Context: an optimization exercise on an open-source flow, tuned for small area, a short achievable clock period and few clock cycles per item. The choices shown serve that exercise and are no tape-out recipe.
Where RTL was checked, it was by simulation tests only, not by an equivalence proof against the original.
The series may have gaps, and a smaller design here may also do less where the tests do not look.
The RTL of runs 2 to 13 was laid out without a check of its function.

### Signal wires by layer, run 1

Drawn at 6 px/µm. Two of the layers only.
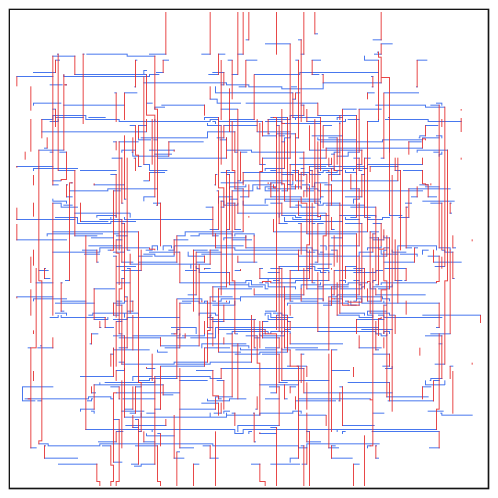
### Supply network, run 1

Drawn at 6 px/µm. Pins as bars on the die edge.
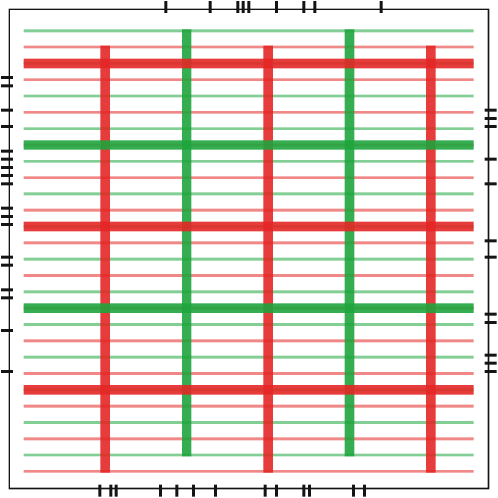
### Supply voltage drop heat map, run 1

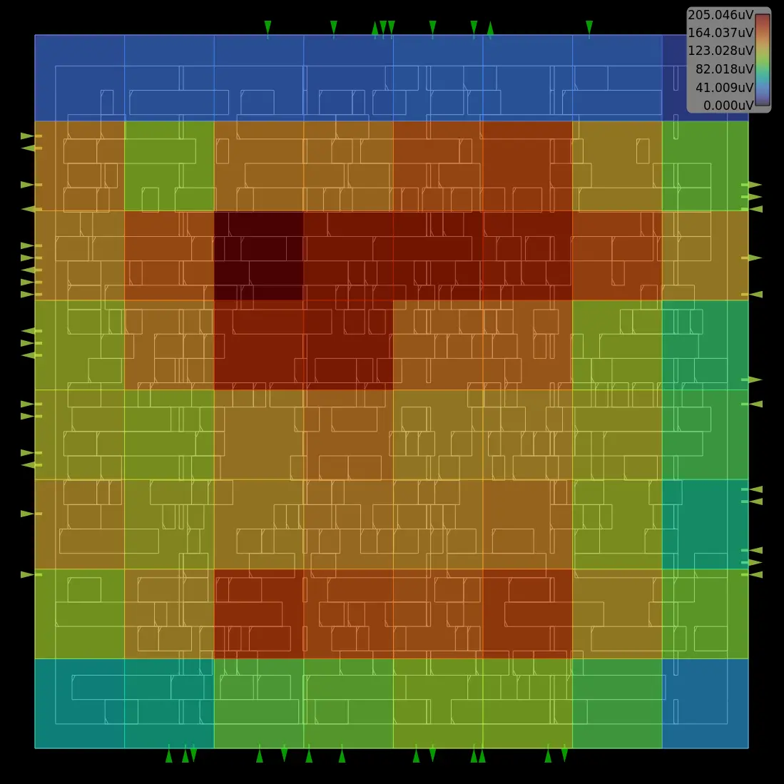
$ cat flow/design.v
module modulo_sec#(
  parameter SIZE = 16,
  parameter CALCULATION_OUT = 1'b0 )(
  input clk,
  input rst,
  input [(SIZE-1):0] divident,
  input [(SIZE-1):0] divisor,
  input start,
  output done,
  output [(SIZE-1):0] remainder);
  reg calculating;  
  wire negativeRes;
  reg [(SIZE-1):0] stepVal, divisor_reg;
  wire [(SIZE-1):0] stepRes;
  assign done = ~calculating;
  assign remainder = (done) ? stepVal : {SIZE{CALCULATION_OUT}};
  assign {negativeRes, stepRes} = {1'b0, stepVal} - {1'b0, divisor_reg};
  always@(posedge clk)
    begin
      if(start & done)
        begin
          stepVal <= divident;
        end
      else
        begin
          stepVal <= (~negativeRes & calculating) ? stepRes : stepVal;
        end
    end
  always@(posedge clk)
    begin
      divisor_reg <= (done) ? divisor : divisor_reg;
    end
  always@(posedge clk or posedge rst)
    begin
      if(rst)
        begin
          calculating <= 1'b0;
        end
      else
        begin
          case(calculating)
            1'b0:
              begin
                calculating <= start;
              end
            1'b1:
              begin
                calculating <= ~negativeRes;
              end
          endcase
        end
    end
endmodule
$ cat flow/run.sh
#!/bin/bash
# synth_recipe.tcl (not shown) runs the flow's synth.tcl, then flattens the netlist and writes it again
# the make line also repeats each setting of config.mk as NAME=value (left out here)
make -C /OpenROAD-flow-scripts/flow DESIGN_CONFIG=/design/flow/config.mk WORK_HOME=/design/flow/orfs CLKGATE_MAP_FILE= SYNTH_SCRIPT=/design/flow/synth_recipe.tcl finish
$ cat flow/config.mk
export PLATFORM = sky130hd
export DESIGN_NAME = modulo_sec
export DESIGN_NICKNAME = modulo_sec
export VERILOG_FILES = /design/flow/design.v
export SDC_FILE = /design/flow/constraint.sdc
export NUM_CORES = 4
export LEC_CHECK = 0
export CAP_MARGIN = 20
export CORE_MARGIN = 2
export CORE_UTILIZATION = 40
export SLEW_MARGIN = 20
$ cat flow/constraint.sdc
create_clock -name core_clock -period 4.0 [get_ports {clk}]
set_input_delay 0.8000 -clock core_clock [delete_from_list [all_inputs] [get_ports {clk}]]
set_output_delay 0.8000 -clock core_clock [all_outputs]
set_load 0.01 [all_outputs]
==> summary.md, run 1 <==
| Metric | Value |
|---|---|
| Fin crit period | 2.59 ns |
| Max Cap Viol | 0 |
| Final std cells w/o fill | 366 |
| Distinct cells, synth | 50 |
| Root Driver | clkbuf_8 |
| Max clock buf depth | 2 |
| Crit path required time | 3.97 ns |
| Layout net count | 345 |
| Leading area contributor after synthesis | edfxtp_1 |
| Mapped Area | 2290 µm² |
| Critical Path End Type | flop |
| Post-CTS Resized | 0 |
| Largest net degree at the start of global routing | 23 |
| Clk sinks | 33 |
| RD Place Congestion | 0.816 |
| Die area | 6340 µm² |
| Initial antenna violation count | 0 |
| CTS tree | built |
| WP data arrival | 2.56 ns |
| Final core occ | 53.7% |
| Post-Syn Area per Cell | 9.53 µm² |
| Pins Over Slew Limit | 0 |
| Port Buffers | 51 |
| WHS | 0.650 ns |
| DRC viols | 0 |
| Chip Width | 79.6 µm |
| Post-Route Setup TNS | 0 ns |
| Status | complete, no violations |
| CP Launch Type | flop |
| Wire per inst | 14.9 µm |
| First-pass DRT Iterations | 4 |
| Post-synth ARST share | 3.03% |
| Final hold violation count | 0 |
| Global-route wire length before repair | 9280 µm |
| Synth warnings | 1 |
| Final Skew | 0.00930 ns |
| Final cycle utilization of the critical path | 64.7% |
| Design Area, Final | 2960 µm² |
| CP max FO | 17 |
| Rows | 27 |
| Setup ws final | 1.41 ns |
| Top-count cell post-synth | edfxtp_1 |
| Main area contributors after synthesis | edfxtp_1 (42%), ha_1 (8.8%), nor2b_1 (4.6%), nor2_1 (4.1%), inv_1 (3.6%) |
| Seq/Total Area, Yosys | 43.1% |
| IO Pins | 52 |
| 1st-iter DRT viols | 123 |
| CTS clk-pin slew, worst paths | 0.06 ns |
| Flops & latches, synth | 33 |
| Top FF cell, synth | edfxtp_1 |
| Syn Inst Count | 240 |
| # hold bufs at CTS | 0 |
| Remaining antenna violation count | 0 |
| Post-synth top area share | 42.0% |
| Clock latency on the worst-skew pair | 0.29 ns |
| Final setup vio count | 0 |
| Placed cell area | 2880 µm² |
| Num CTS Buffers | 5 |
| Syn nets | 292 |
| Setup CP Type | reg2reg |
| H-tree depth | 2 |
| Area growth syn-to-layout | 29.3% |
| Share of layout cells above drive strength 1 | 5.10% |
| Max_slew headroom | 49.2% |
| Top cells by count, synth | edfxtp_1 (32), nor2_1 (25), inv_1 (22) |
| Setup WS pre-CTS | 1.25 ns |
| Total grt overflow | 0 |
| Vias in the first global route | 1982 |
| Placed wire-length estimate | 3960 µm |
| Post-CTS setup repair buffer count | 0 |
| Min-delay worst type | in2async |
| Number of flops mapped to enable cells by yosys | 32 |
| Vias per cell | 5.32 |
| RSZ-0062 raised after global routing | false |
| Worst Tran Pin Value | 0.760 ns |
| Placed Instances | 358 |
| Starting density of the core | 41.5% |
| N_diodes | 0 |
| Max Clk Rate | 386 MHz |
| Post-Route WL | 5450 µm |
Testbench counts for the RTL of run 1, summed over its fixed seeds: cycles 864,721, items 1,280.
Back to the opening pictures, 'Signal wires by layer':
Red is met2, wire length 2550 µm. Blue is met1, wire length 2580 µm.
All-Layer GR Usage: 19.1%
Vias: 1948

Back to the opening pictures, 'Supply network':
Green is VDD. Red is VSS.
5 straps on met4. 28 met1 rails follow the rows. The core has 27 rows. 5 straps on met5. 52 signal pins sit on the boundary.
Die Height: 79.6 µm
core box area: 5510 µm²

Back to the opening pictures, 'Supply voltage drop heat map':

-- run 1: cell families after synthesis --
family,share of synthesized area (%)
xor gates and xnor gates,1.15
and+or+nand+nor,18.3
adders and majority gates,9.63
muxes,0.875
buffers and inverters,5.36
DFF,43.1
AOI/OAI and AO/OA,21.6
-- run 1: worst paths after layout --
check                          startpoint           to  slack [ns]  depth (start not counted)
setup / recovery               stepVal[0]   stepVal[7]        1.41                          9
hold / removal                        rst  calculating        0.65                          2
setup reg to reg               stepVal[0]   stepVal[7]        1.41                          9
hold reg to reg            divisor_reg[0]   stepVal[0]        0.66                          2
max in group asynchronous             rst  calculating        3.26                          2
min in group core_clock    divisor_reg[0]   stepVal[0]        0.66                          2
-- run 1: layer usage --
metal	wire (µm)	share of wire [%]	track usage, %
met5	0	0	0
met4	94	1.7	6.55
met3	232	4.3	3.73
met2	2550	47	30.3
met1	2580	47	25.9
-- run 1: critical path: stages, from the launching register on --
cell       delay (ns)
edfxtp_1         0.32
inv_1            0.05
ha_1             0.22
fa_1             0.41
nor2b_1          0.18
o31a_1           0.29
o31ai_1          0.17
a21oi_1          0.16
a2bb2oi_1        0.17
buf_4            0.29
-- run 1: layout make-up --
| type | instances | area, µm² |
|---|---|---|
| timing repair buffer | 55 | 541 |
| multi-input combinational | 176 | 1180 |
| fill | 529 | 2550 |
| clock buffer | 8 | 80.1 |
| inverter | 22 | 82.6 |
| sequential | 33 | 986 |
| tap | 72 | 90.1 |
-- run 1: cell usage in the layout (no fill, tap or decap), drive strengths merged, types with 4 or more instances in the layout --
cell           netlist  final
clkbuf               5      8
clkdlybuf4s50        0     51
nand3                4      4
edfxtp              32     32
o31ai                4      4
a21o                 5      5
and3                 4      4
nor2b               17     17
a21oi               14     14
nand2               18     18
a211oi               7      7
nor3                 7      7
o21ai               10     10
o21a                 7      7
buf                  4      4
o22ai                4      4
nor2                25     25
ha                  16     16
inv                 22     22
### Routed clock nets over the placement, run 1

Drawn at 6 px/µm.
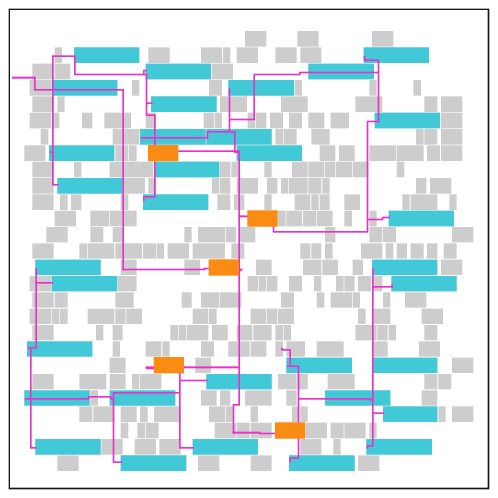

==> run 2, diff against run 1 <==
==> flow/design.v (replaced) <==
module modulo_sec#(
  parameter SIZE = 16,
  parameter CALCULATION_OUT = 1'b0 )(
  input clk,
  input rst,
  input [(SIZE-1):0] divident,
  input [(SIZE-1):0] divisor,
  input start,
  output done,
  output [(SIZE-1):0] remainder);
  localparam CW = $clog2(SIZE);
  function [CW-1:0] lzc;
    input [SIZE-1:0] v;
    integer i;
    begin
      lzc = SIZE-1;
      for (i = 0; i < SIZE; i = i + 1)
        if (v[i]) lzc = SIZE-1-i;
    end
  endfunction
  reg busy;
  reg [SIZE-1:0] rem_reg, div_reg;
  reg [CW-1:0] cnt;
  assign done = ~busy;
  assign remainder = rem_reg;
  wire [CW-1:0] lz_a = lzc(divident);
  wire [CW-1:0] lz_b = lzc(divisor);
  wire [CW:0] shift = {1'b0, lz_b} - {1'b0, lz_a};
  wire [SIZE:0] diff = {1'b0, rem_reg} - {1'b0, div_reg};
  always @(posedge clk) begin
    if (busy) begin
      if (~diff[SIZE])
        rem_reg <= diff[SIZE-1:0];
      div_reg <= div_reg >> 1;
      cnt <= cnt - 1'b1;
    end else begin
      if (start)
        rem_reg <= divident;
      div_reg <= divisor << shift[CW-1:0];
      cnt <= shift[CW-1:0];
    end
  end
  always @(posedge clk or posedge rst) begin
    if (rst)
      busy <= 1'b0;
    else if (busy)
      busy <= |cnt;
    else
      busy <= start & ~shift[CW];
  end
endmodule
### Routed clock nets over the placement, run 2

Drawn at 4 px/µm.
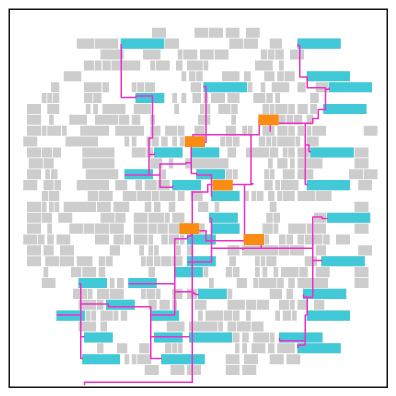
Magenta is clock wires, length 546 µm. Orange is cells driving clock nets, count 5. Cyan is flip-flops, count 37.
There are 6 routed clock nets.

### Signal wires by layer, run 2

Drawn at 4 px/µm. Two of the layers only.
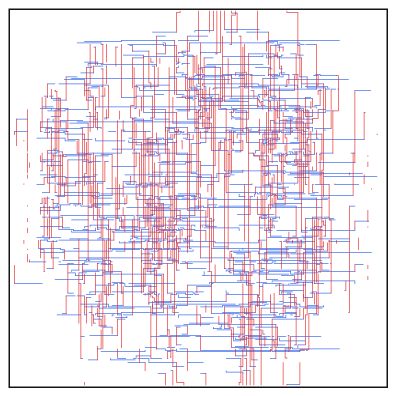
Blue is met1, wire length 3930 µm. Red is met2, wire length 3950 µm.

### Supply voltage drop heat map, run 2

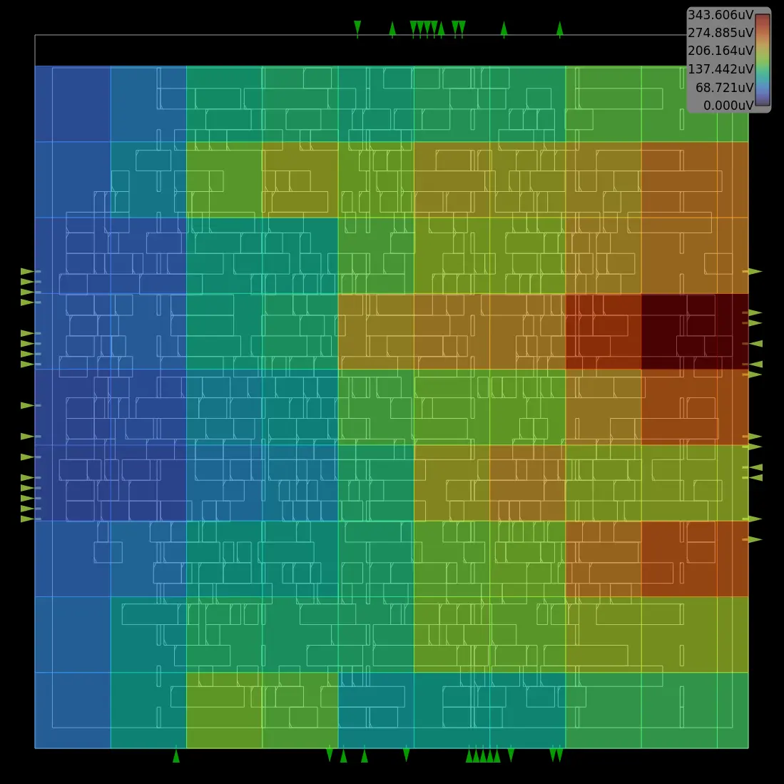

==> summary.md, run 2 <==
| Metric | Value |
|---|---|
| Mapped Area | 3250 µm² |
| Post-synth ARST share | 2.70% |
| Die Height | 94.1 µm |
| Final cycle utilization of the critical path | 93.2% |
| Top cells by count, synth | inv_1 (37), nand2_1 (35), a21oi_1 (30) |
| Flops & latches, synth | 37 |
| Post-Route WL | 8220 µm |
| CP max FO | 20 |
| Wire per inst | 15.2 µm |
| CP Capture Point | div_reg[15] |
| Worst r2r src | rem_reg[0] |
| Post-CTS setup repair buffer count | 0 |
| First-pass DRT Iterations | 4 |
| R2R Path End | rem_reg[8] |
| RD Place Congestion | 0.957 |
| Placed wire-length estimate | 6610 µm |
| Num CTS Buffers | 5 |
| Setup CP Type | in2reg |
| Seq/Total Area, Yosys | 27.9% |
| Top-count cell post-synth | inv_1 |
| Syn Inst Count | 375 |
| Initial antenna violation count | 0 |
| CTS tree | built |
| Max clock buf depth | 2 |
| Critical Path Source | divident[2] |
| Status | complete, no violations |
| Global-route wire length before repair | 13600 µm |
| Max_slew headroom | 60.4% |
| Area growth syn-to-layout | 26.6% |
| Leading area contributor after synthesis | edfxtp_1 |
| Vias | 2936 |
| Hold depth | 1 |
| H-tree depth | 2 |
| Clock latency on the worst-skew pair | 0.29 ns |
| Max Clk Rate | 268 MHz |
| GRT Max-Usage Layer | met2 |
| Number of flops mapped to enable cells by yosys | 16 |
| M1 WL | 3930 µm |
| Reg2reg path depth | 10 |
| Clk sinks | 37 |
| Largest net degree at the start of global routing | 55 |
| Met3 track demand over resource | 2.81% |
| Syn nets | 434 |
| Top FF cell, synth | dfxtp_1 |
| Reg2reg setup slack | 1.45 ns |
| Rows | 32 |
| Core box area | 7810 µm² |
| # hold bufs at CTS | 0 |
| Port Buffers | 51 |
| Final Skew | 0.00845 ns |
| Chip Width | 94.1 µm |
| Remaining antenna violation count | 0 |
| Die area | 8850 µm² |
| GR met1 Demand/Resource | 25.8% |
| Layout net count | 497 |
| Total grt overflow | 0 |
| WP data arrival | 3.89 ns |
| IO Pins | 52 |
| Routed wl met2 | 3950 µm |
| Placed cell area | 3980 µm² |
| Vias in the first global route | 2821 |
| Design Area, Final | 4110 µm² |
| Post-synth top area share | 14.8% |
| CP Launch Type | input port |
| Synth warnings | 1 |
| Commonest non-fill, non-tap cells in the layout | clkdlybuf4s50_1 (51), inv_1 (37), nand2_1 (35), a21oi_1 (30), nor2_1 (26) |
| 1st-iter DRT viols | 133 |
| M2 GR Usage | 33.6% |
| Main area contributors after synthesis | edfxtp_1 (15%), dfxtp_1 (12%), ha_1 (8.5%), mux2i_1 (7.7%), a21oi_1 (4.6%) |
| Vias per cell | 5.43 |
| Distinct cells, synth | 60 |
| CTS clk-pin slew, worst paths | 0.08 ns |
| Final setup vio count | 0 |
| Fin crit period | 3.73 ns |
| Share of layout cells above drive strength 1 | 12.5% |
| N_diodes | 0 |
| Commonest non-fill, non-tap cell in the layout | clkdlybuf4s50_1 |
| Pins Over Slew Limit | 0 |
| WHS | 0.476 ns |
| Metal3 WL | 288 µm |
| Critical Path End Type | flop |
| Worst Tran Pin Value | 0.594 ns |
| Min-delay worst type | reg2reg |
| Post-Syn Area per Cell | 8.66 µm² |
| RSZ-0062 raised after global routing | false |
| Max Cap Viol | 0 |
| Final hold violation count | 0 |
| Crit path required time | 4.16 ns |
| All-Layer GR Usage | 19.5% |
| Highest Signal Layer | met4 |
| DRC viols | 0 |
| Root Driver | clkbuf_8 |
| Starting density of the core | 41.6% |
## run 2: cell types whose count changed after synthesis, sizes merged, moves of 7 or more
cell / delta
a21oi: +17
dfxtp: +20
edfxtp: -16
inv: +15
mux2: +8
mux2i: +23
nand2: +17
nand3: +12
nor2b: -13
o21ai: +18
o31ai: +7
xnor2: +9
## run 2: layout make-up
class / count / area, µm²
Fill cell: 759 / 3700
Multi-Input combinational cell: 287 / 2120
Sequential cell: 37 / 907
Timing Repair Buffer: 70 / 678
Inverter: 37 / 139
Tap cell: 102 / 128
Clock buffer: 6 / 93.8
Clock inverter: 2 / 38.8
## run 2: worst min path at each step
stage,end,startpoint
finish,cnt[0],cnt[0]
global placement,div_reg[7],div_reg[8]
global route,div_reg[7],div_reg[8]
CTS,div_reg[3],div_reg[4]
detailed placement,div_reg[7],div_reg[8]
floorplan,div_reg[5],div_reg[6]
## run 2: worst max-delay path: stages
cell and delay [ns]:
clkdlybuf4s50_1 0.48, inv_1 0.05, a21oi_1 0.14, o21bai_1 0.08, a21oi_1 0.22, o31ai_1 0.10
a221oi_1 0.35, ha_1 0.26, fa_1 0.46, buf_12 0.18, o21ai_1 0.30, nor2_1 0.08
a21oi_1 0.28, a211oi_2 0.11
## run 2: per-stage QoR
step / worst slack, ns / cells / TNS [ns] / utilization [%]
CTS: 0.122 / 541 / 0 / 52.6
global route: 0.0495 / 541 / 0 / 52.6
global placement: -0.210 / 533 / -0.473 / 50.9
floorplan: 0.724 / 375 / 0 / -
detailed placement: -0.200 / 533 / -0.479 / 50.9
finish: 0.272 / 541 / 0 / 52.6
## run 2: timing repair
item / CTS / global route
hold endpoints to repair: 0 / 0
gates resized for setup: 0 / 1
setup endpoints to repair: 0 / 2
## run 2: logic make-up after synthesis
kind of cell    synth area share, %
compound gates                 21.6
xor+xnor                       4.43
simple gates                   15.1
fa+ha+maj                      9.71
flops                          27.9
mux                            14.6
buf+inv                        6.67
==> run 3, diff against run 2 <==
--- a/flow/design.v
+++ b/flow/design.v
@@ -26,17 +26,17 @@
   wire [CW-1:0] lz_a = lzc(divident);
   wire [CW-1:0] lz_b = lzc(divisor);
   wire [CW:0] shift = {1'b0, lz_b} - {1'b0, lz_a};
-  wire [SIZE:0] diff = {1'b0, rem_reg} - {1'b0, div_reg};
+  wire [SIZE-1:0] step_div = div_reg << cnt;
+  wire [SIZE:0] diff = {1'b0, rem_reg} - {1'b0, step_div};
   always @(posedge clk) begin
     if (busy) begin
       if (~diff[SIZE])
         rem_reg <= diff[SIZE-1:0];
-      div_reg <= div_reg >> 1;
       cnt <= cnt - 1'b1;
     end else begin
       if (start)
         rem_reg <= divident;
-      div_reg <= divisor << shift[CW-1:0];
+      div_reg <= divisor;
       cnt <= shift[CW-1:0];
     end
   end
### Routed clock nets over the placement, run 3

Drawn at 4 px/µm.
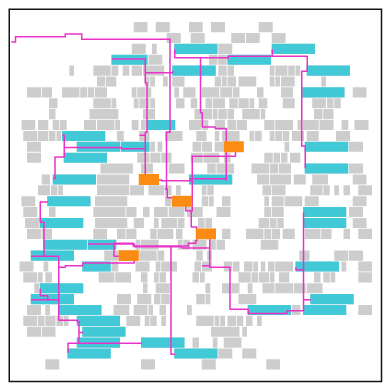
Cyan is flip-flops, count 37. Orange is cells driving clock nets, count 5. Magenta is clock wires, length 610 µm.
There are 6 routed clock nets. Position of the flops: all over the die.

### Signal wires by layer, run 3

Drawn at 4 px/µm. Two of the layers only.
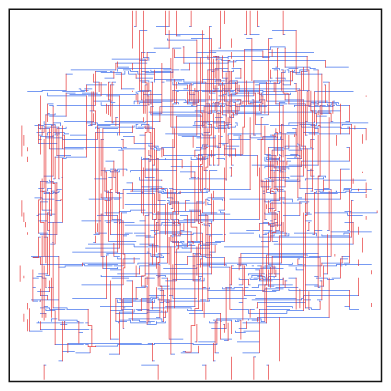
Red is met2, wire length 3620 µm. Blue is met1, wire length 3400 µm.

### Cells coloured by class, run 3

Drawn at 4 px/µm.
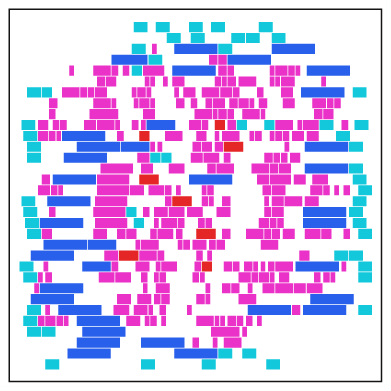
Magenta is all other logic, cells 277, share of their area 54%. Blue is flip-flops, cells 37, share of their area 29%. Cyan is other buffers and delay cells, cells 59, share of their area 15%. Red is clock drivers and dummy loads, cells 8, share of their area 2.5%.
Rows: 32
Design Area, Final: 3850 µm²
Seq/total area: 27.7%

==> summary.md, run 3 <==
| Metric | Value |
|---|---|
| Post-Route Setup TNS | 0 ns |
| Clock latency on the worst-skew pair | 0.30 ns |
| Setup ws final | 0.423 ns |
| Placed wire-length estimate | 5860 µm |
| Post-CTS setup repair buffer count | 0 |
| Worst Tran Pin Value | 0.766 ns |
| Die area | 8590 µm² |
| Total grt overflow | 0 |
| Main area contributors after synthesis | edfxtp_1 (31%), ha_1 (8.8%), mux2_2 (5.4%), mux2i_1 (4.8%), o21ai_0 (4.6%) |
| Layout net count | 439 |
| N_diodes | 0 |
| Post-synth top area share | 30.5% |
| Max Clk Rate | 280 MHz |
| IO Pins | 52 |
| Placed cell area | 3750 µm² |
| CTS clk-pin slew, worst paths | 0.09 ns |
| CP most frequent cell | o21ai_0 |
| Final core occ | 50.0% |
| Setup WS pre-CTS | 0.462 ns |
| Final setup vio count | 0 |
| Distinct cells, synth | 56 |
| Final Skew | 0.0102 ns |
| Max clock buf depth | 2 |
| Fin crit period | 3.58 ns |
| Commonest non-fill, non-tap cells in the layout | clkdlybuf4s50_1 (51), nand2_1 (32), edfxtp_1 (32), o21ai_0 (29), a21oi_1 (23) |
| DRC viols | 0 |
| Clk sinks | 37 |
| Root Driver | clkbuf_8 |
| Min-delay worst type | in2async |
| Vias per cell | 5.46 |
| Buf/Inv on CP | 1 |
| RD Place Congestion | 0.810 |
| Wire per inst | 15.6 µm |
| Vias in the first global route | 2559 |
| Num CTS Buffers | 5 |
| Vias | 2637 |
| Remaining antenna violation count | 0 |
| Crit path required time | 4.06 ns |
| Flops & latches, synth | 37 |
| H-tree depth | 2 |
| Pins Over Slew Limit | 0 |
| Number of flops mapped to enable cells by yosys | 32 |
| Top FF cell, synth | edfxtp_1 |
| Die Height | 92.7 µm |
| Post-Syn Area per Cell | 9.59 µm² |
| CP Launch Type | flop |
| Max Cap Viol | 0 |
| Setup CP Type | reg2reg |
| CP max FO | 9 |
| Post-synth ARST share | 2.70% |
| Top cells by count, synth | edfxtp_1 (32), nand2_1 (32), o21ai_0 (29) |
| Share of layout cells above drive strength 1 | 12.1% |
| RSZ-0062 raised after global routing | false |
| First-pass DRT Iterations | 4 |
| Final hold violation count | 0 |
| Mapped Area | 3150 µm² |
| Final cycle utilization of the critical path | 89.4% |
| Core box area | 7690 µm² |
| Area growth syn-to-layout | 22.3% |
| Post-Route WL | 7540 µm |
| All-Layer GR Usage | 18.3% |
| WP data arrival | 3.64 ns |
| Critical Path End Type | flop |
| Top cell family by delay on the critical path | compound AO/OA/AOI/OAI gates |
| Largest net degree at the start of global routing | 30 |
| Syn Inst Count | 328 |
| Leading area contributor after synthesis | edfxtp_1 |
| Post-CTS Resized | 0 |
| Worst path slowest cell | dfxtp_1 |
| Global-route wire length before repair | 12300 µm |
| Port Buffers | 51 |
| # hold bufs at CTS | 0 |
| Syn nets | 387 |
| Max_slew headroom | 48.2% |
| CTS tree | built |
| Cell breakdown of the critical path | clkinv_1 -> and3_1 -> mux2_2 -> o21ai_0 -> ha_1 -> a21o_1 -> nand2_1 -> o21ai_0 -> a311oi_2 -> nor4b_1 -> a211o_1 |
| Chip Width | 92.7 µm |
| Starting density of the core | 40.9% |
| Synth warnings | 1 |
| Commonest non-fill, non-tap cell in the layout | clkdlybuf4s50_1 |
| Seq/Total Area, Yosys | 33.9% |
| Initial antenna violation count | 0 |
| Status | complete, no violations |
| 1st-iter DRT viols | 140 |
| Worst path max stage delay | 0.59 ns |
-- run 3: changes by cell type in the layout (fill, tap and decap cells not counted), sizes merged, moves of 8 or more --
cell / before / now
buf: 19 / 8
dfxtp: 20 / 4
edfxtp: 16 / 32
inv: 38 / 16
mux2: 8 / 16
mux2i: 25 / 15
nand3: 16 / 5
nor2: 26 / 17
o31ai: 11 / 3
-- run 3: kinds of logic after synthesis --
group	after synthesis	synth area share, %
muxes	37	14.9
adders and majority gates	24	10.0
AOI/OAI and AO/OA	93	18.6
xor gates and xnor gates	11	3.06
and+or+nand+nor	95	14.6
DFF	37	33.9
buffers and inverters	31	4.85
-- run 3: final timing paths --
check	start	end	slack [ns]	cells past startpoint
worst max-delay path	cnt[0]	rem_reg[11]	0.42	11
worst min-delay path	rst	busy	0.64	2
worst max register to register	cnt[0]	rem_reg[11]	0.42	11
worst min register to register	cnt[0]	cnt[0]	0.65	1
max in group asynchronous	rst	busy	3.27	2
min in group core_clock	cnt[0]	cnt[0]	0.65	1
-- run 3: area by class of cell --
cell class                 count  area [µm²]
timing repair buffer          59         571
clock inverter                 3        22.5
multi-input combinational    260        1930
tap                          102         128
inverter                      17        63.8
sequential                    37        1070
fill                         732        3840
clock buffer                   5        68.8
-- run 3: stage by stage --
stage / std cells / hold slack (ns)
floorplan: 328 / 0.529
CTS: 483 / 0.645
finish: 483 / 0.642
global placement: 475 / 0.636
global route: 483 / 0.640
detailed placement: 475 / 0.639
-- run 3: routing by layer --
layer  global-route usage (%)  vias up  part of all wire (%)
met2                     31.3       79                    48
li1                         -     1334                     -
met4                     5.39        0                   1.8
met1                     23.7     1213                    45
met5                        0        -                     0
met3                     3.09       11                   5.2
-- run 3: worst register-to-register path, cell delays in order (launching register included) --
cell and delay, ns:
dfxtp_1 0.59, clkinv_1 0.35, and3_1 0.27, mux2_2 0.26
o21ai_0 0.35, ha_1 0.38, a21o_1 0.22, nand2_1 0.07
o21ai_0 0.13, a311oi_2 0.36, nor4b_1 0.09, a211o_1 0.27
==> run 4, diff against run 3 <==
--- a/flow/config.mk
+++ b/flow/config.mk
@@ -8,4 +8,5 @@
 export CAP_MARGIN = 20
 export CORE_MARGIN = 2
 export CORE_UTILIZATION = 40
+export SETUP_SLACK_MARGIN = 1.0
 export SLEW_MARGIN = 20
### Supply network, run 4

Drawn at 4 px/µm. Pins as bars on the die edge.
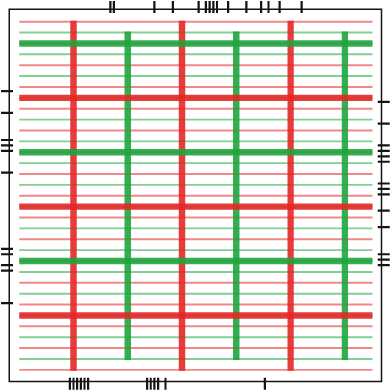
Red is VSS. Green is VDD.
6 straps on met4. 52 signal pins sit on the boundary. 6 straps on met5. 33 met1 rails follow the rows. The core has 32 rows.
Chip Width: 92.7 µm
core box area: 7690 µm²

### Cells coloured by class, run 4

Drawn at 4 px/µm.
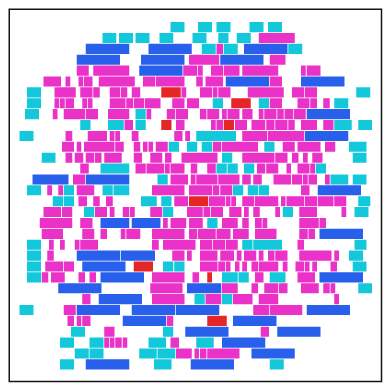
Red is clock drivers and dummy loads, cells 8, share of their area 2.0%. Cyan is other buffers and delay cells, cells 94, share of their area 20%. Blue is flip-flops, cells 37, share of their area 24%. Magenta is all other logic, cells 277, share of their area 53%.
Seq/total area: 23.4%
Design Area, Final: 4590 µm²
final core occ: 59.7%

==> summary.md, run 4 <==
| Metric | Value |
|---|---|
| Placed wire-length estimate | 6000 µm |
| CTS clk-pin slew, worst paths | 0.08 ns |
| CTS tree | built |
| Final std cells w/o fill | 518 |
| CP Launch Type | flop |
| Critical Path End Type | flop |
| Seq/Total Area, Yosys | 33.9% |
| Post-synth ARST share | 2.70% |
| Area of the multi-input gates | 2320 µm² |
| Rows | 32 |
| Total grt overflow | 0 |
| First-pass DRT Iterations | 4 |
| All-Layer GR Usage | 20.9% |
| Final setup vio count | 0 |
| Vias | 2872 |
| Largest net degree at the start of global routing | 30 |
| Syn Inst Count | 328 |
| Worst r2r src | div_reg[7] |
| Highest Signal Layer | met4 |
| Buf/Inv on CP | 2 |
| Commonest non-fill, non-tap cell in the layout | clkdlybuf4s50_1 |
| Worst path slowest cell | edfxtp_1 |
| Syn nets | 387 |
| Root Driver | clkbuf_8 |
| Number of flops mapped to enable cells by yosys | 32 |
| Fill cell count | 687 |
| Reg area | 1070 µm² |
| Max clock buf depth | 2 |
| Reg2reg setup slack | 1.0 ns |
| Layout net count | 474 |
| Min-delay worst type | in2async |
| Post-Route Setup TNS | 0 ns |
| # hold bufs at CTS | 0 |
| Wire per inst | 16.7 µm |
| R2R Path End | rem_reg[1] |
| Post-synth top area share | 30.5% |
| Num CTS Buffers | 5 |
| RSZ-0062 raised after global routing | true |
| Remaining antenna violation count | 0 |
| CP max FO | 7 |
| 1st-iter DRT viols | 163 |
| Synth warnings | 1 |
| RD Place Congestion | 0.901 |
| Vias in the first global route | 2830 |
| WP data arrival | 3.07 ns |
| Pins Over Slew Limit | 0 |
| Reg2reg path depth | 13 |
| Starting density of the core | 40.9% |
| Main area contributors after synthesis | edfxtp_1 (31%), ha_1 (8.8%), mux2_2 (5.4%), mux2i_1 (4.8%), o21ai_0 (4.6%) |
| Routed wl met2 | 4250 µm |
| Fin crit period | 3.00 ns |
| Clk sinks | 37 |
| Clock latency on the worst-skew pair | 0.30 ns |
| Post-Route WL | 8680 µm |
| N_diodes | 0 |
| Vias per cell | 5.54 |
| Status | complete, no violations |
| Leading area contributor after synthesis | edfxtp_1 |
| Commonest non-fill, non-tap cells in the layout | clkdlybuf4s50_1 (41), buf_4 (35), edfxtp_1 (32), nand2_1 (31), inv_1 (16) |
| Mapped Area | 3150 µm² |
| Top cell family by delay on the critical path | compound AO/OA/AOI/OAI gates |
| Max_slew headroom | 57.5% |
| Final cycle utilization of the critical path | 75.0% |
| IO Pins | 52 |
| Placed Instances | 475 |
| Initial antenna violation count | 0 |
| Global-route wire length before repair | 13900 µm |
| Critical Path Source | div_reg[7] |
| Distinct cells, synth | 56 |
| Metal3 WL | 495 µm |
### Supply voltage drop heat map, run 4

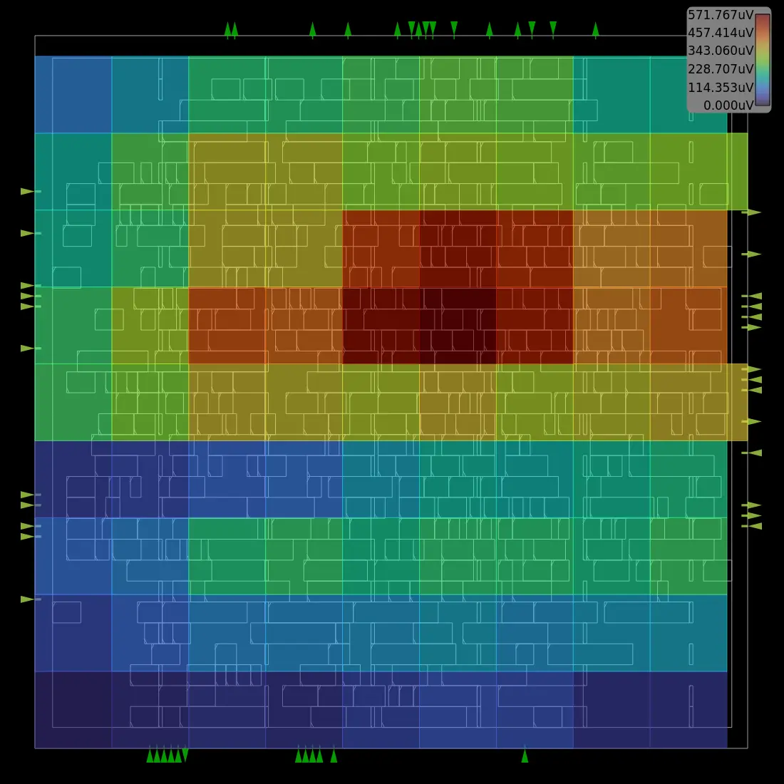

[run 4: cell types whose count changed in the layout (fill, tap and decap cells not counted), sizes merged]
| cell | delta |
|---|---|
| dlygate4sd2 | +2 |
| buf | +35 |
| clkdlybuf4s50 | -10 |
| dlymetal6s2s | +8 |
| clkinvlp | -1 |
| clkbuf | +1 |
[run 4: how the worst max path moves through the flow]
stage	slack (ns)	endpoint	cells after the start
2_1_floorplan	1.03	rem_reg[0]	13
3_3_place_gp	0.43	busy	14
3_5_place_dp	0.42	busy	14
4_1_cts	0.98	rem_reg[13]	16
5_1_grt	0.88	rem_reg[5]	16
6_report	1.0	rem_reg[1]	13
[run 4: repair_timing]
action	in CTS	in global routing
pin swaps	24	28
buffers inserted	27	7
gates resized for setup	65	43
endpoints found under the setup margin	27	26
cloned	1	0
endpoints found under the hold margin	0	0
[run 4: stage by stage]
step           hold WS (ns)  instance area (µm²)  setup slack [ns]
3_3_place_gp          0.736                 3800             0.431
4_1_cts               0.619                 4360             0.983
3_5_place_dp          0.726                 3800             0.415
2_1_floorplan         0.529                 3200              1.03
5_1_grt               0.630                 4590             0.883
6_report              0.622                 4590             0.998
[run 4: cell families (layout without fill, tap and decap cells)]
kind of cell | Yosys count | count (layout) | synth area share [%]
adders and majority gates | 24 | 24 | 10.0
xor gates and xnor gates | 11 | 11 | 3.06
and+or+nand+nor | 95 | 95 | 14.6
buffers and inverters | 31 | 119 | 4.85
AOI/OAI and AO/OA | 93 | 93 | 18.6
DFF | 37 | 37 | 33.9
muxes | 37 | 37 | 14.9
[run 4: area by class of cell]
| cell class | instances | share of cell area (%) |
|---|---|---|
| Multi-Input combinational cell | 260 | 50.6 |
| Sequential cell | 37 | 23.4 |
| Timing Repair Buffer | 94 | 19.9 |
| Tap cell | 102 | 2.78 |
| Clock buffer | 6 | 1.58 |
| Inverter | 17 | 1.42 |
| Clock inverter | 2 | 0.327 |
[run 4: layer usage]
layer,vias up,track usage [%]
met4,0,6.62
met2,87,35.9
met1,1367,27.4
met3,14,2.60
met5,-,0
li1,1404,-
==> run 5, diff against run 4 <==
--- a/flow/design.v
+++ b/flow/design.v
@@ -18,7 +18,7 @@
         if (v[i]) lzc = SIZE-1-i;
     end
   endfunction
-  reg busy;
+  reg busy, align;
   reg [SIZE-1:0] rem_reg, div_reg;
   reg [CW-1:0] cnt;
   assign done = ~busy;
@@ -26,26 +26,30 @@
   wire [CW-1:0] lz_a = lzc(divident);
   wire [CW-1:0] lz_b = lzc(divisor);
   wire [CW:0] shift = {1'b0, lz_b} - {1'b0, lz_a};
-  wire [SIZE-1:0] step_div = div_reg << cnt;
-  wire [SIZE:0] diff = {1'b0, rem_reg} - {1'b0, step_div};
+  wire [SIZE:0] diff = {1'b0, rem_reg} - {1'b0, div_reg};
   always @(posedge clk) begin
-    if (busy) begin
-      if (~diff[SIZE])
-        rem_reg <= diff[SIZE-1:0];
-      cnt <= cnt - 1'b1;
-    end else begin
+    if (~busy) begin
       if (start)
         rem_reg <= divident;
       div_reg <= divisor;
       cnt <= shift[CW-1:0];
+      align <= |shift[CW-1:0];
+    end else if (align) begin
+      div_reg <= div_reg << cnt;
+      align <= 1'b0;
+    end else begin
+      if (~diff[SIZE])
+        rem_reg <= diff[SIZE-1:0];
+      div_reg <= div_reg >> 1;
+      cnt <= cnt - 1'b1;
     end
   end
   always @(posedge clk or posedge rst) begin
     if (rst)
       busy <= 1'b0;
-    else if (busy)
+    else if (~busy)
+      busy <= start & ~shift[CW];
+    else if (~align)
       busy <= |cnt;
-    else
-      busy <= start & ~shift[CW];
   end
 endmodule
--- a/flow/config.mk
+++ b/flow/config.mk
@@ -8,5 +8,4 @@
 export CAP_MARGIN = 20
 export CORE_MARGIN = 2
 export CORE_UTILIZATION = 40
-export SETUP_SLACK_MARGIN = 1.0
 export SLEW_MARGIN = 20
### Supply voltage drop heat map, run 5

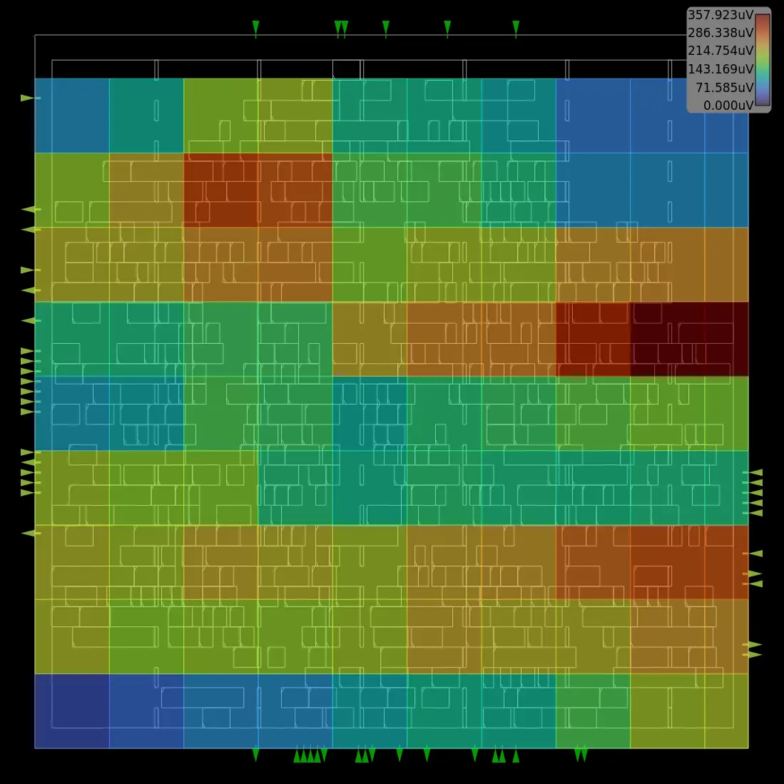

### Cells coloured by class, run 5

Drawn at 4 px/µm.
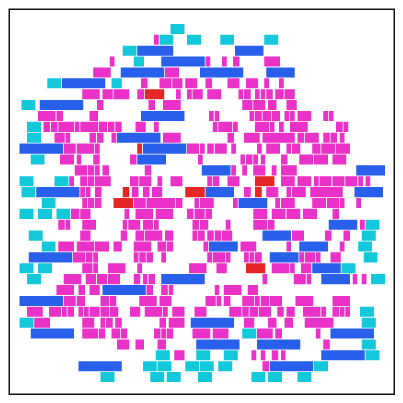
Cyan is other buffers and delay cells, cells 53, share of their area 14%. Blue is flip-flops, cells 38, share of their area 25%. Red is clock drivers and dummy loads, cells 8, share of their area 2.1%. Magenta is all other logic, cells 339, share of their area 59%.
Design Area, Final: 4010 µm²
final core occ: 48.7%
Seq/total area: 24.6%

==> summary.md, run 5 <==
| Metric | Value |
|---|---|
| Status | complete, no violations |
| Top-count cell post-synth | nand2_1 |
| Clock latency on the worst-skew pair | 0.30 ns |
| Reg area | 986 µm² |
| Critical Path End Type | flop |
| Commonest non-fill, non-tap cell in the layout | clkdlybuf4s50_1 |
| Post-synth ARST share | 2.63% |
| Initial antenna violation count | 0 |
| Crit path required time | 4.17 ns |
| CTS tree | built |
| Num CTS Buffers | 5 |
| Fin crit period | 3.06 ns |
| Max Cap Viol | 0 |
| Setup CP Type | in2reg |
| Die area | 9190 µm² |
| Reg2reg setup slack | 1.09 ns |
| Worst path max stage delay | 0.48 ns |
| Vias per cell | 5.90 |
| Pins Over Slew Limit | 0 |
| Final hold violation count | 0 |
| Die Height | 95.9 µm |
| Placed cell area | 3920 µm² |
| Leading area contributor after synthesis | edfxtp_1 |
| Placed Instances | 535 |
| Final cycle utilization of the critical path | 76.5% |
| CP Launch Type | input port |
| Remaining antenna violation count | 0 |
| Min-delay worst type | in2async |
| Fill cell count | 812 |
| Post-CTS setup repair buffer count | 0 |
| CP max FO | 2 |
| Main area contributors after synthesis | edfxtp_1 (20%), dfxtp_1 (8.9%), ha_1 (8.2%), mux2i_1 (6.2%), a21oi_1 (4.4%) |
| Final setup vio count | 0 |
| Final Skew | 0.00737 ns |
| Rows | 33 |
| # hold bufs at CTS | 0 |
| Total grt overflow | 0 |
| All-Layer GR Usage | 22.4% |
| Max Clk Rate | 327 MHz |
| Vias | 3202 |
| 1st-iter DRT viols | 211 |
| Port Buffers | 51 |
| Post-Syn Area per Cell | 8.48 µm² |
| Placed wire-length estimate | 7500 µm |
| Post-Route WL | 9780 µm |
| DRC viols | 0 |
| Layout net count | 496 |
| Commonest non-fill, non-tap cells in the layout | clkdlybuf4s50_1 (51), nand2_1 (35), nor2_1 (33), inv_1 (32), a21oi_1 (30) |
| Vias in the first global route | 3073 |
| Global-route wire length before repair | 15600 µm |
| Clk sinks | 38 |
| Worst Tran Pin Value | 0.837 ns |
| RD Place Congestion | 0.923 |
| RSZ-0062 raised after global routing | false |
| Final std cells w/o fill | 543 |
| First-pass DRT Iterations | 5 |
| Syn nets | 457 |
| Worst path slowest cell | clkdlybuf4s50_1 |
| N_diodes | 0 |
| CTS clk-pin slew, worst paths | 0.09 ns |
| Synth warnings | 1 |
| Starting density of the core | 41.1% |
| WP data arrival | 3.23 ns |
| Number of flops mapped to enable cells by yosys | 22 |
| Syn Inst Count | 398 |
| Flops & latches, synth | 38 |
| Largest net degree at the start of global routing | 57 |
| Post-Route Setup TNS | 0 ns |
| Max_slew headroom | 44.2% |
| WHS | 0.618 ns |
| Post-CTS Resized | 0 |
| Max clock buf depth | 2 |
| Core box area | 8220 µm² |
| Distinct cells, synth | 64 |
| Top cells by count, synth | nand2_1 (35), nor2_1 (33), inv_1 (32) |
### Supply network, run 5

Drawn at 4 px/µm. Pins as bars on the die edge.
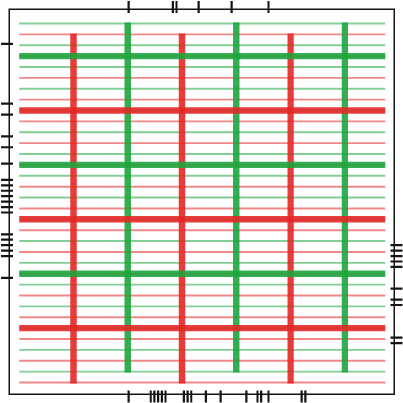
Red is VSS. Green is VDD.
6 straps on met4. 34 met1 rails follow the rows.

run 5: cell types whose count changed after synthesis, moves of 4 or more:
cell      change
o211ai_1      +4
mux2_2        -4
inv_1        +16
a21oi_1       +7
dfxtp_1      +11
nor2_1       +16
nand2b_1      -7
o21a_1        +5
mux2i_1       +6
a221oi_1     +10
mux4_2        -4
clkbuf_1      +5
edfxtp_1     -10
run 5: critical path, delay by kind of cell:
kind,cells,cell delay (ns)
AND/OR/NAND/NOR,1,0.21
adder cells (fa/ha/maj),2,0.58
XOR/XNOR,1,0.18
AO/OA/AOI/OAI,6,0.88
buffers and inverters,3,0.59
run 5: kinds of logic after synthesis:
logic type / synth area share, %
AO/OA/AOI/OAI: 24.0
XOR/XNOR: 3.11
adder cells (fa/ha/maj): 9.34
buffers and inverters: 6.90
flip-flops: 29.2
multiplexers: 11.2
AND/OR/NAND/NOR: 16.2
run 5: per-stage QoR:
step                utilization, %  setup slack [ns]
floorplan                        -              1.36
global placement              47.7             0.627
detailed placement            47.7             0.580
CTS                           48.7             0.903
global route                  48.7             0.677
finish                        48.7             0.940
run 5: per-layer routing:
layer	global-route usage, %	part of all wire, %
met1	30.8	47
met3	2.98	5.4
met5	0	0
met2	36.7	46
met4	6.43	1.6
run 5: worst paths after layout:
check / startpoint / to / cells past startpoint
worst max-delay path: divident[2] / align / 13
worst min-delay path: rst / busy / 2
worst max register to register: rem_reg[0] / rem_reg[0] / 9
worst min register to register: div_reg[3] / div_reg[2] / 2
max in group asynchronous: rst / busy / 2
min in group core_clock: div_reg[3] / div_reg[2] / 2
run 5: final cells by class:
| class | instances | area share, % |
|---|---|---|
| multi-input combinational | 306 | 53.8 |
| sequential | 38 | 24.6 |
| tap | 105 | 3.28 |
| clock inverter | 2 | 0.250 |
| timing repair buffer | 53 | 13.1 |
| clock buffer | 6 | 1.81 |
| inverter | 33 | 3.09 |
==> run 6, diff against run 5 <==
--- a/flow/config.mk
+++ b/flow/config.mk
@@ -5,6 +5,7 @@
 export SDC_FILE = /design/flow/constraint.sdc
 export NUM_CORES = 4
 export LEC_CHECK = 0
+export ABC_CLOCK_PERIOD_IN_PS = 2000
 export CAP_MARGIN = 20
 export CORE_MARGIN = 2
 export CORE_UTILIZATION = 40
==> summary.md, run 6 <==
| Metric | Value |
|---|---|
| IO Pins | 52 |
| Distinct cells, synth | 64 |
| Status | complete, no violations |
| WP data arrival | 3.23 ns |
| Cell breakdown of the critical path | clkdlybuf4s50_1 -> inv_1 -> a21oi_1 -> o21bai_1 -> a21oi_1 -> o21ai_0 -> a221oi_1 -> ha_1 -> inv_1 -> fa_1 -> xor2_1 -> nor3b_1 -> a21oi_1 |
| Final cycle utilization of the critical path | 76.5% |
| Clk sinks | 38 |
| Area growth syn-to-layout | 18.7% |
| Fin crit period | 3.06 ns |
| Share of layout cells above drive strength 1 | 7.53% |
| Setup CP Type | in2reg |
| Rows | 33 |
| Placed wire-length estimate | 7500 µm |
| Post-Synth Simple-Gate Area | 16.2% |
| Total grt overflow | 0 |
| Die area | 9190 µm² |
| Flops & latches, synth | 38 |
| Vias in the first global route | 3073 |
| Final hold violation count | 0 |
| Core box area | 8220 µm² |
| CTS clk-pin slew, worst paths | 0.09 ns |
| Leading area contributor after synthesis | edfxtp_1 |
| Number of flops mapped to enable cells by yosys | 22 |
| Top cells by count, synth | nand2_1 (35), nor2_1 (33), inv_1 (32) |
| Max_slew headroom | 44.2% |
| Main area contributors after synthesis | edfxtp_1 (20%), dfxtp_1 (8.9%), ha_1 (8.2%), mux2i_1 (6.2%), a21oi_1 (4.4%) |
| Main combinational cell family by area after synthesis | compound AO/OA/AOI/OAI gates |
| Min-delay worst type | in2async |
| Post-CTS setup repair buffer count | 0 |
| Worst path max stage delay | 0.48 ns |
| Post-Route Setup TNS | 0 ns |
| Starting density of the core | 41.1% |
| Top FF cell, synth | edfxtp_1 |
| N_diodes | 0 |
| Critical Path End Type | flop |
| CP Launch Type | input port |
| Met3 track demand over resource | 2.98% |
| # hold bufs at CTS | 0 |
| Final setup vio count | 0 |
| First-pass DRT Iterations | 5 |
| 1st-iter DRT viols | 211 |
| Worst path slowest cell | clkdlybuf4s50_1 |
| Max Cap Viol | 0 |
| Reg2reg path depth | 9 |
| Chip Width | 95.9 µm |
| Die Height | 95.9 µm |
| Crit path required time | 4.17 ns |
| Syn nets | 457 |
| Layout net count | 496 |
| RSZ-0062 raised after global routing | false |
| Wire per inst | 18.0 µm |
| Synth warnings | 1 |
| Seq/Total Area, Yosys | 29.2% |
| Commonest non-fill, non-tap cell in the layout | clkdlybuf4s50_1 |
| Post-CTS Resized | 0 |
| Design Area, Final | 4010 µm² |
| Mux share of post-synthesis cell area | 11.2% |
| Vias per cell | 5.90 |
| M2 GR Usage | 36.7% |
| Post-synth ARST share | 2.63% |
| Pins Over Slew Limit | 0 |
| Syn Inst Count | 398 |
| Port Buffers | 51 |
| Mapped Area | 3370 µm² |
| Adder-cell share of the synthesized area | 9.34% |
| H-tree depth | 2 |
| Max clock buf depth | 2 |
| RD Place Congestion | 0.923 |
| CP max FO | 2 |
| Worst Tran Pin Value | 0.837 ns |
| Post-synth top area share | 19.6% |
| Final Skew | 0.00737 ns |
| Top-count cell post-synth | nand2_1 |
| CP most frequent cell | a21oi_1 |
| GR met1 Demand/Resource | 30.8% |
| Synth Area in XOR/XNOR | 3.11% |
| All-Layer GR Usage | 22.4% |
| Commonest non-fill, non-tap cells in the layout | clkdlybuf4s50_1 (51), nand2_1 (35), nor2_1 (33), inv_1 (32), a21oi_1 (30) |
| Num CTS Buffers | 5 |
| Vias | 3202 |
| CTS tree | built |
| Root Driver | clkbuf_8 |
| Initial antenna violation count | 0 |
| Largest net degree at the start of global routing | 57 |
| Global-route wire length before repair | 15600 µm |
| Post-Syn Area per Cell | 8.48 µm² |
| Remaining antenna violation count | 0 |
| DRC viols | 0 |
| Max Clk Rate | 327 MHz |
| GRT Max-Usage Layer | met2 |
| Post-Route WL | 9780 µm |
| Synth Area in Compound Gates | 24.0% |
| Placed cell area | 3920 µm² |
[run 6: cell counts in the layout (fill, tap and decap cells not counted)]
Identical to the previous run, type by type.
[run 6: kinds of logic (layout without fill, tap and decap cells)]
kind of cell	after synthesis	after routing
simple gates	117	117
compound gates	119	119
mux	34	34
fa+ha+maj	24	24
flops	38	38
xor+xnor	12	12
buf+inv	54	94
[run 6: layout make-up]
type,count,area [µm²]
Multi-Input combinational cell,306,2160
Fill cell,812,4210
Clock inverter,2,10.0
Timing Repair Buffer,53,526
Tap cell,105,131
Sequential cell,38,986
Inverter,33,124
Clock buffer,6,72.6
[run 6: worst paths after layout]
| check | startpoint | end | slack [ns] |
|---|---|---|---|
| max | divident[2] | align | 0.94 |
| min | rst | busy | 0.62 |
| max reg2reg | rem_reg[0] | rem_reg[0] | 1.09 |
| min reg2reg | div_reg[3] | div_reg[2] | 0.62 |
| max in group asynchronous | rst | busy | 3.29 |
| min in group core_clock | div_reg[3] | div_reg[2] | 0.62 |
[run 6: worst max-delay path, delay by kind of cell]
kind | cells | cell delay, ns
AND/OR/NAND/NOR | 1 | 0.21
AO/OA/AOI/OAI | 6 | 0.88
adder cells (fa/ha/maj) | 2 | 0.58
buffers and inverters | 3 | 0.59
XOR/XNOR | 1 | 0.18
[run 6: stage by stage]
step	util, %	hold slack, ns	setup slack [ns]	instances
5_1_grt	48.7	0.617	0.677	543
3_5_place_dp	47.7	0.615	0.580	535
6_report	48.7	0.618	0.940	543
2_1_floorplan	-	0.529	1.36	398
3_3_place_gp	47.7	0.605	0.627	535
4_1_cts	48.7	0.618	0.903	543
[run 6: layer usage]
layer  share of wire (%)  wire length, µm
met5                   0                0
met4                 1.6              152
met3                 5.4              529
met2                  46             4500
met1                  47             4600
### Signal wires by layer, run 6

Drawn at 4 px/µm. Two of the layers only.
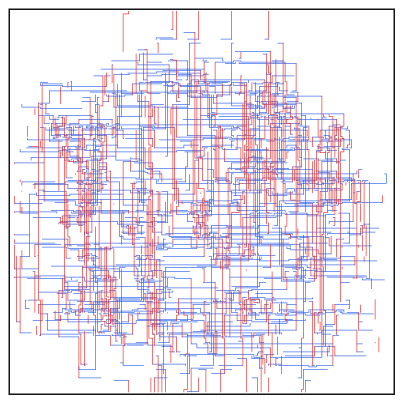
Red is met2, wire length 4500 µm. Blue is met1, wire length 4600 µm.

### Routed clock nets over the placement, run 6

Drawn at 4 px/µm.
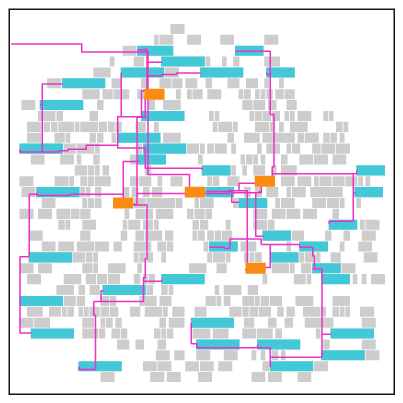
Orange is cells driving clock nets, count 5. Cyan is flip-flops, count 38. Magenta is clock wires, length 704 µm.
There are 6 routed clock nets. Position of the flops: all over the die.
clock latency on the worst-skew pair: 0.30 ns

==> run 7, diff against run 6 <==
--- a/flow/config.mk
+++ b/flow/config.mk
@@ -5,7 +5,7 @@
 export SDC_FILE = /design/flow/constraint.sdc
 export NUM_CORES = 4
 export LEC_CHECK = 0
-export ABC_CLOCK_PERIOD_IN_PS = 2000
+export ABC_CLOCK_PERIOD_IN_PS = 2800
 export CAP_MARGIN = 20
 export CORE_MARGIN = 2
 export CORE_UTILIZATION = 40
==> summary.md, run 7 <==
| Metric | Value |
|---|---|
| Post-Route Setup TNS | 0 ns |
| Mapped Area | 3370 µm² |
| Status | complete, no violations |
| Max_slew headroom | 44.2% |
| Pins Over Slew Limit | 0 |
| Post-Route WL | 9780 µm |
| Leading area contributor after synthesis | edfxtp_1 |
| RSZ-0062 raised after global routing | false |
| Clk sinks | 38 |
| CP max FO | 2 |
| Core box area | 8220 µm² |
| N_diodes | 0 |
| Wire per inst | 18.0 µm |
| CTS clk-pin slew, worst paths | 0.09 ns |
| Die area | 9190 µm² |
| Critical Path End Type | flop |
| Share of layout cells above drive strength 1 | 7.53% |
| Chip Width | 95.9 µm |
| Post-CTS setup repair buffer count | 0 |
| Post-synth top area share | 19.6% |
| Final setup vio count | 0 |
| Max clock buf depth | 2 |
| WP data arrival | 3.23 ns |
| Main area contributors after synthesis | edfxtp_1 (20%), dfxtp_1 (8.9%), ha_1 (8.2%), mux2i_1 (6.2%), a21oi_1 (4.4%) |
| Max Cap Viol | 0 |
| Starting density of the core | 41.1% |
| Min-delay worst type | in2async |
| Top cells by count, synth | nand2_1 (35), nor2_1 (33), inv_1 (32) |
| All-Layer GR Usage | 22.4% |
| RD Place Congestion | 0.923 |
| Seq/Total Area, Yosys | 29.2% |
| Vias in the first global route | 3073 |
| Remaining antenna violation count | 0 |
| Final std cells w/o fill | 543 |
| Reg2reg setup slack | 1.09 ns |
| # hold bufs at CTS | 0 |
| Setup CP Type | in2reg |
| 1st-iter DRT viols | 211 |
| H-tree depth | 2 |
| Post-synth ARST share | 2.63% |
| Syn nets | 457 |
| Top-count cell post-synth | nand2_1 |
| Worst Tran Pin Value | 0.837 ns |
| Final cycle utilization of the critical path | 76.5% |
| Clock latency on the worst-skew pair | 0.30 ns |
| Final core occ | 48.7% |
| WHS | 0.618 ns |
| Placed Instances | 535 |
| Distinct cells, synth | 64 |
| Max Clk Rate | 327 MHz |
| IO Pins | 52 |
| Placed wire-length estimate | 7500 µm |
| Global-route wire length before repair | 15600 µm |
| Flops & latches, synth | 38 |
| Post-CTS Resized | 0 |
| Area growth syn-to-layout | 18.7% |
| Final hold violation count | 0 |
| Fin crit period | 3.06 ns |
| Largest net degree at the start of global routing | 57 |
| Port Buffers | 51 |
| Synth warnings | 1 |
| Post-Syn Area per Cell | 8.48 µm² |
| Reg2reg path depth | 9 |
| Root Driver | clkbuf_8 |
| Num CTS Buffers | 5 |
| Number of flops mapped to enable cells by yosys | 22 |
| Layout net count | 496 |
| CP Launch Type | input port |
| Commonest non-fill, non-tap cell in the layout | clkdlybuf4s50_1 |
| Rows | 33 |
| Vias | 3202 |
| Die Height | 95.9 µm |
| Commonest non-fill, non-tap cells in the layout | clkdlybuf4s50_1 (51), nand2_1 (35), nor2_1 (33), inv_1 (32), a21oi_1 (30) |
| Total grt overflow | 0 |
| Vias per cell | 5.90 |
| Crit path required time | 4.17 ns |
| Final Skew | 0.00737 ns |
| Initial antenna violation count | 0 |
| DRC viols | 0 |
| First-pass DRT Iterations | 5 |
| Top FF cell, synth | edfxtp_1 |
| CTS tree | built |
| Syn Inst Count | 398 |
[run 7: layer usage]
layer	vias to the layer above	wire, µm	GRT usage (%)
met5	-	0	0
met4	0	152	6.43
met3	14	529	2.98
met2	108	4500	36.7
met1	1538	4600	30.8
li1	1542	-	-
[run 7: kinds of logic after synthesis]
group                      Yosys count  share of synthesized area [%]
muxes                               34                           11.2
and+or+nand+nor                    117                           16.2
DFF                                 38                           29.2
xor gates and xnor gates            12                           3.11
buffers and inverters               54                           6.90
AOI/OAI and AO/OA                  119                           24.0
adders and majority gates           24                           9.34
[run 7: path summary, 6_finish.rpt]
check	startpoint	endpoint
min in group core_clock	div_reg[3]	div_reg[2]
min	rst	busy
min reg2reg	div_reg[3]	div_reg[2]
max reg2reg	rem_reg[0]	rem_reg[0]
max in group asynchronous	rst	busy
max	divident[2]	align
[run 7: cell type report]
type	instances	area [µm²]
clock buffers	6	72.6
clock inverters	2	10.0
fillers	812	4210
inverters	33	124
multi-input cells	306	2160
flip-flops and latches	38	986
well taps	105	131
repair buffers	53	526
[run 7: through the flow]
stage,setup slack (ns),cell area [µm²]
after floorplan,1.36,3370
after global placement,0.627,3920
after detailed placement,0.580,3920
after CTS,0.903,4010
after global routing,0.677,4010
final,0.940,4010
[run 7: worst max-delay path, cell delays in order]
cell             delay (ns)
clkdlybuf4s50_1        0.48
inv_1                  0.05
a21oi_1                0.16
o21bai_1               0.09
a21oi_1                0.17
o21ai_0                0.11
a221oi_1               0.26
ha_1                   0.19
inv_1                  0.06
fa_1                   0.39
xor2_1                 0.18
nor3b_1                0.21
a21oi_1                0.09
==> run 8, diff against run 7 <==
==> flow/flow/run.sh (new file) <==
#!/bin/bash
# The standard layout, with plain buf_1 cells (not delay cells) as the port buffers.
set -euo pipefail
bash standard.sh BUFFER_PORTS_ARGS="-buffer_cell sky130_fd_sc_hd__buf_1" finish > standard.log 2>&1
==> flow/standard.sh (new file) <==
#!/bin/bash
# synth_recipe.tcl (not shown) runs the flow's synth.tcl, then flattens the netlist and writes it again
# the make line also repeats each setting of config.mk as NAME=value (left out here)
make -C /OpenROAD-flow-scripts/flow DESIGN_CONFIG=/design/flow/config.mk WORK_HOME=/design/flow/orfs CLKGATE_MAP_FILE= SYNTH_SCRIPT=/design/flow/synth_recipe.tcl "${@:-finish}"
--- a/flow/config.mk
+++ b/flow/config.mk
@@ -5,7 +5,6 @@
 export SDC_FILE = /design/flow/constraint.sdc
 export NUM_CORES = 4
 export LEC_CHECK = 0
-export ABC_CLOCK_PERIOD_IN_PS = 2800
 export CAP_MARGIN = 20
 export CORE_MARGIN = 2
 export CORE_UTILIZATION = 40
removed: flow/run.sh
### Signal wires by layer, run 8

Drawn at 4 px/µm. Two of the layers only.
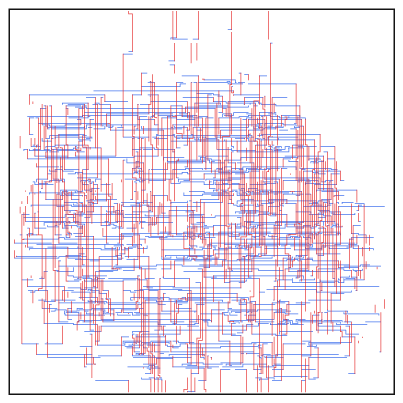
Red is met2, wire length 4290 µm. Blue is met1, wire length 4470 µm.

### Cells coloured by class, run 8

Drawn at 4 px/µm.
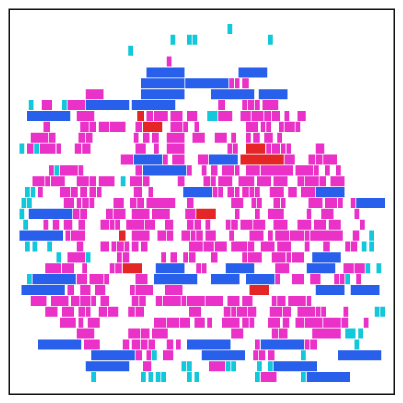
Blue is flip-flops, cells 38, share of their area 28%. Magenta is all other logic, cells 339, share of their area 64%. Cyan is other buffers and delay cells, cells 53, share of their area 5.8%. Red is clock drivers and dummy loads, cells 8, share of their area 3.0%.
Rows: 33
final core occ: 45.2%
core box area: 8220 µm²
Design Area, Final: 3710 µm²

==> summary.md, run 8 <==
| Metric | Value |
|---|---|
| Status | complete, no violations |
| Layout net count | 496 |
| Max Cap Viol | 0 |
| Setup CP Type | reg2reg |
| Final std cells w/o fill | 543 |
| Critical Path End Type | flop |
| Initial antenna violation count | 0 |
| Post-Route Setup TNS | 0 ns |
| Num CTS Buffers | 5 |
| Max Clk Rate | 343 MHz |
| Syn nets | 457 |
| Synth warnings | 1 |
| Top FF cell, synth | edfxtp_1 |
| Post-CTS setup repair buffer count | 0 |
| Largest net degree at the start of global routing | 51 |
| Remaining antenna violation count | 0 |
| Levels on crit path | 9 |
| Flops & latches, synth | 38 |
| Final cycle utilization of the critical path | 72.9% |
| Final hold violation count | 0 |
| WP data arrival | 2.86 ns |
| Cell breakdown of the critical path | inv_1 -> ha_1 -> fa_1 -> nand2b_1 -> a21oi_2 -> o211ai_2 -> a21o_1 -> a21oi_1 -> o221a_2 |
| First-pass DRT Iterations | 4 |
| Commonest non-fill, non-tap cell in the layout | buf_1 |
| Syn Inst Count | 398 |
| DRC viols | 0 |
| CP max FO | 16 |
| Post-Route WL | 9530 µm |
| Placed Instances | 535 |
| IO Pins | 52 |
| RD Place Congestion | 0.958 |
| Die area | 9190 µm² |
| Reg2reg setup slack | 1.08 ns |
| 1st-iter DRT viols | 157 |
| Vias in the first global route | 2959 |
| Post-Syn Area per Cell | 8.48 µm² |
| Final Skew | 0.0123 ns |
| N_diodes | 0 |
| Final setup vio count | 0 |
| Port Buffers | 51 |
| Max_slew headroom | 42.7% |
| RSZ-0062 raised after global routing | false |
| Leading area contributor after synthesis | edfxtp_1 |
| Root Driver | clkbuf_8 |
| Distinct cells, synth | 64 |
| Post-synth ARST share | 2.63% |
| H-tree depth | 2 |
| Worst path slowest cell | o221a_2 |
| Share of layout cells above drive strength 1 | 7.99% |
| Seq/Total Area, Yosys | 29.2% |
| Area growth syn-to-layout | 10.0% |
| Clock latency on the worst-skew pair | 0.31 ns |
| Fill cell count | 816 |
| Mapped Area | 3370 µm² |
| Starting density of the core | 41.1% |
| Reg area | 987 µm² |
| Worst path max stage delay | 0.54 ns |
| CTS tree | built |
| Global-route wire length before repair | 15000 µm |
| Crit path required time | 3.94 ns |
| Vias per cell | 5.80 |
| WHS | 0.294 ns |
| Commonest non-fill, non-tap cells in the layout | buf_1 (51), nand2_1 (35), nor2_1 (33), inv_1 (32), a21oi_1 (30) |
| Vias | 3150 |
| Fin crit period | 2.92 ns |
| Total grt overflow | 0 |
| Number of flops mapped to enable cells by yosys | 22 |
| Top-count cell post-synth | nand2_1 |
| Placed wire-length estimate | 7420 µm |
| Max clock buf depth | 2 |
| Top cells by count, synth | nand2_1 (35), nor2_1 (33), inv_1 (32) |
| Die Height | 95.9 µm |
| CTS clk-pin slew, worst paths | 0.08 ns |
| Post-CTS Resized | 0 |
| Pins Over Slew Limit | 0 |
### Supply voltage drop heat map, run 8

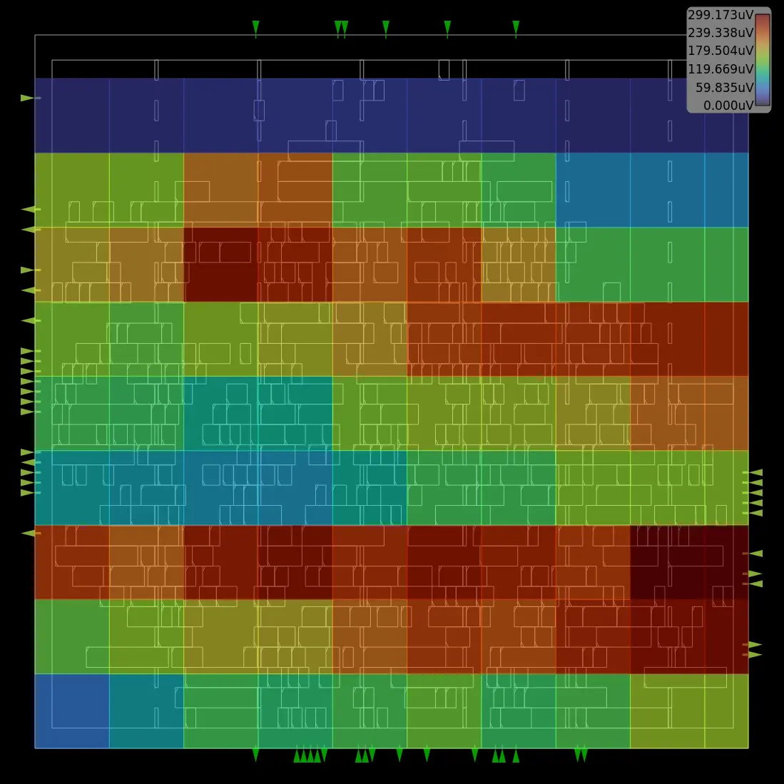

-- run 8: cells by family (layout without fill, tap and decap cells) --
family | count (synthesis) | count (layout) | share of synthesized area, %
DFF | 38 | 38 | 29.2
and+or+nand+nor | 117 | 117 | 16.2
adders and majority gates | 24 | 24 | 9.34
AOI/OAI and AO/OA | 119 | 119 | 24.0
buffers and inverters | 54 | 94 | 6.90
muxes | 34 | 34 | 11.2
xor gates and xnor gates | 12 | 12 | 3.11
-- run 8: stage by stage --
step                      instance area, µm²  setup WS, ns
after floorplan                         3370          1.36
after global placement                  3600         0.974
after detailed placement                3600         0.941
after CTS                               3710          1.08
after global routing                    3710         0.939
final                                   3710          1.08
-- run 8: routing by layer --
metal	GRT usage, %	share of wire [%]	up-vias
met4	7.14	2.2	0
met2	33.8	45	113
met5	0	0	-
met1	29.8	47	1475
met3	3.84	5.8	21
li1	-	-	1541
-- run 8: final timing paths --
path	from	endpoint
worst max-delay path	rem_reg[0]	rem_reg[14]
worst min-delay path	rst	busy
worst max register to register	rem_reg[0]	rem_reg[14]
worst min register to register	busy	div_reg[12]
max in group asynchronous	rst	busy
min in group core_clock	busy	div_reg[12]
-- run 8: area by class of cell --
cell class	instances	share of cell area, %
clock buffer	5	1.85
tap	105	3.54
sequential	38	26.6
inverter	33	3.34
timing repair buffer	53	5.56
multi-input combinational	306	58.1
clock inverter	3	1.08
==> run 9, diff against run 8 <==
--- a/flow/config.mk
+++ b/flow/config.mk
@@ -8,4 +8,5 @@
 export CAP_MARGIN = 20
 export CORE_MARGIN = 2
 export CORE_UTILIZATION = 40
+export SETUP_SLACK_MARGIN = 0.5
 export SLEW_MARGIN = 20
### Routed clock nets over the placement, run 9

Drawn at 4 px/µm.
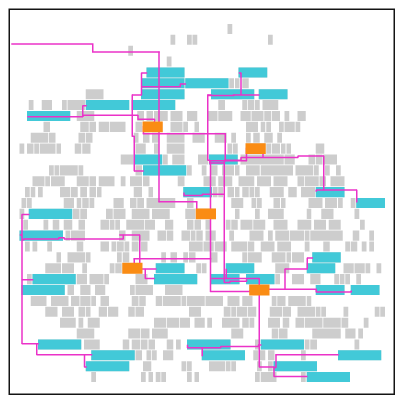
Orange is cells driving clock nets, count 5. Magenta is clock wires, length 659 µm. Cyan is flip-flops, count 38.
There are 6 routed clock nets.

==> summary.md, run 9 <==
| Metric | Value |
|---|---|
| Status | complete, no violations |
| N_diodes | 0 |
| Max clock buf depth | 2 |
| 1st-iter DRT viols | 157 |
| Synth warnings | 1 |
| All-Layer GR Usage | 21.5% |
| Layout net count | 496 |
| IO Pins | 52 |
| Commonest non-fill, non-tap cells in the layout | buf_1 (51), nand2_1 (35), nor2_1 (33), inv_1 (32), a21oi_1 (30) |
| Post-synth top area share | 19.6% |
| Core box area | 8220 µm² |
| Main area contributors after synthesis | edfxtp_1 (20%), dfxtp_1 (8.9%), ha_1 (8.2%), mux2i_1 (6.2%), a21oi_1 (4.4%) |
| Number of flops mapped to enable cells by yosys | 22 |
| Share of layout cells above drive strength 1 | 7.99% |
| Chip Width | 95.9 µm |
| Post-CTS Resized | 0 |
| Fin crit period | 2.92 ns |
| Max Clk Rate | 343 MHz |
| Critical Path End Type | flop |
| Clock latency on the worst-skew pair | 0.31 ns |
| R2R Path End | rem_reg[14] |
| Final core occ | 45.2% |
| Die area | 9190 µm² |
| RD Place Congestion | 0.958 |
| Reg2reg setup slack | 1.08 ns |
| Die Height | 95.9 µm |
| Top cells by count, synth | nand2_1 (35), nor2_1 (33), inv_1 (32) |
| CP max FO | 16 |
| Rows | 33 |
| Root Driver | clkbuf_8 |
| Post-Syn Area per Cell | 8.48 µm² |
| Largest net degree at the start of global routing | 51 |
| Placed wire-length estimate | 7420 µm |
| Crit path required time | 3.94 ns |
| CP Capture Point | rem_reg[14] |
| Final Skew | 0.0123 ns |
| Top-count cell post-synth | nand2_1 |
| Critical Path Source | rem_reg[0] |
| Commonest non-fill, non-tap cell in the layout | buf_1 |
| Pins Over Slew Limit | 0 |
| WP data arrival | 2.86 ns |
| DRC viols | 0 |
| Distinct cells, synth | 64 |
| Post-Route Setup TNS | 0 ns |
| Clk sinks | 38 |
| Min-delay worst type | in2async |
| Final hold violation count | 0 |
| Remaining antenna violation count | 0 |
| Final cycle utilization of the critical path | 72.9% |
| Reg2reg path depth | 9 |
| H-tree depth | 2 |
| Num CTS Buffers | 5 |
| Total grt overflow | 0 |
| Seq/Total Area, Yosys | 29.2% |
| Max Cap Viol | 0 |
| WHS | 0.294 ns |
| Initial antenna violation count | 0 |
| Vias | 3150 |
| RSZ-0062 raised after global routing | false |
| CTS clk-pin slew, worst paths | 0.08 ns |
| Post-Route WL | 9530 µm |
| Mapped Area | 3370 µm² |
| Vias in the first global route | 2959 |
| Worst r2r src | rem_reg[0] |
| # hold bufs at CTS | 0 |
| Max_slew headroom | 42.7% |
| Syn nets | 457 |
| Vias per cell | 5.80 |
| Starting density of the core | 41.1% |
| Post-synth ARST share | 2.63% |
| Syn Inst Count | 398 |
| Flops & latches, synth | 38 |
| Post-CTS setup repair buffer count | 0 |
| Top FF cell, synth | edfxtp_1 |
| First-pass DRT Iterations | 4 |
| Global-route wire length before repair | 15000 µm |
| Area growth syn-to-layout | 10.0% |
| CTS tree | built |
| Setup CP Type | reg2reg |
| CP Launch Type | flop |
| Final setup vio count | 0 |
| Wire per inst | 17.5 µm |
| Worst Tran Pin Value | 0.860 ns |
| Port Buffers | 51 |
| Leading area contributor after synthesis | edfxtp_1 |
-- run 9: area by class of cell --
class,count,area [µm²]
inverters,33,124
repair buffers,53,206
clock buffers,5,68.8
flip-flops and latches,38,987
multi-input cells,306,2160
well taps,105,131
fillers,816,4500
clock inverters,3,40.0
-- run 9: layer usage --
layer	GRT usage (%)	part of all wire, %	vias to the layer above
li1	-	-	1541
met1	29.8	47	1475
met2	33.8	45	113
met3	3.84	5.8	21
met4	7.14	2.2	0
met5	0	0	-
-- run 9: worst max-delay path, stage by stage (launching register included) --
cell      delay, ns
edfxtp_1       0.35
inv_1          0.05
ha_1           0.22
fa_1           0.39
nand2b_1       0.21
a21oi_2        0.19
o211ai_2       0.14
a21o_1         0.26
a21oi_1        0.20
o221a_2        0.54
-- run 9: through the flow --
stage,cells,setup slack [ns],instance area [µm²]
finish,543,1.08,3710
global route,543,0.939,3710
CTS,543,1.08,3710
detailed placement,535,0.941,3600
global placement,535,0.974,3600
floorplan,398,1.36,3370
-- run 9: worst min path at each step --
stage / end / slack (ns) / cells past startpoint / startpoint
after floorplan: busy / 0.53 / 1 / rst
after global placement: div_reg[12] / 0.59 / 1 / busy
after detailed placement: div_reg[12] / 0.59 / 1 / busy
after CTS: busy / 0.29 / 2 / rst
after global routing: busy / 0.29 / 2 / rst
final: busy / 0.29 / 2 / rst
-- run 9: kinds of logic after synthesis --
group | share of synthesized area (%)
DFF | 29.2
buffers and inverters | 6.90
xor gates and xnor gates | 3.11
muxes | 11.2
AOI/OAI and AO/OA | 24.0
and+or+nand+nor | 16.2
adders and majority gates | 9.34
==> run 10, diff against run 9 <==
--- a/flow/config.mk
+++ b/flow/config.mk
@@ -8,5 +8,5 @@
 export CAP_MARGIN = 20
 export CORE_MARGIN = 2
 export CORE_UTILIZATION = 40
-export SETUP_SLACK_MARGIN = 0.5
+export SETUP_SLACK_MARGIN = 1.5
 export SLEW_MARGIN = 20
### Supply network, run 10

Drawn at 4 px/µm. Pins as bars on the die edge.
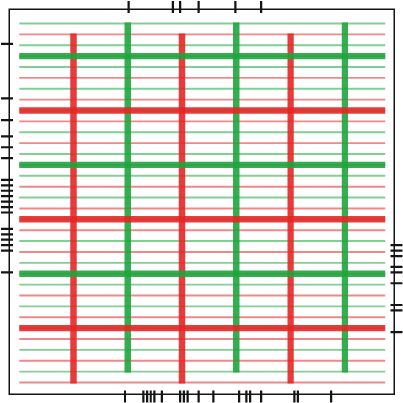
Green is VDD. Red is VSS.
34 met1 rails follow the rows. The core has 33 rows. 6 straps on met5. 6 straps on met4.

### Cells coloured by class, run 10

Drawn at 4 px/µm.
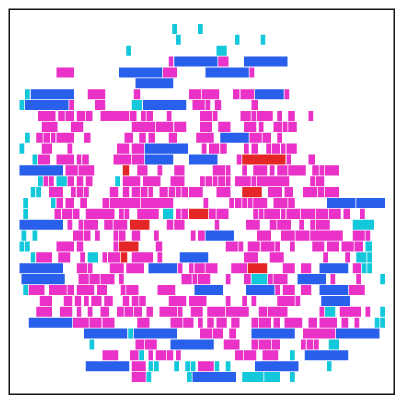
Magenta is all other logic, cells 340, share of their area 64%. Blue is flip-flops, cells 38, share of their area 26%. Cyan is other buffers and delay cells, cells 59, share of their area 7.6%. Red is clock drivers and dummy loads, cells 8, share of their area 2.8%.
final core occ: 48.3%
Design Area, Final: 3970 µm²

==> summary.md, run 10 <==
| Metric | Value |
|---|---|
| Post-Route Setup TNS | 0 ns |
| Commonest non-fill, non-tap cell in the layout | buf_1 |
| Max Clk Rate | 385 MHz |
| Area growth syn-to-layout | 17.6% |
| Syn nets | 457 |
| IO Pins | 52 |
| RSZ-0062 raised after global routing | true |
| Die Height | 95.9 µm |
| Layout net count | 503 |
| Critical Path End Type | flop |
| Vias | 3220 |
| CP Launch Type | input port |
| Global-route wire length before repair | 15700 µm |
| Post-synth top area share | 19.6% |
| Core box area | 8220 µm² |
| Top FF cell, synth | edfxtp_1 |
| Reg2reg setup slack | 1.53 ns |
| Fin crit period | 2.59 ns |
| Top-count cell post-synth | nand2_1 |
| Post-synth ARST share | 2.63% |
| Distinct cells, synth | 64 |
| Clk sinks | 38 |
| Max Cap Viol | 0 |
| Synth warnings | 1 |
| Final cycle utilization of the critical path | 64.9% |
| Pins Over Slew Limit | 0 |
| DRC viols | 0 |
| Share of layout cells above drive strength 1 | 17.5% |
| Die area | 9190 µm² |
| Commonest non-fill, non-tap cells in the layout | buf_1 (46), nand2_1 (34), nor2_1 (31), inv_1 (29), a21oi_1 (23) |
| Fill cell count | 808 |
| Largest net degree at the start of global routing | 32 |
| # hold bufs at CTS | 0 |
| Final setup vio count | 0 |
| Reg area | 987 µm² |
| Leading area contributor after synthesis | edfxtp_1 |
| Final Skew | 0.00832 ns |
| CTS clk-pin slew, worst paths | 0.08 ns |
| CP max FO | 3 |
| CTS tree | built |
| Placed Instances | 535 |
| R2R Path End | rem_reg[15] |
| Seq/Total Area, Yosys | 29.2% |
| Vias in the first global route | 2987 |
| Worst Tran Pin Value | 0.768 ns |
| Wire per inst | 18.4 µm |
| Placed wire-length estimate | 7430 µm |
| Number of flops mapped to enable cells by yosys | 22 |
| Max clock buf depth | 2 |
| First-pass DRT Iterations | 4 |
| All-Layer GR Usage | 22.5% |
| Post-Syn Area per Cell | 8.48 µm² |
| Crit path required time | 4.03 ns |
| Setup CP Type | in2reg |
| Remaining antenna violation count | 0 |
| 1st-iter DRT viols | 196 |
| Min-delay worst type | in2async |
| Final std cells w/o fill | 550 |
| Main area contributors after synthesis | edfxtp_1 (20%), dfxtp_1 (8.9%), ha_1 (8.2%), mux2i_1 (6.2%), a21oi_1 (4.4%) |
| Initial antenna violation count | 0 |
| Top cells by count, synth | nand2_1 (35), nor2_1 (33), inv_1 (32) |
| Chip Width | 95.9 µm |
| RD Place Congestion | 0.938 |
| Vias per cell | 5.85 |
| Max_slew headroom | 48.8% |
| WP data arrival | 2.62 ns |
| Reg2reg path depth | 9 |
| Mapped Area | 3370 µm² |
| Rows | 33 |
| Clock latency on the worst-skew pair | 0.29 ns |
| N_diodes | 0 |
| H-tree depth | 2 |
| Status | complete, no violations |
| Final hold violation count | 0 |
| Flops & latches, synth | 38 |
| Port Buffers | 51 |
| Root Driver | clkbuf_8 |
| Num CTS Buffers | 5 |
| Total grt overflow | 0 |
| Syn Inst Count | 398 |
| Worst r2r src | rem_reg[0] |
| Post-Route WL | 10100 µm |
| Area of the multi-input gates | 2320 µm² |
| Starting density of the core | 41.1% |
### Signal wires by layer, run 10

Drawn at 4 px/µm. Two of the layers only.
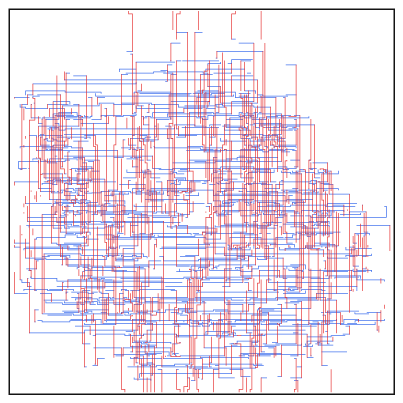
Blue is met1, wire length 4810 µm. Red is met2, wire length 4630 µm.

[run 10: cell counts after synthesis]
Identical to the previous run, type by type.
[run 10: cell type report]
| class | count | area share, % |
|---|---|---|
| multi-input cells | 307 | 58.5 |
| flip-flops and latches | 38 | 24.9 |
| repair buffers | 59 | 7.32 |
| well taps | 105 | 3.31 |
| inverters | 33 | 3.25 |
| clock buffers | 5 | 1.73 |
| clock inverters | 3 | 1.01 |
[run 10: repair_timing]
action                                  in CTS  in global routing
resized for setup                           17                 40
endpoints found under the setup margin      21                 24
pin swaps                                   14                 30
setup buffers                                2                  4
cloned                                       1                  0
[run 10: critical path, stage by stage]
cell	delay, ns
buf_1	0.11
nor2_2	0.17
o21ai_2	0.10
a211oi_1	0.20
nor3_1	0.07
nor3_1	0.22
nor3_2	0.09
ha_1	0.28
a21o_1	0.16
a21oi_2	0.14
xor2_1	0.20
o21ai_1	0.07
[run 10: cell families after synthesis]
kind of cell,synth area share (%)
AO/OA/AOI/OAI,24.0
AND/OR/NAND/NOR,16.2
buffers and inverters,6.90
flip-flops,29.2
multiplexers,11.2
adder cells (fa/ha/maj),9.34
XOR/XNOR,3.11
[run 10: metal layers]
metal  GRT usage, %  share of wire (%)  routed length (µm)  up-vias
met5              0                  0                   0        -
met3           2.98                5.1                 519       13
met4           5.83                1.7                 176        0
li1               -                  -                   -     1555
met1           31.7                 47                4810     1545
met2           36.2                 46                4630      107
[run 10: per-stage QoR]
| step | cell area [µm²] | worst slack [ns] | hold WS (ns) |
|---|---|---|---|
| global placement | 3620 | 1.00 | 0.604 |
| detailed placement | 3620 | 0.918 | 0.611 |
| global route | 3970 | 1.26 | 0.304 |
| CTS | 3810 | 1.34 | 0.301 |
| finish | 3970 | 1.41 | 0.306 |
| floorplan | 3390 | 1.41 | 0.529 |
[run 10: how the worst max path moves through the flow]
stage,startpoint,to,slack (ns),cells past startpoint
after floorplan,divident[2],align,1.41,12
after global placement,divisor[2],cnt[3],1.00,11
after detailed placement,divident[2],align,0.92,13
after CTS,divident[2],align,1.34,13
after global routing,divident[2],cnt[2],1.26,13
final,divisor[5],cnt[3],1.41,12
==> run 11, diff against run 10 <==
--- a/flow/design.v
+++ b/flow/design.v
@@ -18,6 +18,41 @@
         if (v[i]) lzc = SIZE-1-i;
     end
   endfunction
+  function [SIZE:0] sub_bk;
+    input [SIZE-1:0] x, y;
+    reg [SIZE-1:0] g, p, gn, pn;
+    integer i, j, l;
+    begin
+      for (i = 0; i < SIZE; i = i + 1) begin
+        g[i] = ~x[i] & y[i];
+        p[i] = ~(x[i] ^ y[i]);
+      end
+      for (l = 0; (1 << l) < SIZE; l = l + 1) begin
+        gn = g; pn = p;
+        for (i = 0; i < SIZE; i = i + 1)
+          if (((i + 1) % (2 << l)) == 0) begin
+            j = i - (1 << l);
+            gn[i] = g[i] | (p[i] & g[j]);
+            pn[i] = p[i] & p[j];
+          end
+        g = gn; p = pn;
+      end
+      for (l = CW - 2; l >= 0; l = l - 1) begin
+        gn = g; pn = p;
+        for (i = 0; i < SIZE; i = i + 1)
+          if (((i + 1) % (2 << l)) == (1 << l) && i > (1 << l)) begin
+            j = i - (1 << l);
+            gn[i] = g[i] | (p[i] & g[j]);
+            pn[i] = p[i] & p[j];
+          end
+        g = gn; p = pn;
+      end
+      sub_bk[SIZE] = g[SIZE-1];
+      sub_bk[0] = x[0] ^ y[0];
+      for (i = 1; i < SIZE; i = i + 1)
+        sub_bk[i] = x[i] ^ y[i] ^ g[i-1];
+    end
+  endfunction
   reg busy, align;
   reg [SIZE-1:0] rem_reg, div_reg;
   reg [CW-1:0] cnt;
@@ -26,7 +61,7 @@
   wire [CW-1:0] lz_a = lzc(divident);
   wire [CW-1:0] lz_b = lzc(divisor);
   wire [CW:0] shift = {1'b0, lz_b} - {1'b0, lz_a};
-  wire [SIZE:0] diff = {1'b0, rem_reg} - {1'b0, div_reg};
+  wire [SIZE:0] diff = sub_bk(rem_reg, div_reg);
   always @(posedge clk) begin
     if (~busy) begin
       if (start)
--- a/flow/config.mk
+++ b/flow/config.mk
@@ -8,5 +8,4 @@
 export CAP_MARGIN = 20
 export CORE_MARGIN = 2
 export CORE_UTILIZATION = 40
-export SETUP_SLACK_MARGIN = 1.5
 export SLEW_MARGIN = 20
### Routed clock nets over the placement, run 11

Drawn at 4 px/µm.
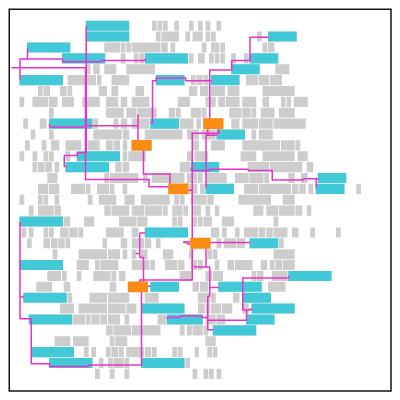
Magenta is clock wires, length 597 µm. Orange is cells driving clock nets, count 5. Cyan is flip-flops, count 38.
Position of the flops: all over the die.
Final Skew: 0.00913 ns

### Supply voltage drop heat map, run 11

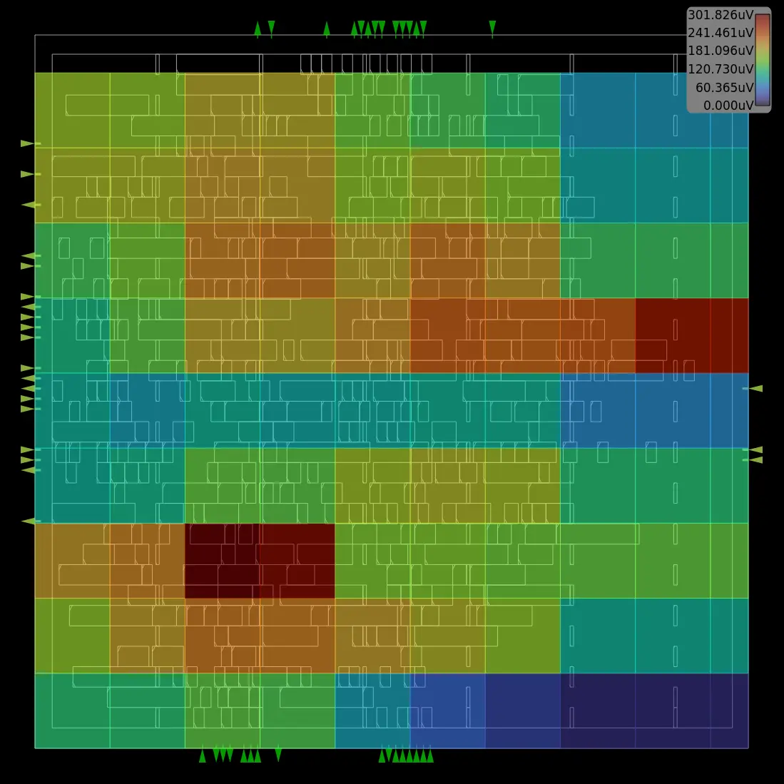

### Cells coloured by class, run 11

Drawn at 4 px/µm.
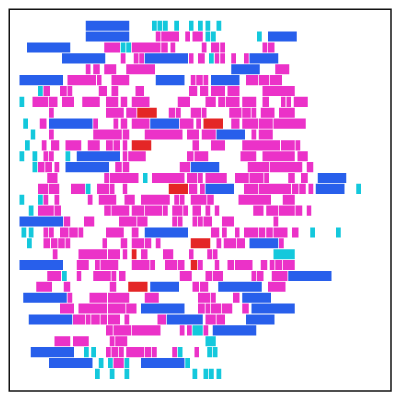
Magenta is all other logic, cells 302, share of their area 63%. Cyan is other buffers and delay cells, cells 54, share of their area 6.2%. Red is clock drivers and dummy loads, cells 8, share of their area 2.6%. Blue is flip-flops, cells 38, share of their area 28%.

==> summary.md, run 11 <==
| Metric | Value |
|---|---|
| WHS | 0.300 ns |
| 1st-iter DRT viols | 205 |
| Reg2reg setup slack | 1.12 ns |
| Starting density of the core | 40.8% |
| Final hold violation count | 0 |
| Placed cell area | 3570 µm² |
| Crit path required time | 4.05 ns |
| Post-Syn Area per Cell | 9.34 µm² |
| Critical Path End Type | flop |
| Seq/Total Area, Yosys | 29.7% |
| Max Clk Rate | 347 MHz |
| Share of layout cells above drive strength 1 | 8.96% |
| Distinct cells, synth | 60 |
| Worst Tran Pin Value | 0.956 ns |
| Reg2reg path depth | 9 |
| Vias in the first global route | 2844 |
| H-tree depth | 2 |
| CP Launch Type | flop |
| Commonest non-fill, non-tap cell in the layout | buf_1 |
| RSZ-0062 raised after global routing | false |
| Max clock buf depth | 2 |
| Die area | 9030 µm² |
| Design Area, Final | 3680 µm² |
| Top-count cell post-synth | nor2_1 |
| Clock latency on the worst-skew pair | 0.30 ns |
| Port Buffers | 51 |
| Clk sinks | 38 |
| Top cells by count, synth | nor2_1 (36), inv_1 (35), a21oi_1 (25) |
| Main area contributors after synthesis | edfxtp_1 (20%), dfxtp_1 (9.1%), ha_1 (7.9%), fa_1 (5.4%), mux2i_1 (5.4%) |
| Num CTS Buffers | 5 |
| Syn Inst Count | 355 |
| All-Layer GR Usage | 20.8% |
| Top FF cell, synth | edfxtp_1 |
| Number of flops mapped to enable cells by yosys | 22 |
| N_diodes | 0 |
| Wire per inst | 17.7 µm |
| Post-synth top area share | 19.9% |
| Max Cap Viol | 0 |
| Post-CTS Resized | 0 |
| Root Driver | clkbuf_8 |
| Final cycle utilization of the critical path | 72.0% |
| # hold bufs at CTS | 0 |
| CTS clk-pin slew, worst paths | 0.08 ns |
| Chip Width | 95.0 µm |
| Post-Route WL | 8950 µm |
| CP max FO | 7 |
| Post-Route Setup TNS | 0 ns |
| Commonest non-fill, non-tap cells in the layout | buf_1 (51), nor2_1 (36), inv_1 (35), a21oi_1 (25), o21ai_0 (23) |
| Final setup vio count | 0 |
| Mapped Area | 3320 µm² |
| Rows | 33 |
| RD Place Congestion | 0.873 |
| R2R Path End | rem_reg[15] |
| Core box area | 8130 µm² |
| Setup CP Type | reg2reg |
| Worst r2r src | div_reg[4] |
| Post-synth ARST share | 2.63% |
| Global-route wire length before repair | 14400 µm |
| DRC viols | 0 |
| Largest net degree at the start of global routing | 39 |
| Vias | 2863 |
| CTS tree | built |
| First-pass DRT Iterations | 5 |
| Status | complete, no violations |
| Die Height | 95.0 µm |
| Fin crit period | 2.88 ns |
| Leading area contributor after synthesis | edfxtp_1 |
| Area growth syn-to-layout | 11.0% |
| Post-CTS setup repair buffer count | 0 |
| Total grt overflow | 0 |
| Syn nets | 420 |
| Layout net count | 466 |
| Remaining antenna violation count | 0 |
| Flops & latches, synth | 38 |
| Placed wire-length estimate | 6930 µm |
| Min-delay worst type | in2async |
| Max_slew headroom | 36.2% |
| Pins Over Slew Limit | 0 |
| Synth warnings | 1 |
| IO Pins | 52 |
| WP data arrival | 2.93 ns |
| Initial antenna violation count | 0 |
| Vias per cell | 5.65 |
==> run 11: worst max-delay path: stages, from the launching register on <==
cell,delay (ns)
dfxtp_1,0.51
ha_1,0.31
a21o_1,0.16
a21oi_1,0.18
nand3_1,0.15
a41oi_1,0.39
a21oi_1,0.14
fa_1,0.39
xnor2_1,0.14
mux2_2,0.26
==> run 11: worst max path at each step <==
| stage | startpoint | to | slack, ns | cells past startpoint |
|---|---|---|---|---|
| global route | rem_reg[0] | rem_reg[4] | 0.88 | 9 |
| floorplan | rem_reg[4] | rem_reg[0] | 1.16 | 7 |
| detailed placement | divident[4] | cnt[3] | 0.97 | 11 |
| global placement | divident[5] | cnt[3] | 1.02 | 11 |
| CTS | div_reg[4] | rem_reg[9] | 1.10 | 6 |
| finish | div_reg[4] | rem_reg[15] | 1.12 | 9 |
==> run 11: cells by family after synthesis <==
| kind of cell | count (synthesis) | synth area share [%] |
|---|---|---|
| compound gates | 93 | 17.9 |
| simple gates | 89 | 12.6 |
| buf+inv | 53 | 6.87 |
| xor+xnor | 11 | 2.91 |
| mux | 41 | 16.6 |
| fa+ha+maj | 30 | 13.4 |
| flops | 38 | 29.7 |
==> run 11: per-layer routing <==
| layer | share of wire (%) | global-route usage, % |
|---|---|---|
| met5 | 0 | 0 |
| met4 | 1.7 | 5.56 |
| met3 | 6.3 | 3.48 |
| met2 | 49 | 35.3 |
| met1 | 43 | 27.6 |
==> run 11: per-stage QoR <==
stage / cells / utilization, % / setup WS [ns]
after floorplan: 355 / - / 1.16
after global placement: 498 / 43.9 / 1.02
after detailed placement: 498 / 43.9 / 0.974
after CTS: 506 / 45.1 / 1.10
after global routing: 507 / 45.3 / 0.875
final: 507 / 45.3 / 1.12
==> run 11: layout make-up <==
class | instances | area [µm²]
repair buffers | 54 | 221
clock buffers | 7 | 86.3
inverters | 38 | 143
fillers | 804 | 4450
well taps | 105 | 131
multi-input cells | 264 | 2110
flip-flops and latches | 38 | 986
clock inverters | 1 | 5.00
==> run 12, diff against run 11 <==
--- a/flow/config.mk
+++ b/flow/config.mk
@@ -5,6 +5,7 @@
 export SDC_FILE = /design/flow/constraint.sdc
 export NUM_CORES = 4
 export LEC_CHECK = 0
+export ABC_AREA = 1
 export CAP_MARGIN = 20
 export CORE_MARGIN = 2
 export CORE_UTILIZATION = 40
==> summary.md, run 12 <==
| Metric | Value |
|---|---|
| First-pass DRT Iterations | 4 |
| Area growth syn-to-layout | 9.62% |
| Largest net degree at the start of global routing | 34 |
| Max Cap Viol | 0 |
| Max clock buf depth | 2 |
| Flops & latches, synth | 38 |
| Cell breakdown of the critical path | inv_1 -> ha_1 -> inv_1 -> fa_1 -> inv_1 -> nand3_1 -> nand2_1 -> nand3_1 -> nand2_1 -> nand2_1 -> nand2_1 -> nand4_1 -> nand2_1 -> nand2_1 -> nand2_1 -> nand2_1 |
| H-tree depth | 2 |
| Die area | 8900 µm² |
| Global-route wire length before repair | 14200 µm |
| Reg2reg path depth | 16 |
| Commonest non-fill, non-tap cell in the layout | nand2_1 |
| CP Capture Point | rem_reg[0] |
| Distinct cells, synth | 43 |
| Remaining antenna violation count | 0 |
| CTS tree | built |
| # hold bufs at CTS | 0 |
| CP Launch Type | flop |
| Reg2reg setup slack | 1.15 ns |
| Critical Path End Type | flop |
| All-Layer GR Usage | 20.4% |
| Max_slew headroom | 47.6% |
| Seq/Total Area, Yosys | 30.2% |
| IO Pins | 52 |
| Highest Signal Layer | met4 |
| Initial antenna violation count | 0 |
| Synth warnings | 1 |
| Leading area contributor after synthesis | edfxtp_1 |
| Final hold violation count | 0 |
| Placed cell area | 3490 µm² |
| Post-synth top area share | 20.2% |
| DRC viols | 0 |
| Mapped Area | 3270 µm² |
| Post-Route Setup TNS | 0 ns |
| R2R Path End | rem_reg[0] |
| CP max FO | 16 |
| Num CTS Buffers | 5 |
| RSZ-0062 raised after global routing | false |
| Main area contributors after synthesis | edfxtp_1 (20%), nand2_1 (15%), dfxtp_1 (9.2%), ha_1 (8.0%), inv_1 (7.0%) |
| Syn Inst Count | 446 |
| 1st-iter DRT viols | 188 |
| Worst path max stage delay | 0.45 ns |
| Post-synth ARST share | 2.63% |
| Final cycle utilization of the critical path | 71.3% |
| Vias | 2999 |
| Routed wl met2 | 3860 µm |
| N_diodes | 0 |
| Metal3 WL | 401 µm |
| Setup CP Type | reg2reg |
| Layout net count | 553 |
| Worst r2r src | rem_reg[0] |
| Total grt overflow | 0 |
| Top cells by count, synth | nand2_1 (130), inv_1 (61), o21ai_0 (28) |
| Share of layout cells above drive strength 1 | 6.13% |
| CP most frequent cell | nand2_1 |
| Post-CTS setup repair buffer count | 0 |
| Wire per inst | 13.9 µm |
| Commonest non-fill, non-tap cells in the layout | nand2_1 (130), inv_1 (61), buf_1 (51), o21ai_0 (28) |
| WP data arrival | 2.71 ns |
| RD Place Congestion | 0.919 |
| Critical Path Source | rem_reg[0] |
| Design Area, Final | 3580 µm² |
| Number of flops mapped to enable cells by yosys | 22 |
| Min-delay worst type | in2async |
| Worst Tran Pin Value | 0.783 ns |
| Top FF cell, synth | edfxtp_1 |
| Starting density of the core | 41.8% |
| M1 WL | 3770 µm |
| Status | complete, no violations |
| Post-CTS Resized | 0 |
| Rows | 32 |
| Vias per cell | 5.07 |
| Crit path required time | 3.86 ns |
| Clk sinks | 38 |
| Pins Over Slew Limit | 0 |
| Max Clk Rate | 351 MHz |
| Top-count cell post-synth | nand2_1 |
| Post-Route WL | 8190 µm |
| Worst path slowest cell | nand2_1 |
| Fin crit period | 2.85 ns |
| CTS clk-pin slew, worst paths | 0.08 ns |
| Fill cell count | 851 |
| Vias in the first global route | 2942 |
| Placed wire-length estimate | 6560 µm |
| Post-Syn Area per Cell | 7.32 µm² |
| Port Buffers | 51 |
| Final setup vio count | 0 |
| WHS | 0.296 ns |
| Syn nets | 511 |
| Root Driver | clkbuf_8 |
[run 12: final cells by class]
cell class	instances	area, µm²	area share, %
clock inverters	3	16.3	0.454
repair buffers	53	206	5.77
multi-input cells	325	1930	53.9
inverters	65	246	6.89
clock buffers	5	68.8	1.92
well taps	102	128	3.57
flip-flops and latches	38	986	27.5
[run 12: worst min-delay path by stage]
stage | to | slack, ns | depth (start not counted)
final | busy | 0.30 | 2
after global routing | busy | 0.30 | 2
after CTS | busy | 0.30 | 2
after detailed placement | div_reg[0] | 0.59 | 2
after global placement | div_reg[0] | 0.58 | 2
after floorplan | busy | 0.53 | 1
[run 12: stage by stage]
stage / cells / setup slack [ns] / util [%]
2_1_floorplan: 446 / 1.40 / -
3_3_place_gp: 583 / 1.05 / 44.8
3_5_place_dp: 583 / 0.934 / 44.8
4_1_cts: 591 / 1.09 / 45.8
5_1_grt: 591 / 0.778 / 45.8
6_report: 591 / 1.15 / 45.8
[run 12: kinds of logic (layout without fill, tap and decap cells)]
logic type                 after synthesis  count (layout)  share of synthesized area [%]
buffers and inverters                   83             126                           10.8
adders and majority gates               30              30                           13.6
AOI/OAI and AO/OA                       95              95                           18.2
and+or+nand+nor                        187             187                           23.8
xor gates and xnor gates                11              11                           2.95
muxes                                    2               2                          0.613
DFF                                     38              38                           30.2
[run 12: routing by layer]
layer	global-route usage, %	vias up
met5	0	-
met4	5.80	0
met3	2.71	12
met2	34.0	82
met1	27.8	1350
li1	-	1555
[run 12: worst max-delay path: cells and delay by family (launching register included)]
kind | cells | cell delay (ns)
buffers and inverters | 3 | 0.20
DFF | 1 | 0.39
and+or+nand+nor | 11 | 1.35
adders and majority gates | 2 | 0.48
### Supply network, run 12

Drawn at 4 px/µm. Pins as bars on the die edge.
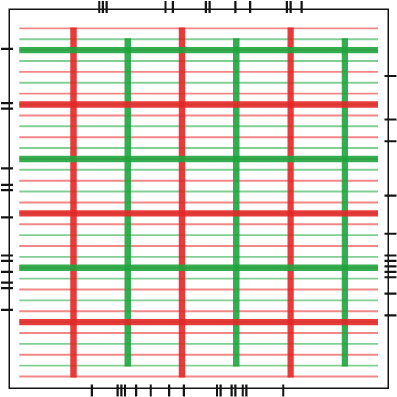
Green is VDD. Red is VSS.
6 straps on met4. 52 signal pins sit on the boundary.
Chip Width: 94.4 µm
core box area: 7810 µm²

### Supply voltage drop heat map, run 12

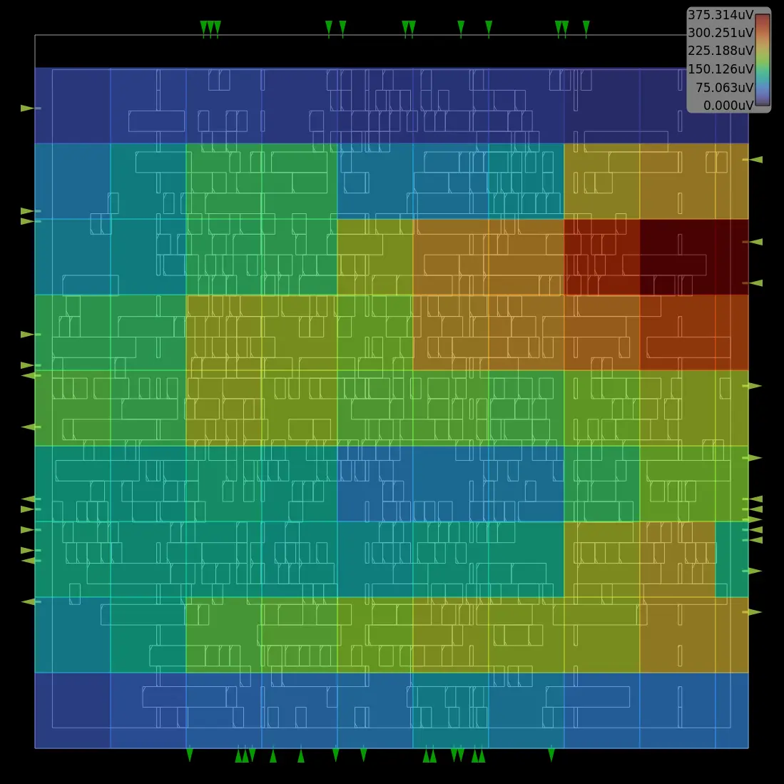

### Routed clock nets over the placement, run 12

Drawn at 4 px/µm.
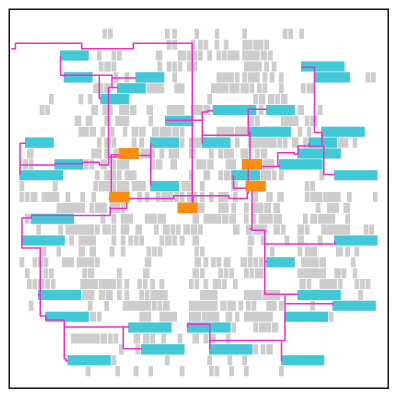
Orange is cells driving clock nets, count 5. Magenta is clock wires, length 613 µm. Cyan is flip-flops, count 38.
Position of the flops: all over the die.
Final Skew: 0.00615 ns
clock latency on the worst-skew pair: 0.29 ns

### Signal wires by layer, run 12

Drawn at 4 px/µm. Two of the layers only.
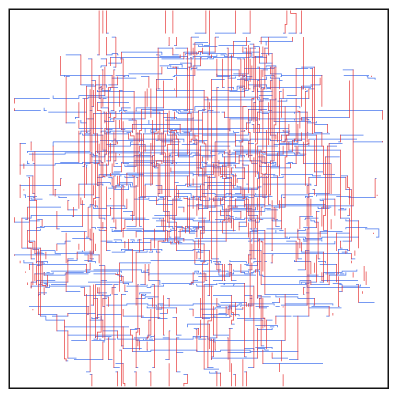

==> run 13, diff against run 12 <==
--- a/flow/config.mk
+++ b/flow/config.mk
@@ -9,4 +9,5 @@
 export CAP_MARGIN = 20
 export CORE_MARGIN = 2
 export CORE_UTILIZATION = 40
+export SETUP_SLACK_MARGIN = 1.5
 export SLEW_MARGIN = 20
### Signal wires by layer, run 13

Drawn at 4 px/µm. Two of the layers only.
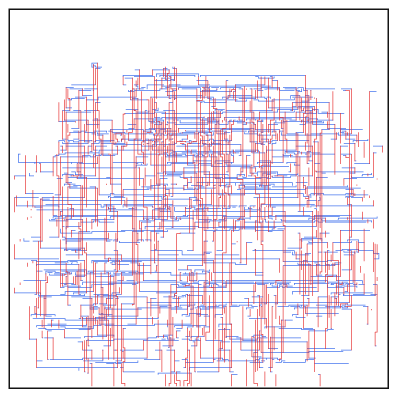
Red is met2, wire length 4120 µm. Blue is met1, wire length 4280 µm.
wire per inst: 15.0 µm
Post-Route WL: 9030 µm

### Supply network, run 13

Drawn at 4 px/µm. Pins as bars on the die edge.
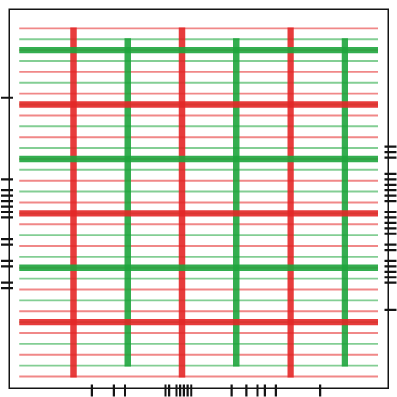
Red is VSS. Green is VDD.
The core has 32 rows. 6 straps on met4. 33 met1 rails follow the rows. 6 straps on met5. 52 signal pins sit on the boundary.

### Routed clock nets over the placement, run 13

Drawn at 4 px/µm.
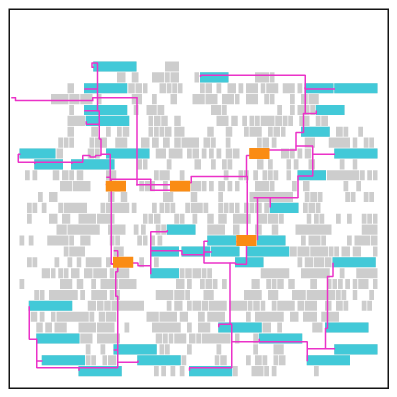
Orange is cells driving clock nets, count 5. Magenta is clock wires, length 587 µm. Cyan is flip-flops, count 38.
Position of the flops: all over the die. There are 6 routed clock nets.
clock latency on the worst-skew pair: 0.30 ns

==> summary.md, run 13 <==
| Metric | Value |
|---|---|
| Root Driver | clkbuf_8 |
| WHS | 0.295 ns |
| Core box area | 7810 µm² |
| Area growth syn-to-layout | 18.9% |
| Reg2reg setup slack | 1.41 ns |
| Max_slew headroom | 38.5% |
| Fill cell count | 807 |
| Pins Over Slew Limit | 0 |
| Post-Route Setup TNS | 0 ns |
| Syn nets | 511 |
| Final setup vio count | 0 |
| Final Skew | 0.0122 ns |
| CP Launch Type | input port |
| Post-Syn Area per Cell | 7.32 µm² |
| Syn Inst Count | 446 |
| Initial antenna violation count | 0 |
| Vias per cell | 5.27 |
| Min-delay worst type | in2async |
| Top cells by count, synth | nand2_1 (130), inv_1 (61), o21ai_0 (28) |
| Max clock buf depth | 2 |
| Leading area contributor after synthesis | edfxtp_1 |
| Synth warnings | 1 |
| Layout net count | 564 |
| Vias in the first global route | 2918 |
| Top-count cell post-synth | nand2_1 |
| CP max FO | 2 |
| CP most frequent cell | nand2_1 |
| Top FF cell, synth | edfxtp_1 |
| Top cell family by delay on the critical path | simple AND/OR/NAND/NOR gates |
| RSZ-0062 raised after global routing | true |
| Worst r2r src | rem_reg[0] |
| Die Height | 94.4 µm |
| Area of the multi-input gates | 2090 µm² |
| Share of layout cells above drive strength 1 | 17.0% |
| Crit path required time | 4.03 ns |
| Mapped Area | 3270 µm² |
| Worst Tran Pin Value | 0.919 ns |
| Commonest non-fill, non-tap cell in the layout | nand2_1 |
| Worst path slowest cell | fa_2 |
| H-tree depth | 2 |
| All-Layer GR Usage | 20.6% |
| N_diodes | 0 |
| Max Cap Viol | 0 |
| Remaining antenna violation count | 0 |
| Placed wire-length estimate | 6830 µm |
| Rows | 32 |
| Reg area | 986 µm² |
| Global-route wire length before repair | 14300 µm |
| Setup WS pre-CTS | 1.00 ns |
| Setup ws final | 1.40 ns |
| DRC viols | 0 |
| WP data arrival | 2.63 ns |
| Die area | 8900 µm² |
| R2R Path End | rem_reg[14] |
| Reg2reg path depth | 17 |
| Commonest non-fill, non-tap cells in the layout | nand2_1 (115), inv_1 (56), buf_1 (47), edfxtp_1 (22), o21ai_1 (21) |
| # hold bufs at CTS | 0 |
| Setup CP Type | in2reg |
| Fin crit period | 2.60 ns |
| CTS tree | built |
| Status | complete, no violations |
| Post-synth top area share | 20.2% |
| Max Clk Rate | 385 MHz |
| Chip Width | 94.4 µm |
| Clk sinks | 38 |
| Final core occ | 49.7% |
| Post-synth ARST share | 2.63% |
| Vias | 3175 |
| Port Buffers | 51 |
| Critical Path End Type | flop |
| 1st-iter DRT viols | 211 |
| Buf/Inv on CP | 3 |
| Main area contributors after synthesis | edfxtp_1 (20%), nand2_1 (15%), dfxtp_1 (9.2%), ha_1 (8.0%), inv_1 (7.0%) |
| Total grt overflow | 0 |
| Cell breakdown of the critical path | buf_8 -> inv_2 -> nand2_2 -> nand2_2 -> nand2_1 -> nand2_1 -> nand2_1 -> nand2_1 -> nand2_1 -> nand2_1 -> nand2_1 -> nand2_2 -> nand2_2 -> nand2_2 -> a21oi_2 -> ha_2 -> inv_2 -> fa_2 -> xor2_2 -> nand2_1 -> o21ai_1 |
| Largest net degree at the start of global routing | 40 |
| First-pass DRT Iterations | 4 |
| Final cycle utilization of the critical path | 64.9% |
| Worst path max stage delay | 0.38 ns |
| Distinct cells, synth | 43 |
| Flops & latches, synth | 38 |
| Seq/Total Area, Yosys | 30.2% |
| Num CTS Buffers | 5 |
| Number of flops mapped to enable cells by yosys | 22 |
| RD Place Congestion | 0.933 |
| CTS clk-pin slew, worst paths | 0.07 ns |
| Final hold violation count | 0 |
| Starting density of the core | 41.8% |
| IO Pins | 52 |
run 13: how the worst max path moves through the flow:
stage / from / to / slack (ns) / cells past startpoint
floorplan: divisor[1] / cnt[2] / 1.48 / 20
global placement: divident[2] / align / 1.09 / 21
detailed placement: rem_reg[0] / rem_reg[5] / 1.00 / 16
CTS: rem_reg[0] / rem_reg[14] / 1.41 / 17
global route: divident[2] / align / 1.24 / 21
finish: divident[2] / cnt[2] / 1.40 / 21
run 13: layer usage:
metal  wire length (µm)  vias to the layer above  track usage, %
met5                  0                        -               0
met1               4280                     1455            28.7
met2               4120                      120            34.7
met3                570                        8            2.63
met4                 63                        0            3.62
li1                   -                     1592               -
run 13: logic make-up after synthesis:
logic type	share of synthesized area, %
and+or+nand+nor	23.8
AOI/OAI and AO/OA	18.2
muxes	0.613
buffers and inverters	10.8
xor gates and xnor gates	2.95
adders and majority gates	13.6
DFF	30.2
run 13: stage by stage:
stage,instance area [µm²],instances
2_1_floorplan,3280,446
3_3_place_gp,3500,582
3_5_place_dp,3500,582
4_1_cts,3730,596
5_1_grt,3880,602
6_report,3880,602
run 13: cell type report:
class                   instances  area share [%]
well taps                     102            3.29
multi-input cells             326            53.9
repair buffers                 63            8.16
flip-flops and latches         38            25.4
inverters                      65            6.35
clock buffers                   5            1.77
clock inverters                 3            1.16
run 13: worst register-to-register path, stage by stage, from the launching register on:
cell      delay, ns
edfxtp_1       0.40
inv_1          0.08
ha_2           0.17
inv_2          0.04
fa_2           0.33
inv_2          0.08
nand3_2        0.06
nand2_2        0.08
nand3_2        0.06
nand2_2        0.08
nand2_2        0.06
nand2_2        0.07
nand4_1        0.09
nand2_2        0.12
nand3_2        0.10
nand2_2        0.08
fa_2           0.44
o21ai_2        0.12
run 13: repair_timing:
item	4_1_cts	5_1_grt
resized for setup	23	39
setup endpoints to repair	25	29
gates cloned	0	1
pin swaps	9	22
buffers inserted	6	5

==> notes/layouts.md <==
Pictures saved along the way, in no particular order.

Supply voltage drop heat map.
picture 1
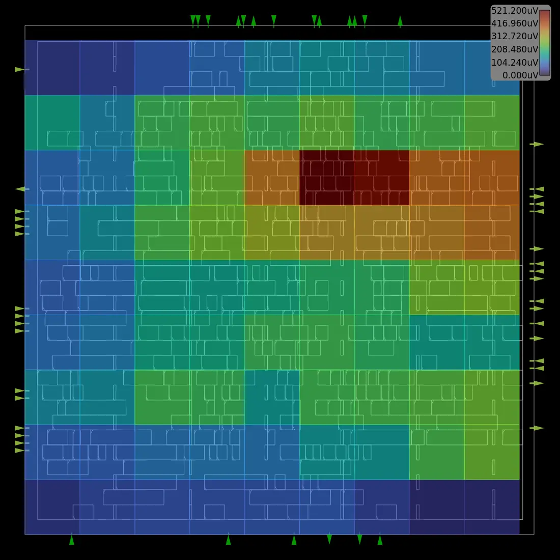
picture 2
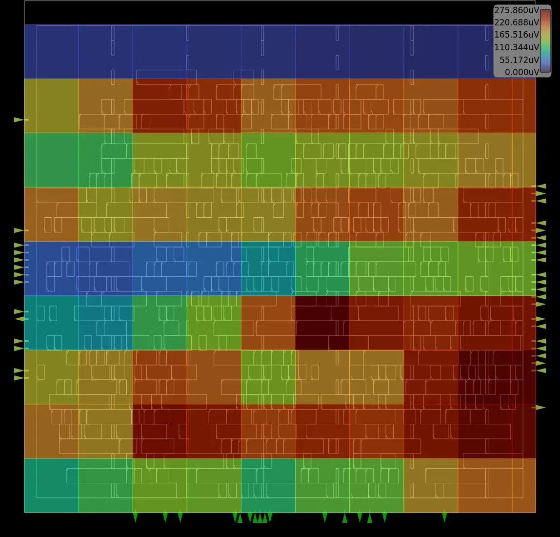
picture 3
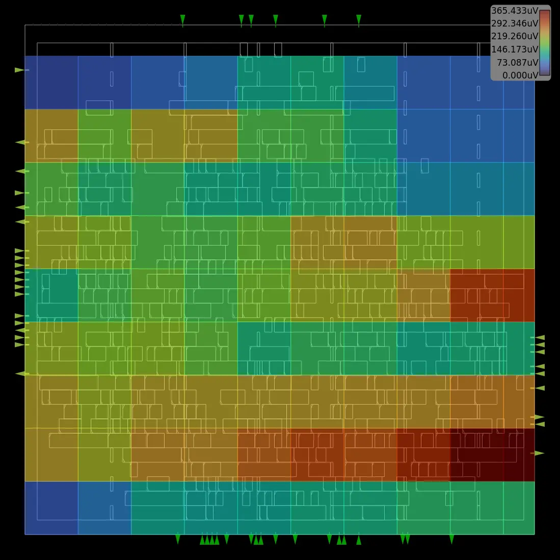
- run 13 = picture 2
- run 3 = picture 1
- run 10 = picture 3


## Gallery

Cells coloured by class.
panel A
Drawn at 6 px/µm.
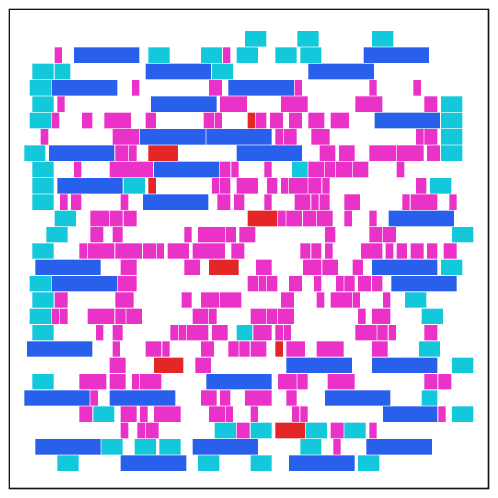
panel B
Drawn at 4 px/µm.
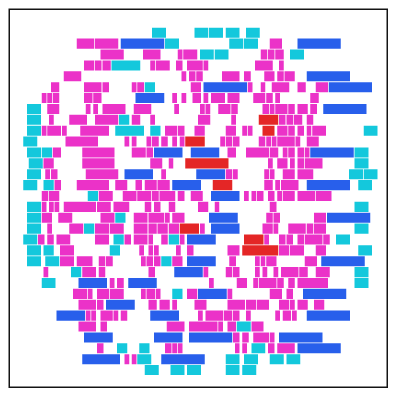
panel C
Drawn at 4 px/µm.
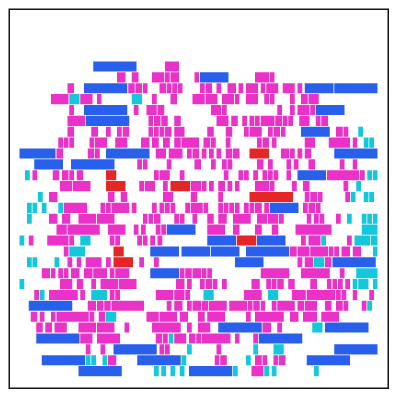
panel D
Drawn at 4 px/µm.
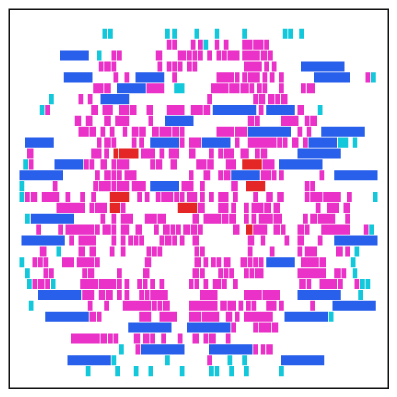
The one with the fewest cells is panel A.
The one with the smallest die is panel A.
run 1: panel A
run 13: panel C
run 12: panel D
run 2: panel B

Key to panel C:
Blue is flip-flops, cells 38, share of their area 26%. Magenta is all other logic, cells 391, share of their area 62%. Cyan is other buffers and delay cells, cells 63, share of their area 8.4%. Red is clock drivers and dummy loads, cells 8, share of their area 3.0%.

what the ideal ports hide:
The results above use ideal ports. As a check the final layouts listed here were re-extracted and re-timed, cells and wires unchanged. Step 1: set_driving_cell puts a clkbuf_16 on clk and a buf_2 on each other input, an assumption about the parent block. Step 2, shift: input delay + t, output delay - t, t = (earliest + latest rising clock arrival at the registers) / 2. This alone moves slack from input paths to output paths. Three values: ideal ports, drivers, drivers and shift; two values: the first two.
| run | shift t [ns] | slack for setup (ns) | hold slack, ns | pins driven straight from the clock port |
|---|---|---|---|---|
| run 1 | 0.313 | 1.411 / 1.406 / 1.215 | 0.650 / 0.646 / 0.660 | 1 |
| run 2 | 0.319 | 0.272 / 0.274 / -0.045 | 0.476 / 0.476 / 0.476 | 1 |
| run 3 | 0.325 | 0.423 / 0.423 / 0.423 | 0.642 / 0.634 / 0.651 | 1 |
| run 4 | 0.327 | 0.998 / 0.998 / 0.762 | 0.622 / 0.615 / 0.644 | 1 |
| run 5 | 0.330 | 0.940 / 0.947 / 0.617 | 0.618 / 0.618 / 0.618 | 1 |
| run 6 | 0.330 | 0.940 / 0.947 / 0.617 | 0.618 / 0.618 / 0.618 | 1 |
| run 7 | 0.330 | 0.940 / 0.947 / 0.617 | 0.618 / 0.618 / 0.618 | 1 |
| run 8 | 0.334 | 1.084 / 1.084 / 0.954 | 0.294 / 0.285 / 0.588 | 1 |
| run 9 | 0.334 | 1.084 / 1.084 / 0.954 | 0.294 / 0.285 / 0.588 | 1 |
| run 10 | 0.322 | 1.405 / 1.397 / 1.076 | 0.306 / 0.296 / 0.618 | 1 |
| run 11 | 0.325 | 1.119 / 1.119 / 1.013 | 0.300 / 0.292 / 0.617 | 1 |
| run 12 | 0.324 | 1.150 / 1.150 / 0.918 | 0.296 / 0.281 / 0.599 | 1 |
| run 13 | 0.327 | 1.404 / 1.381 / 1.054 | 0.295 / 0.286 / 0.613 | 1 |
Met with ideal ports but missed after step 2: setup timing in run 2. The setup slack of run 13, which loses most, moves by -0.023 ns with the drivers and by -0.350 ns with both steps.
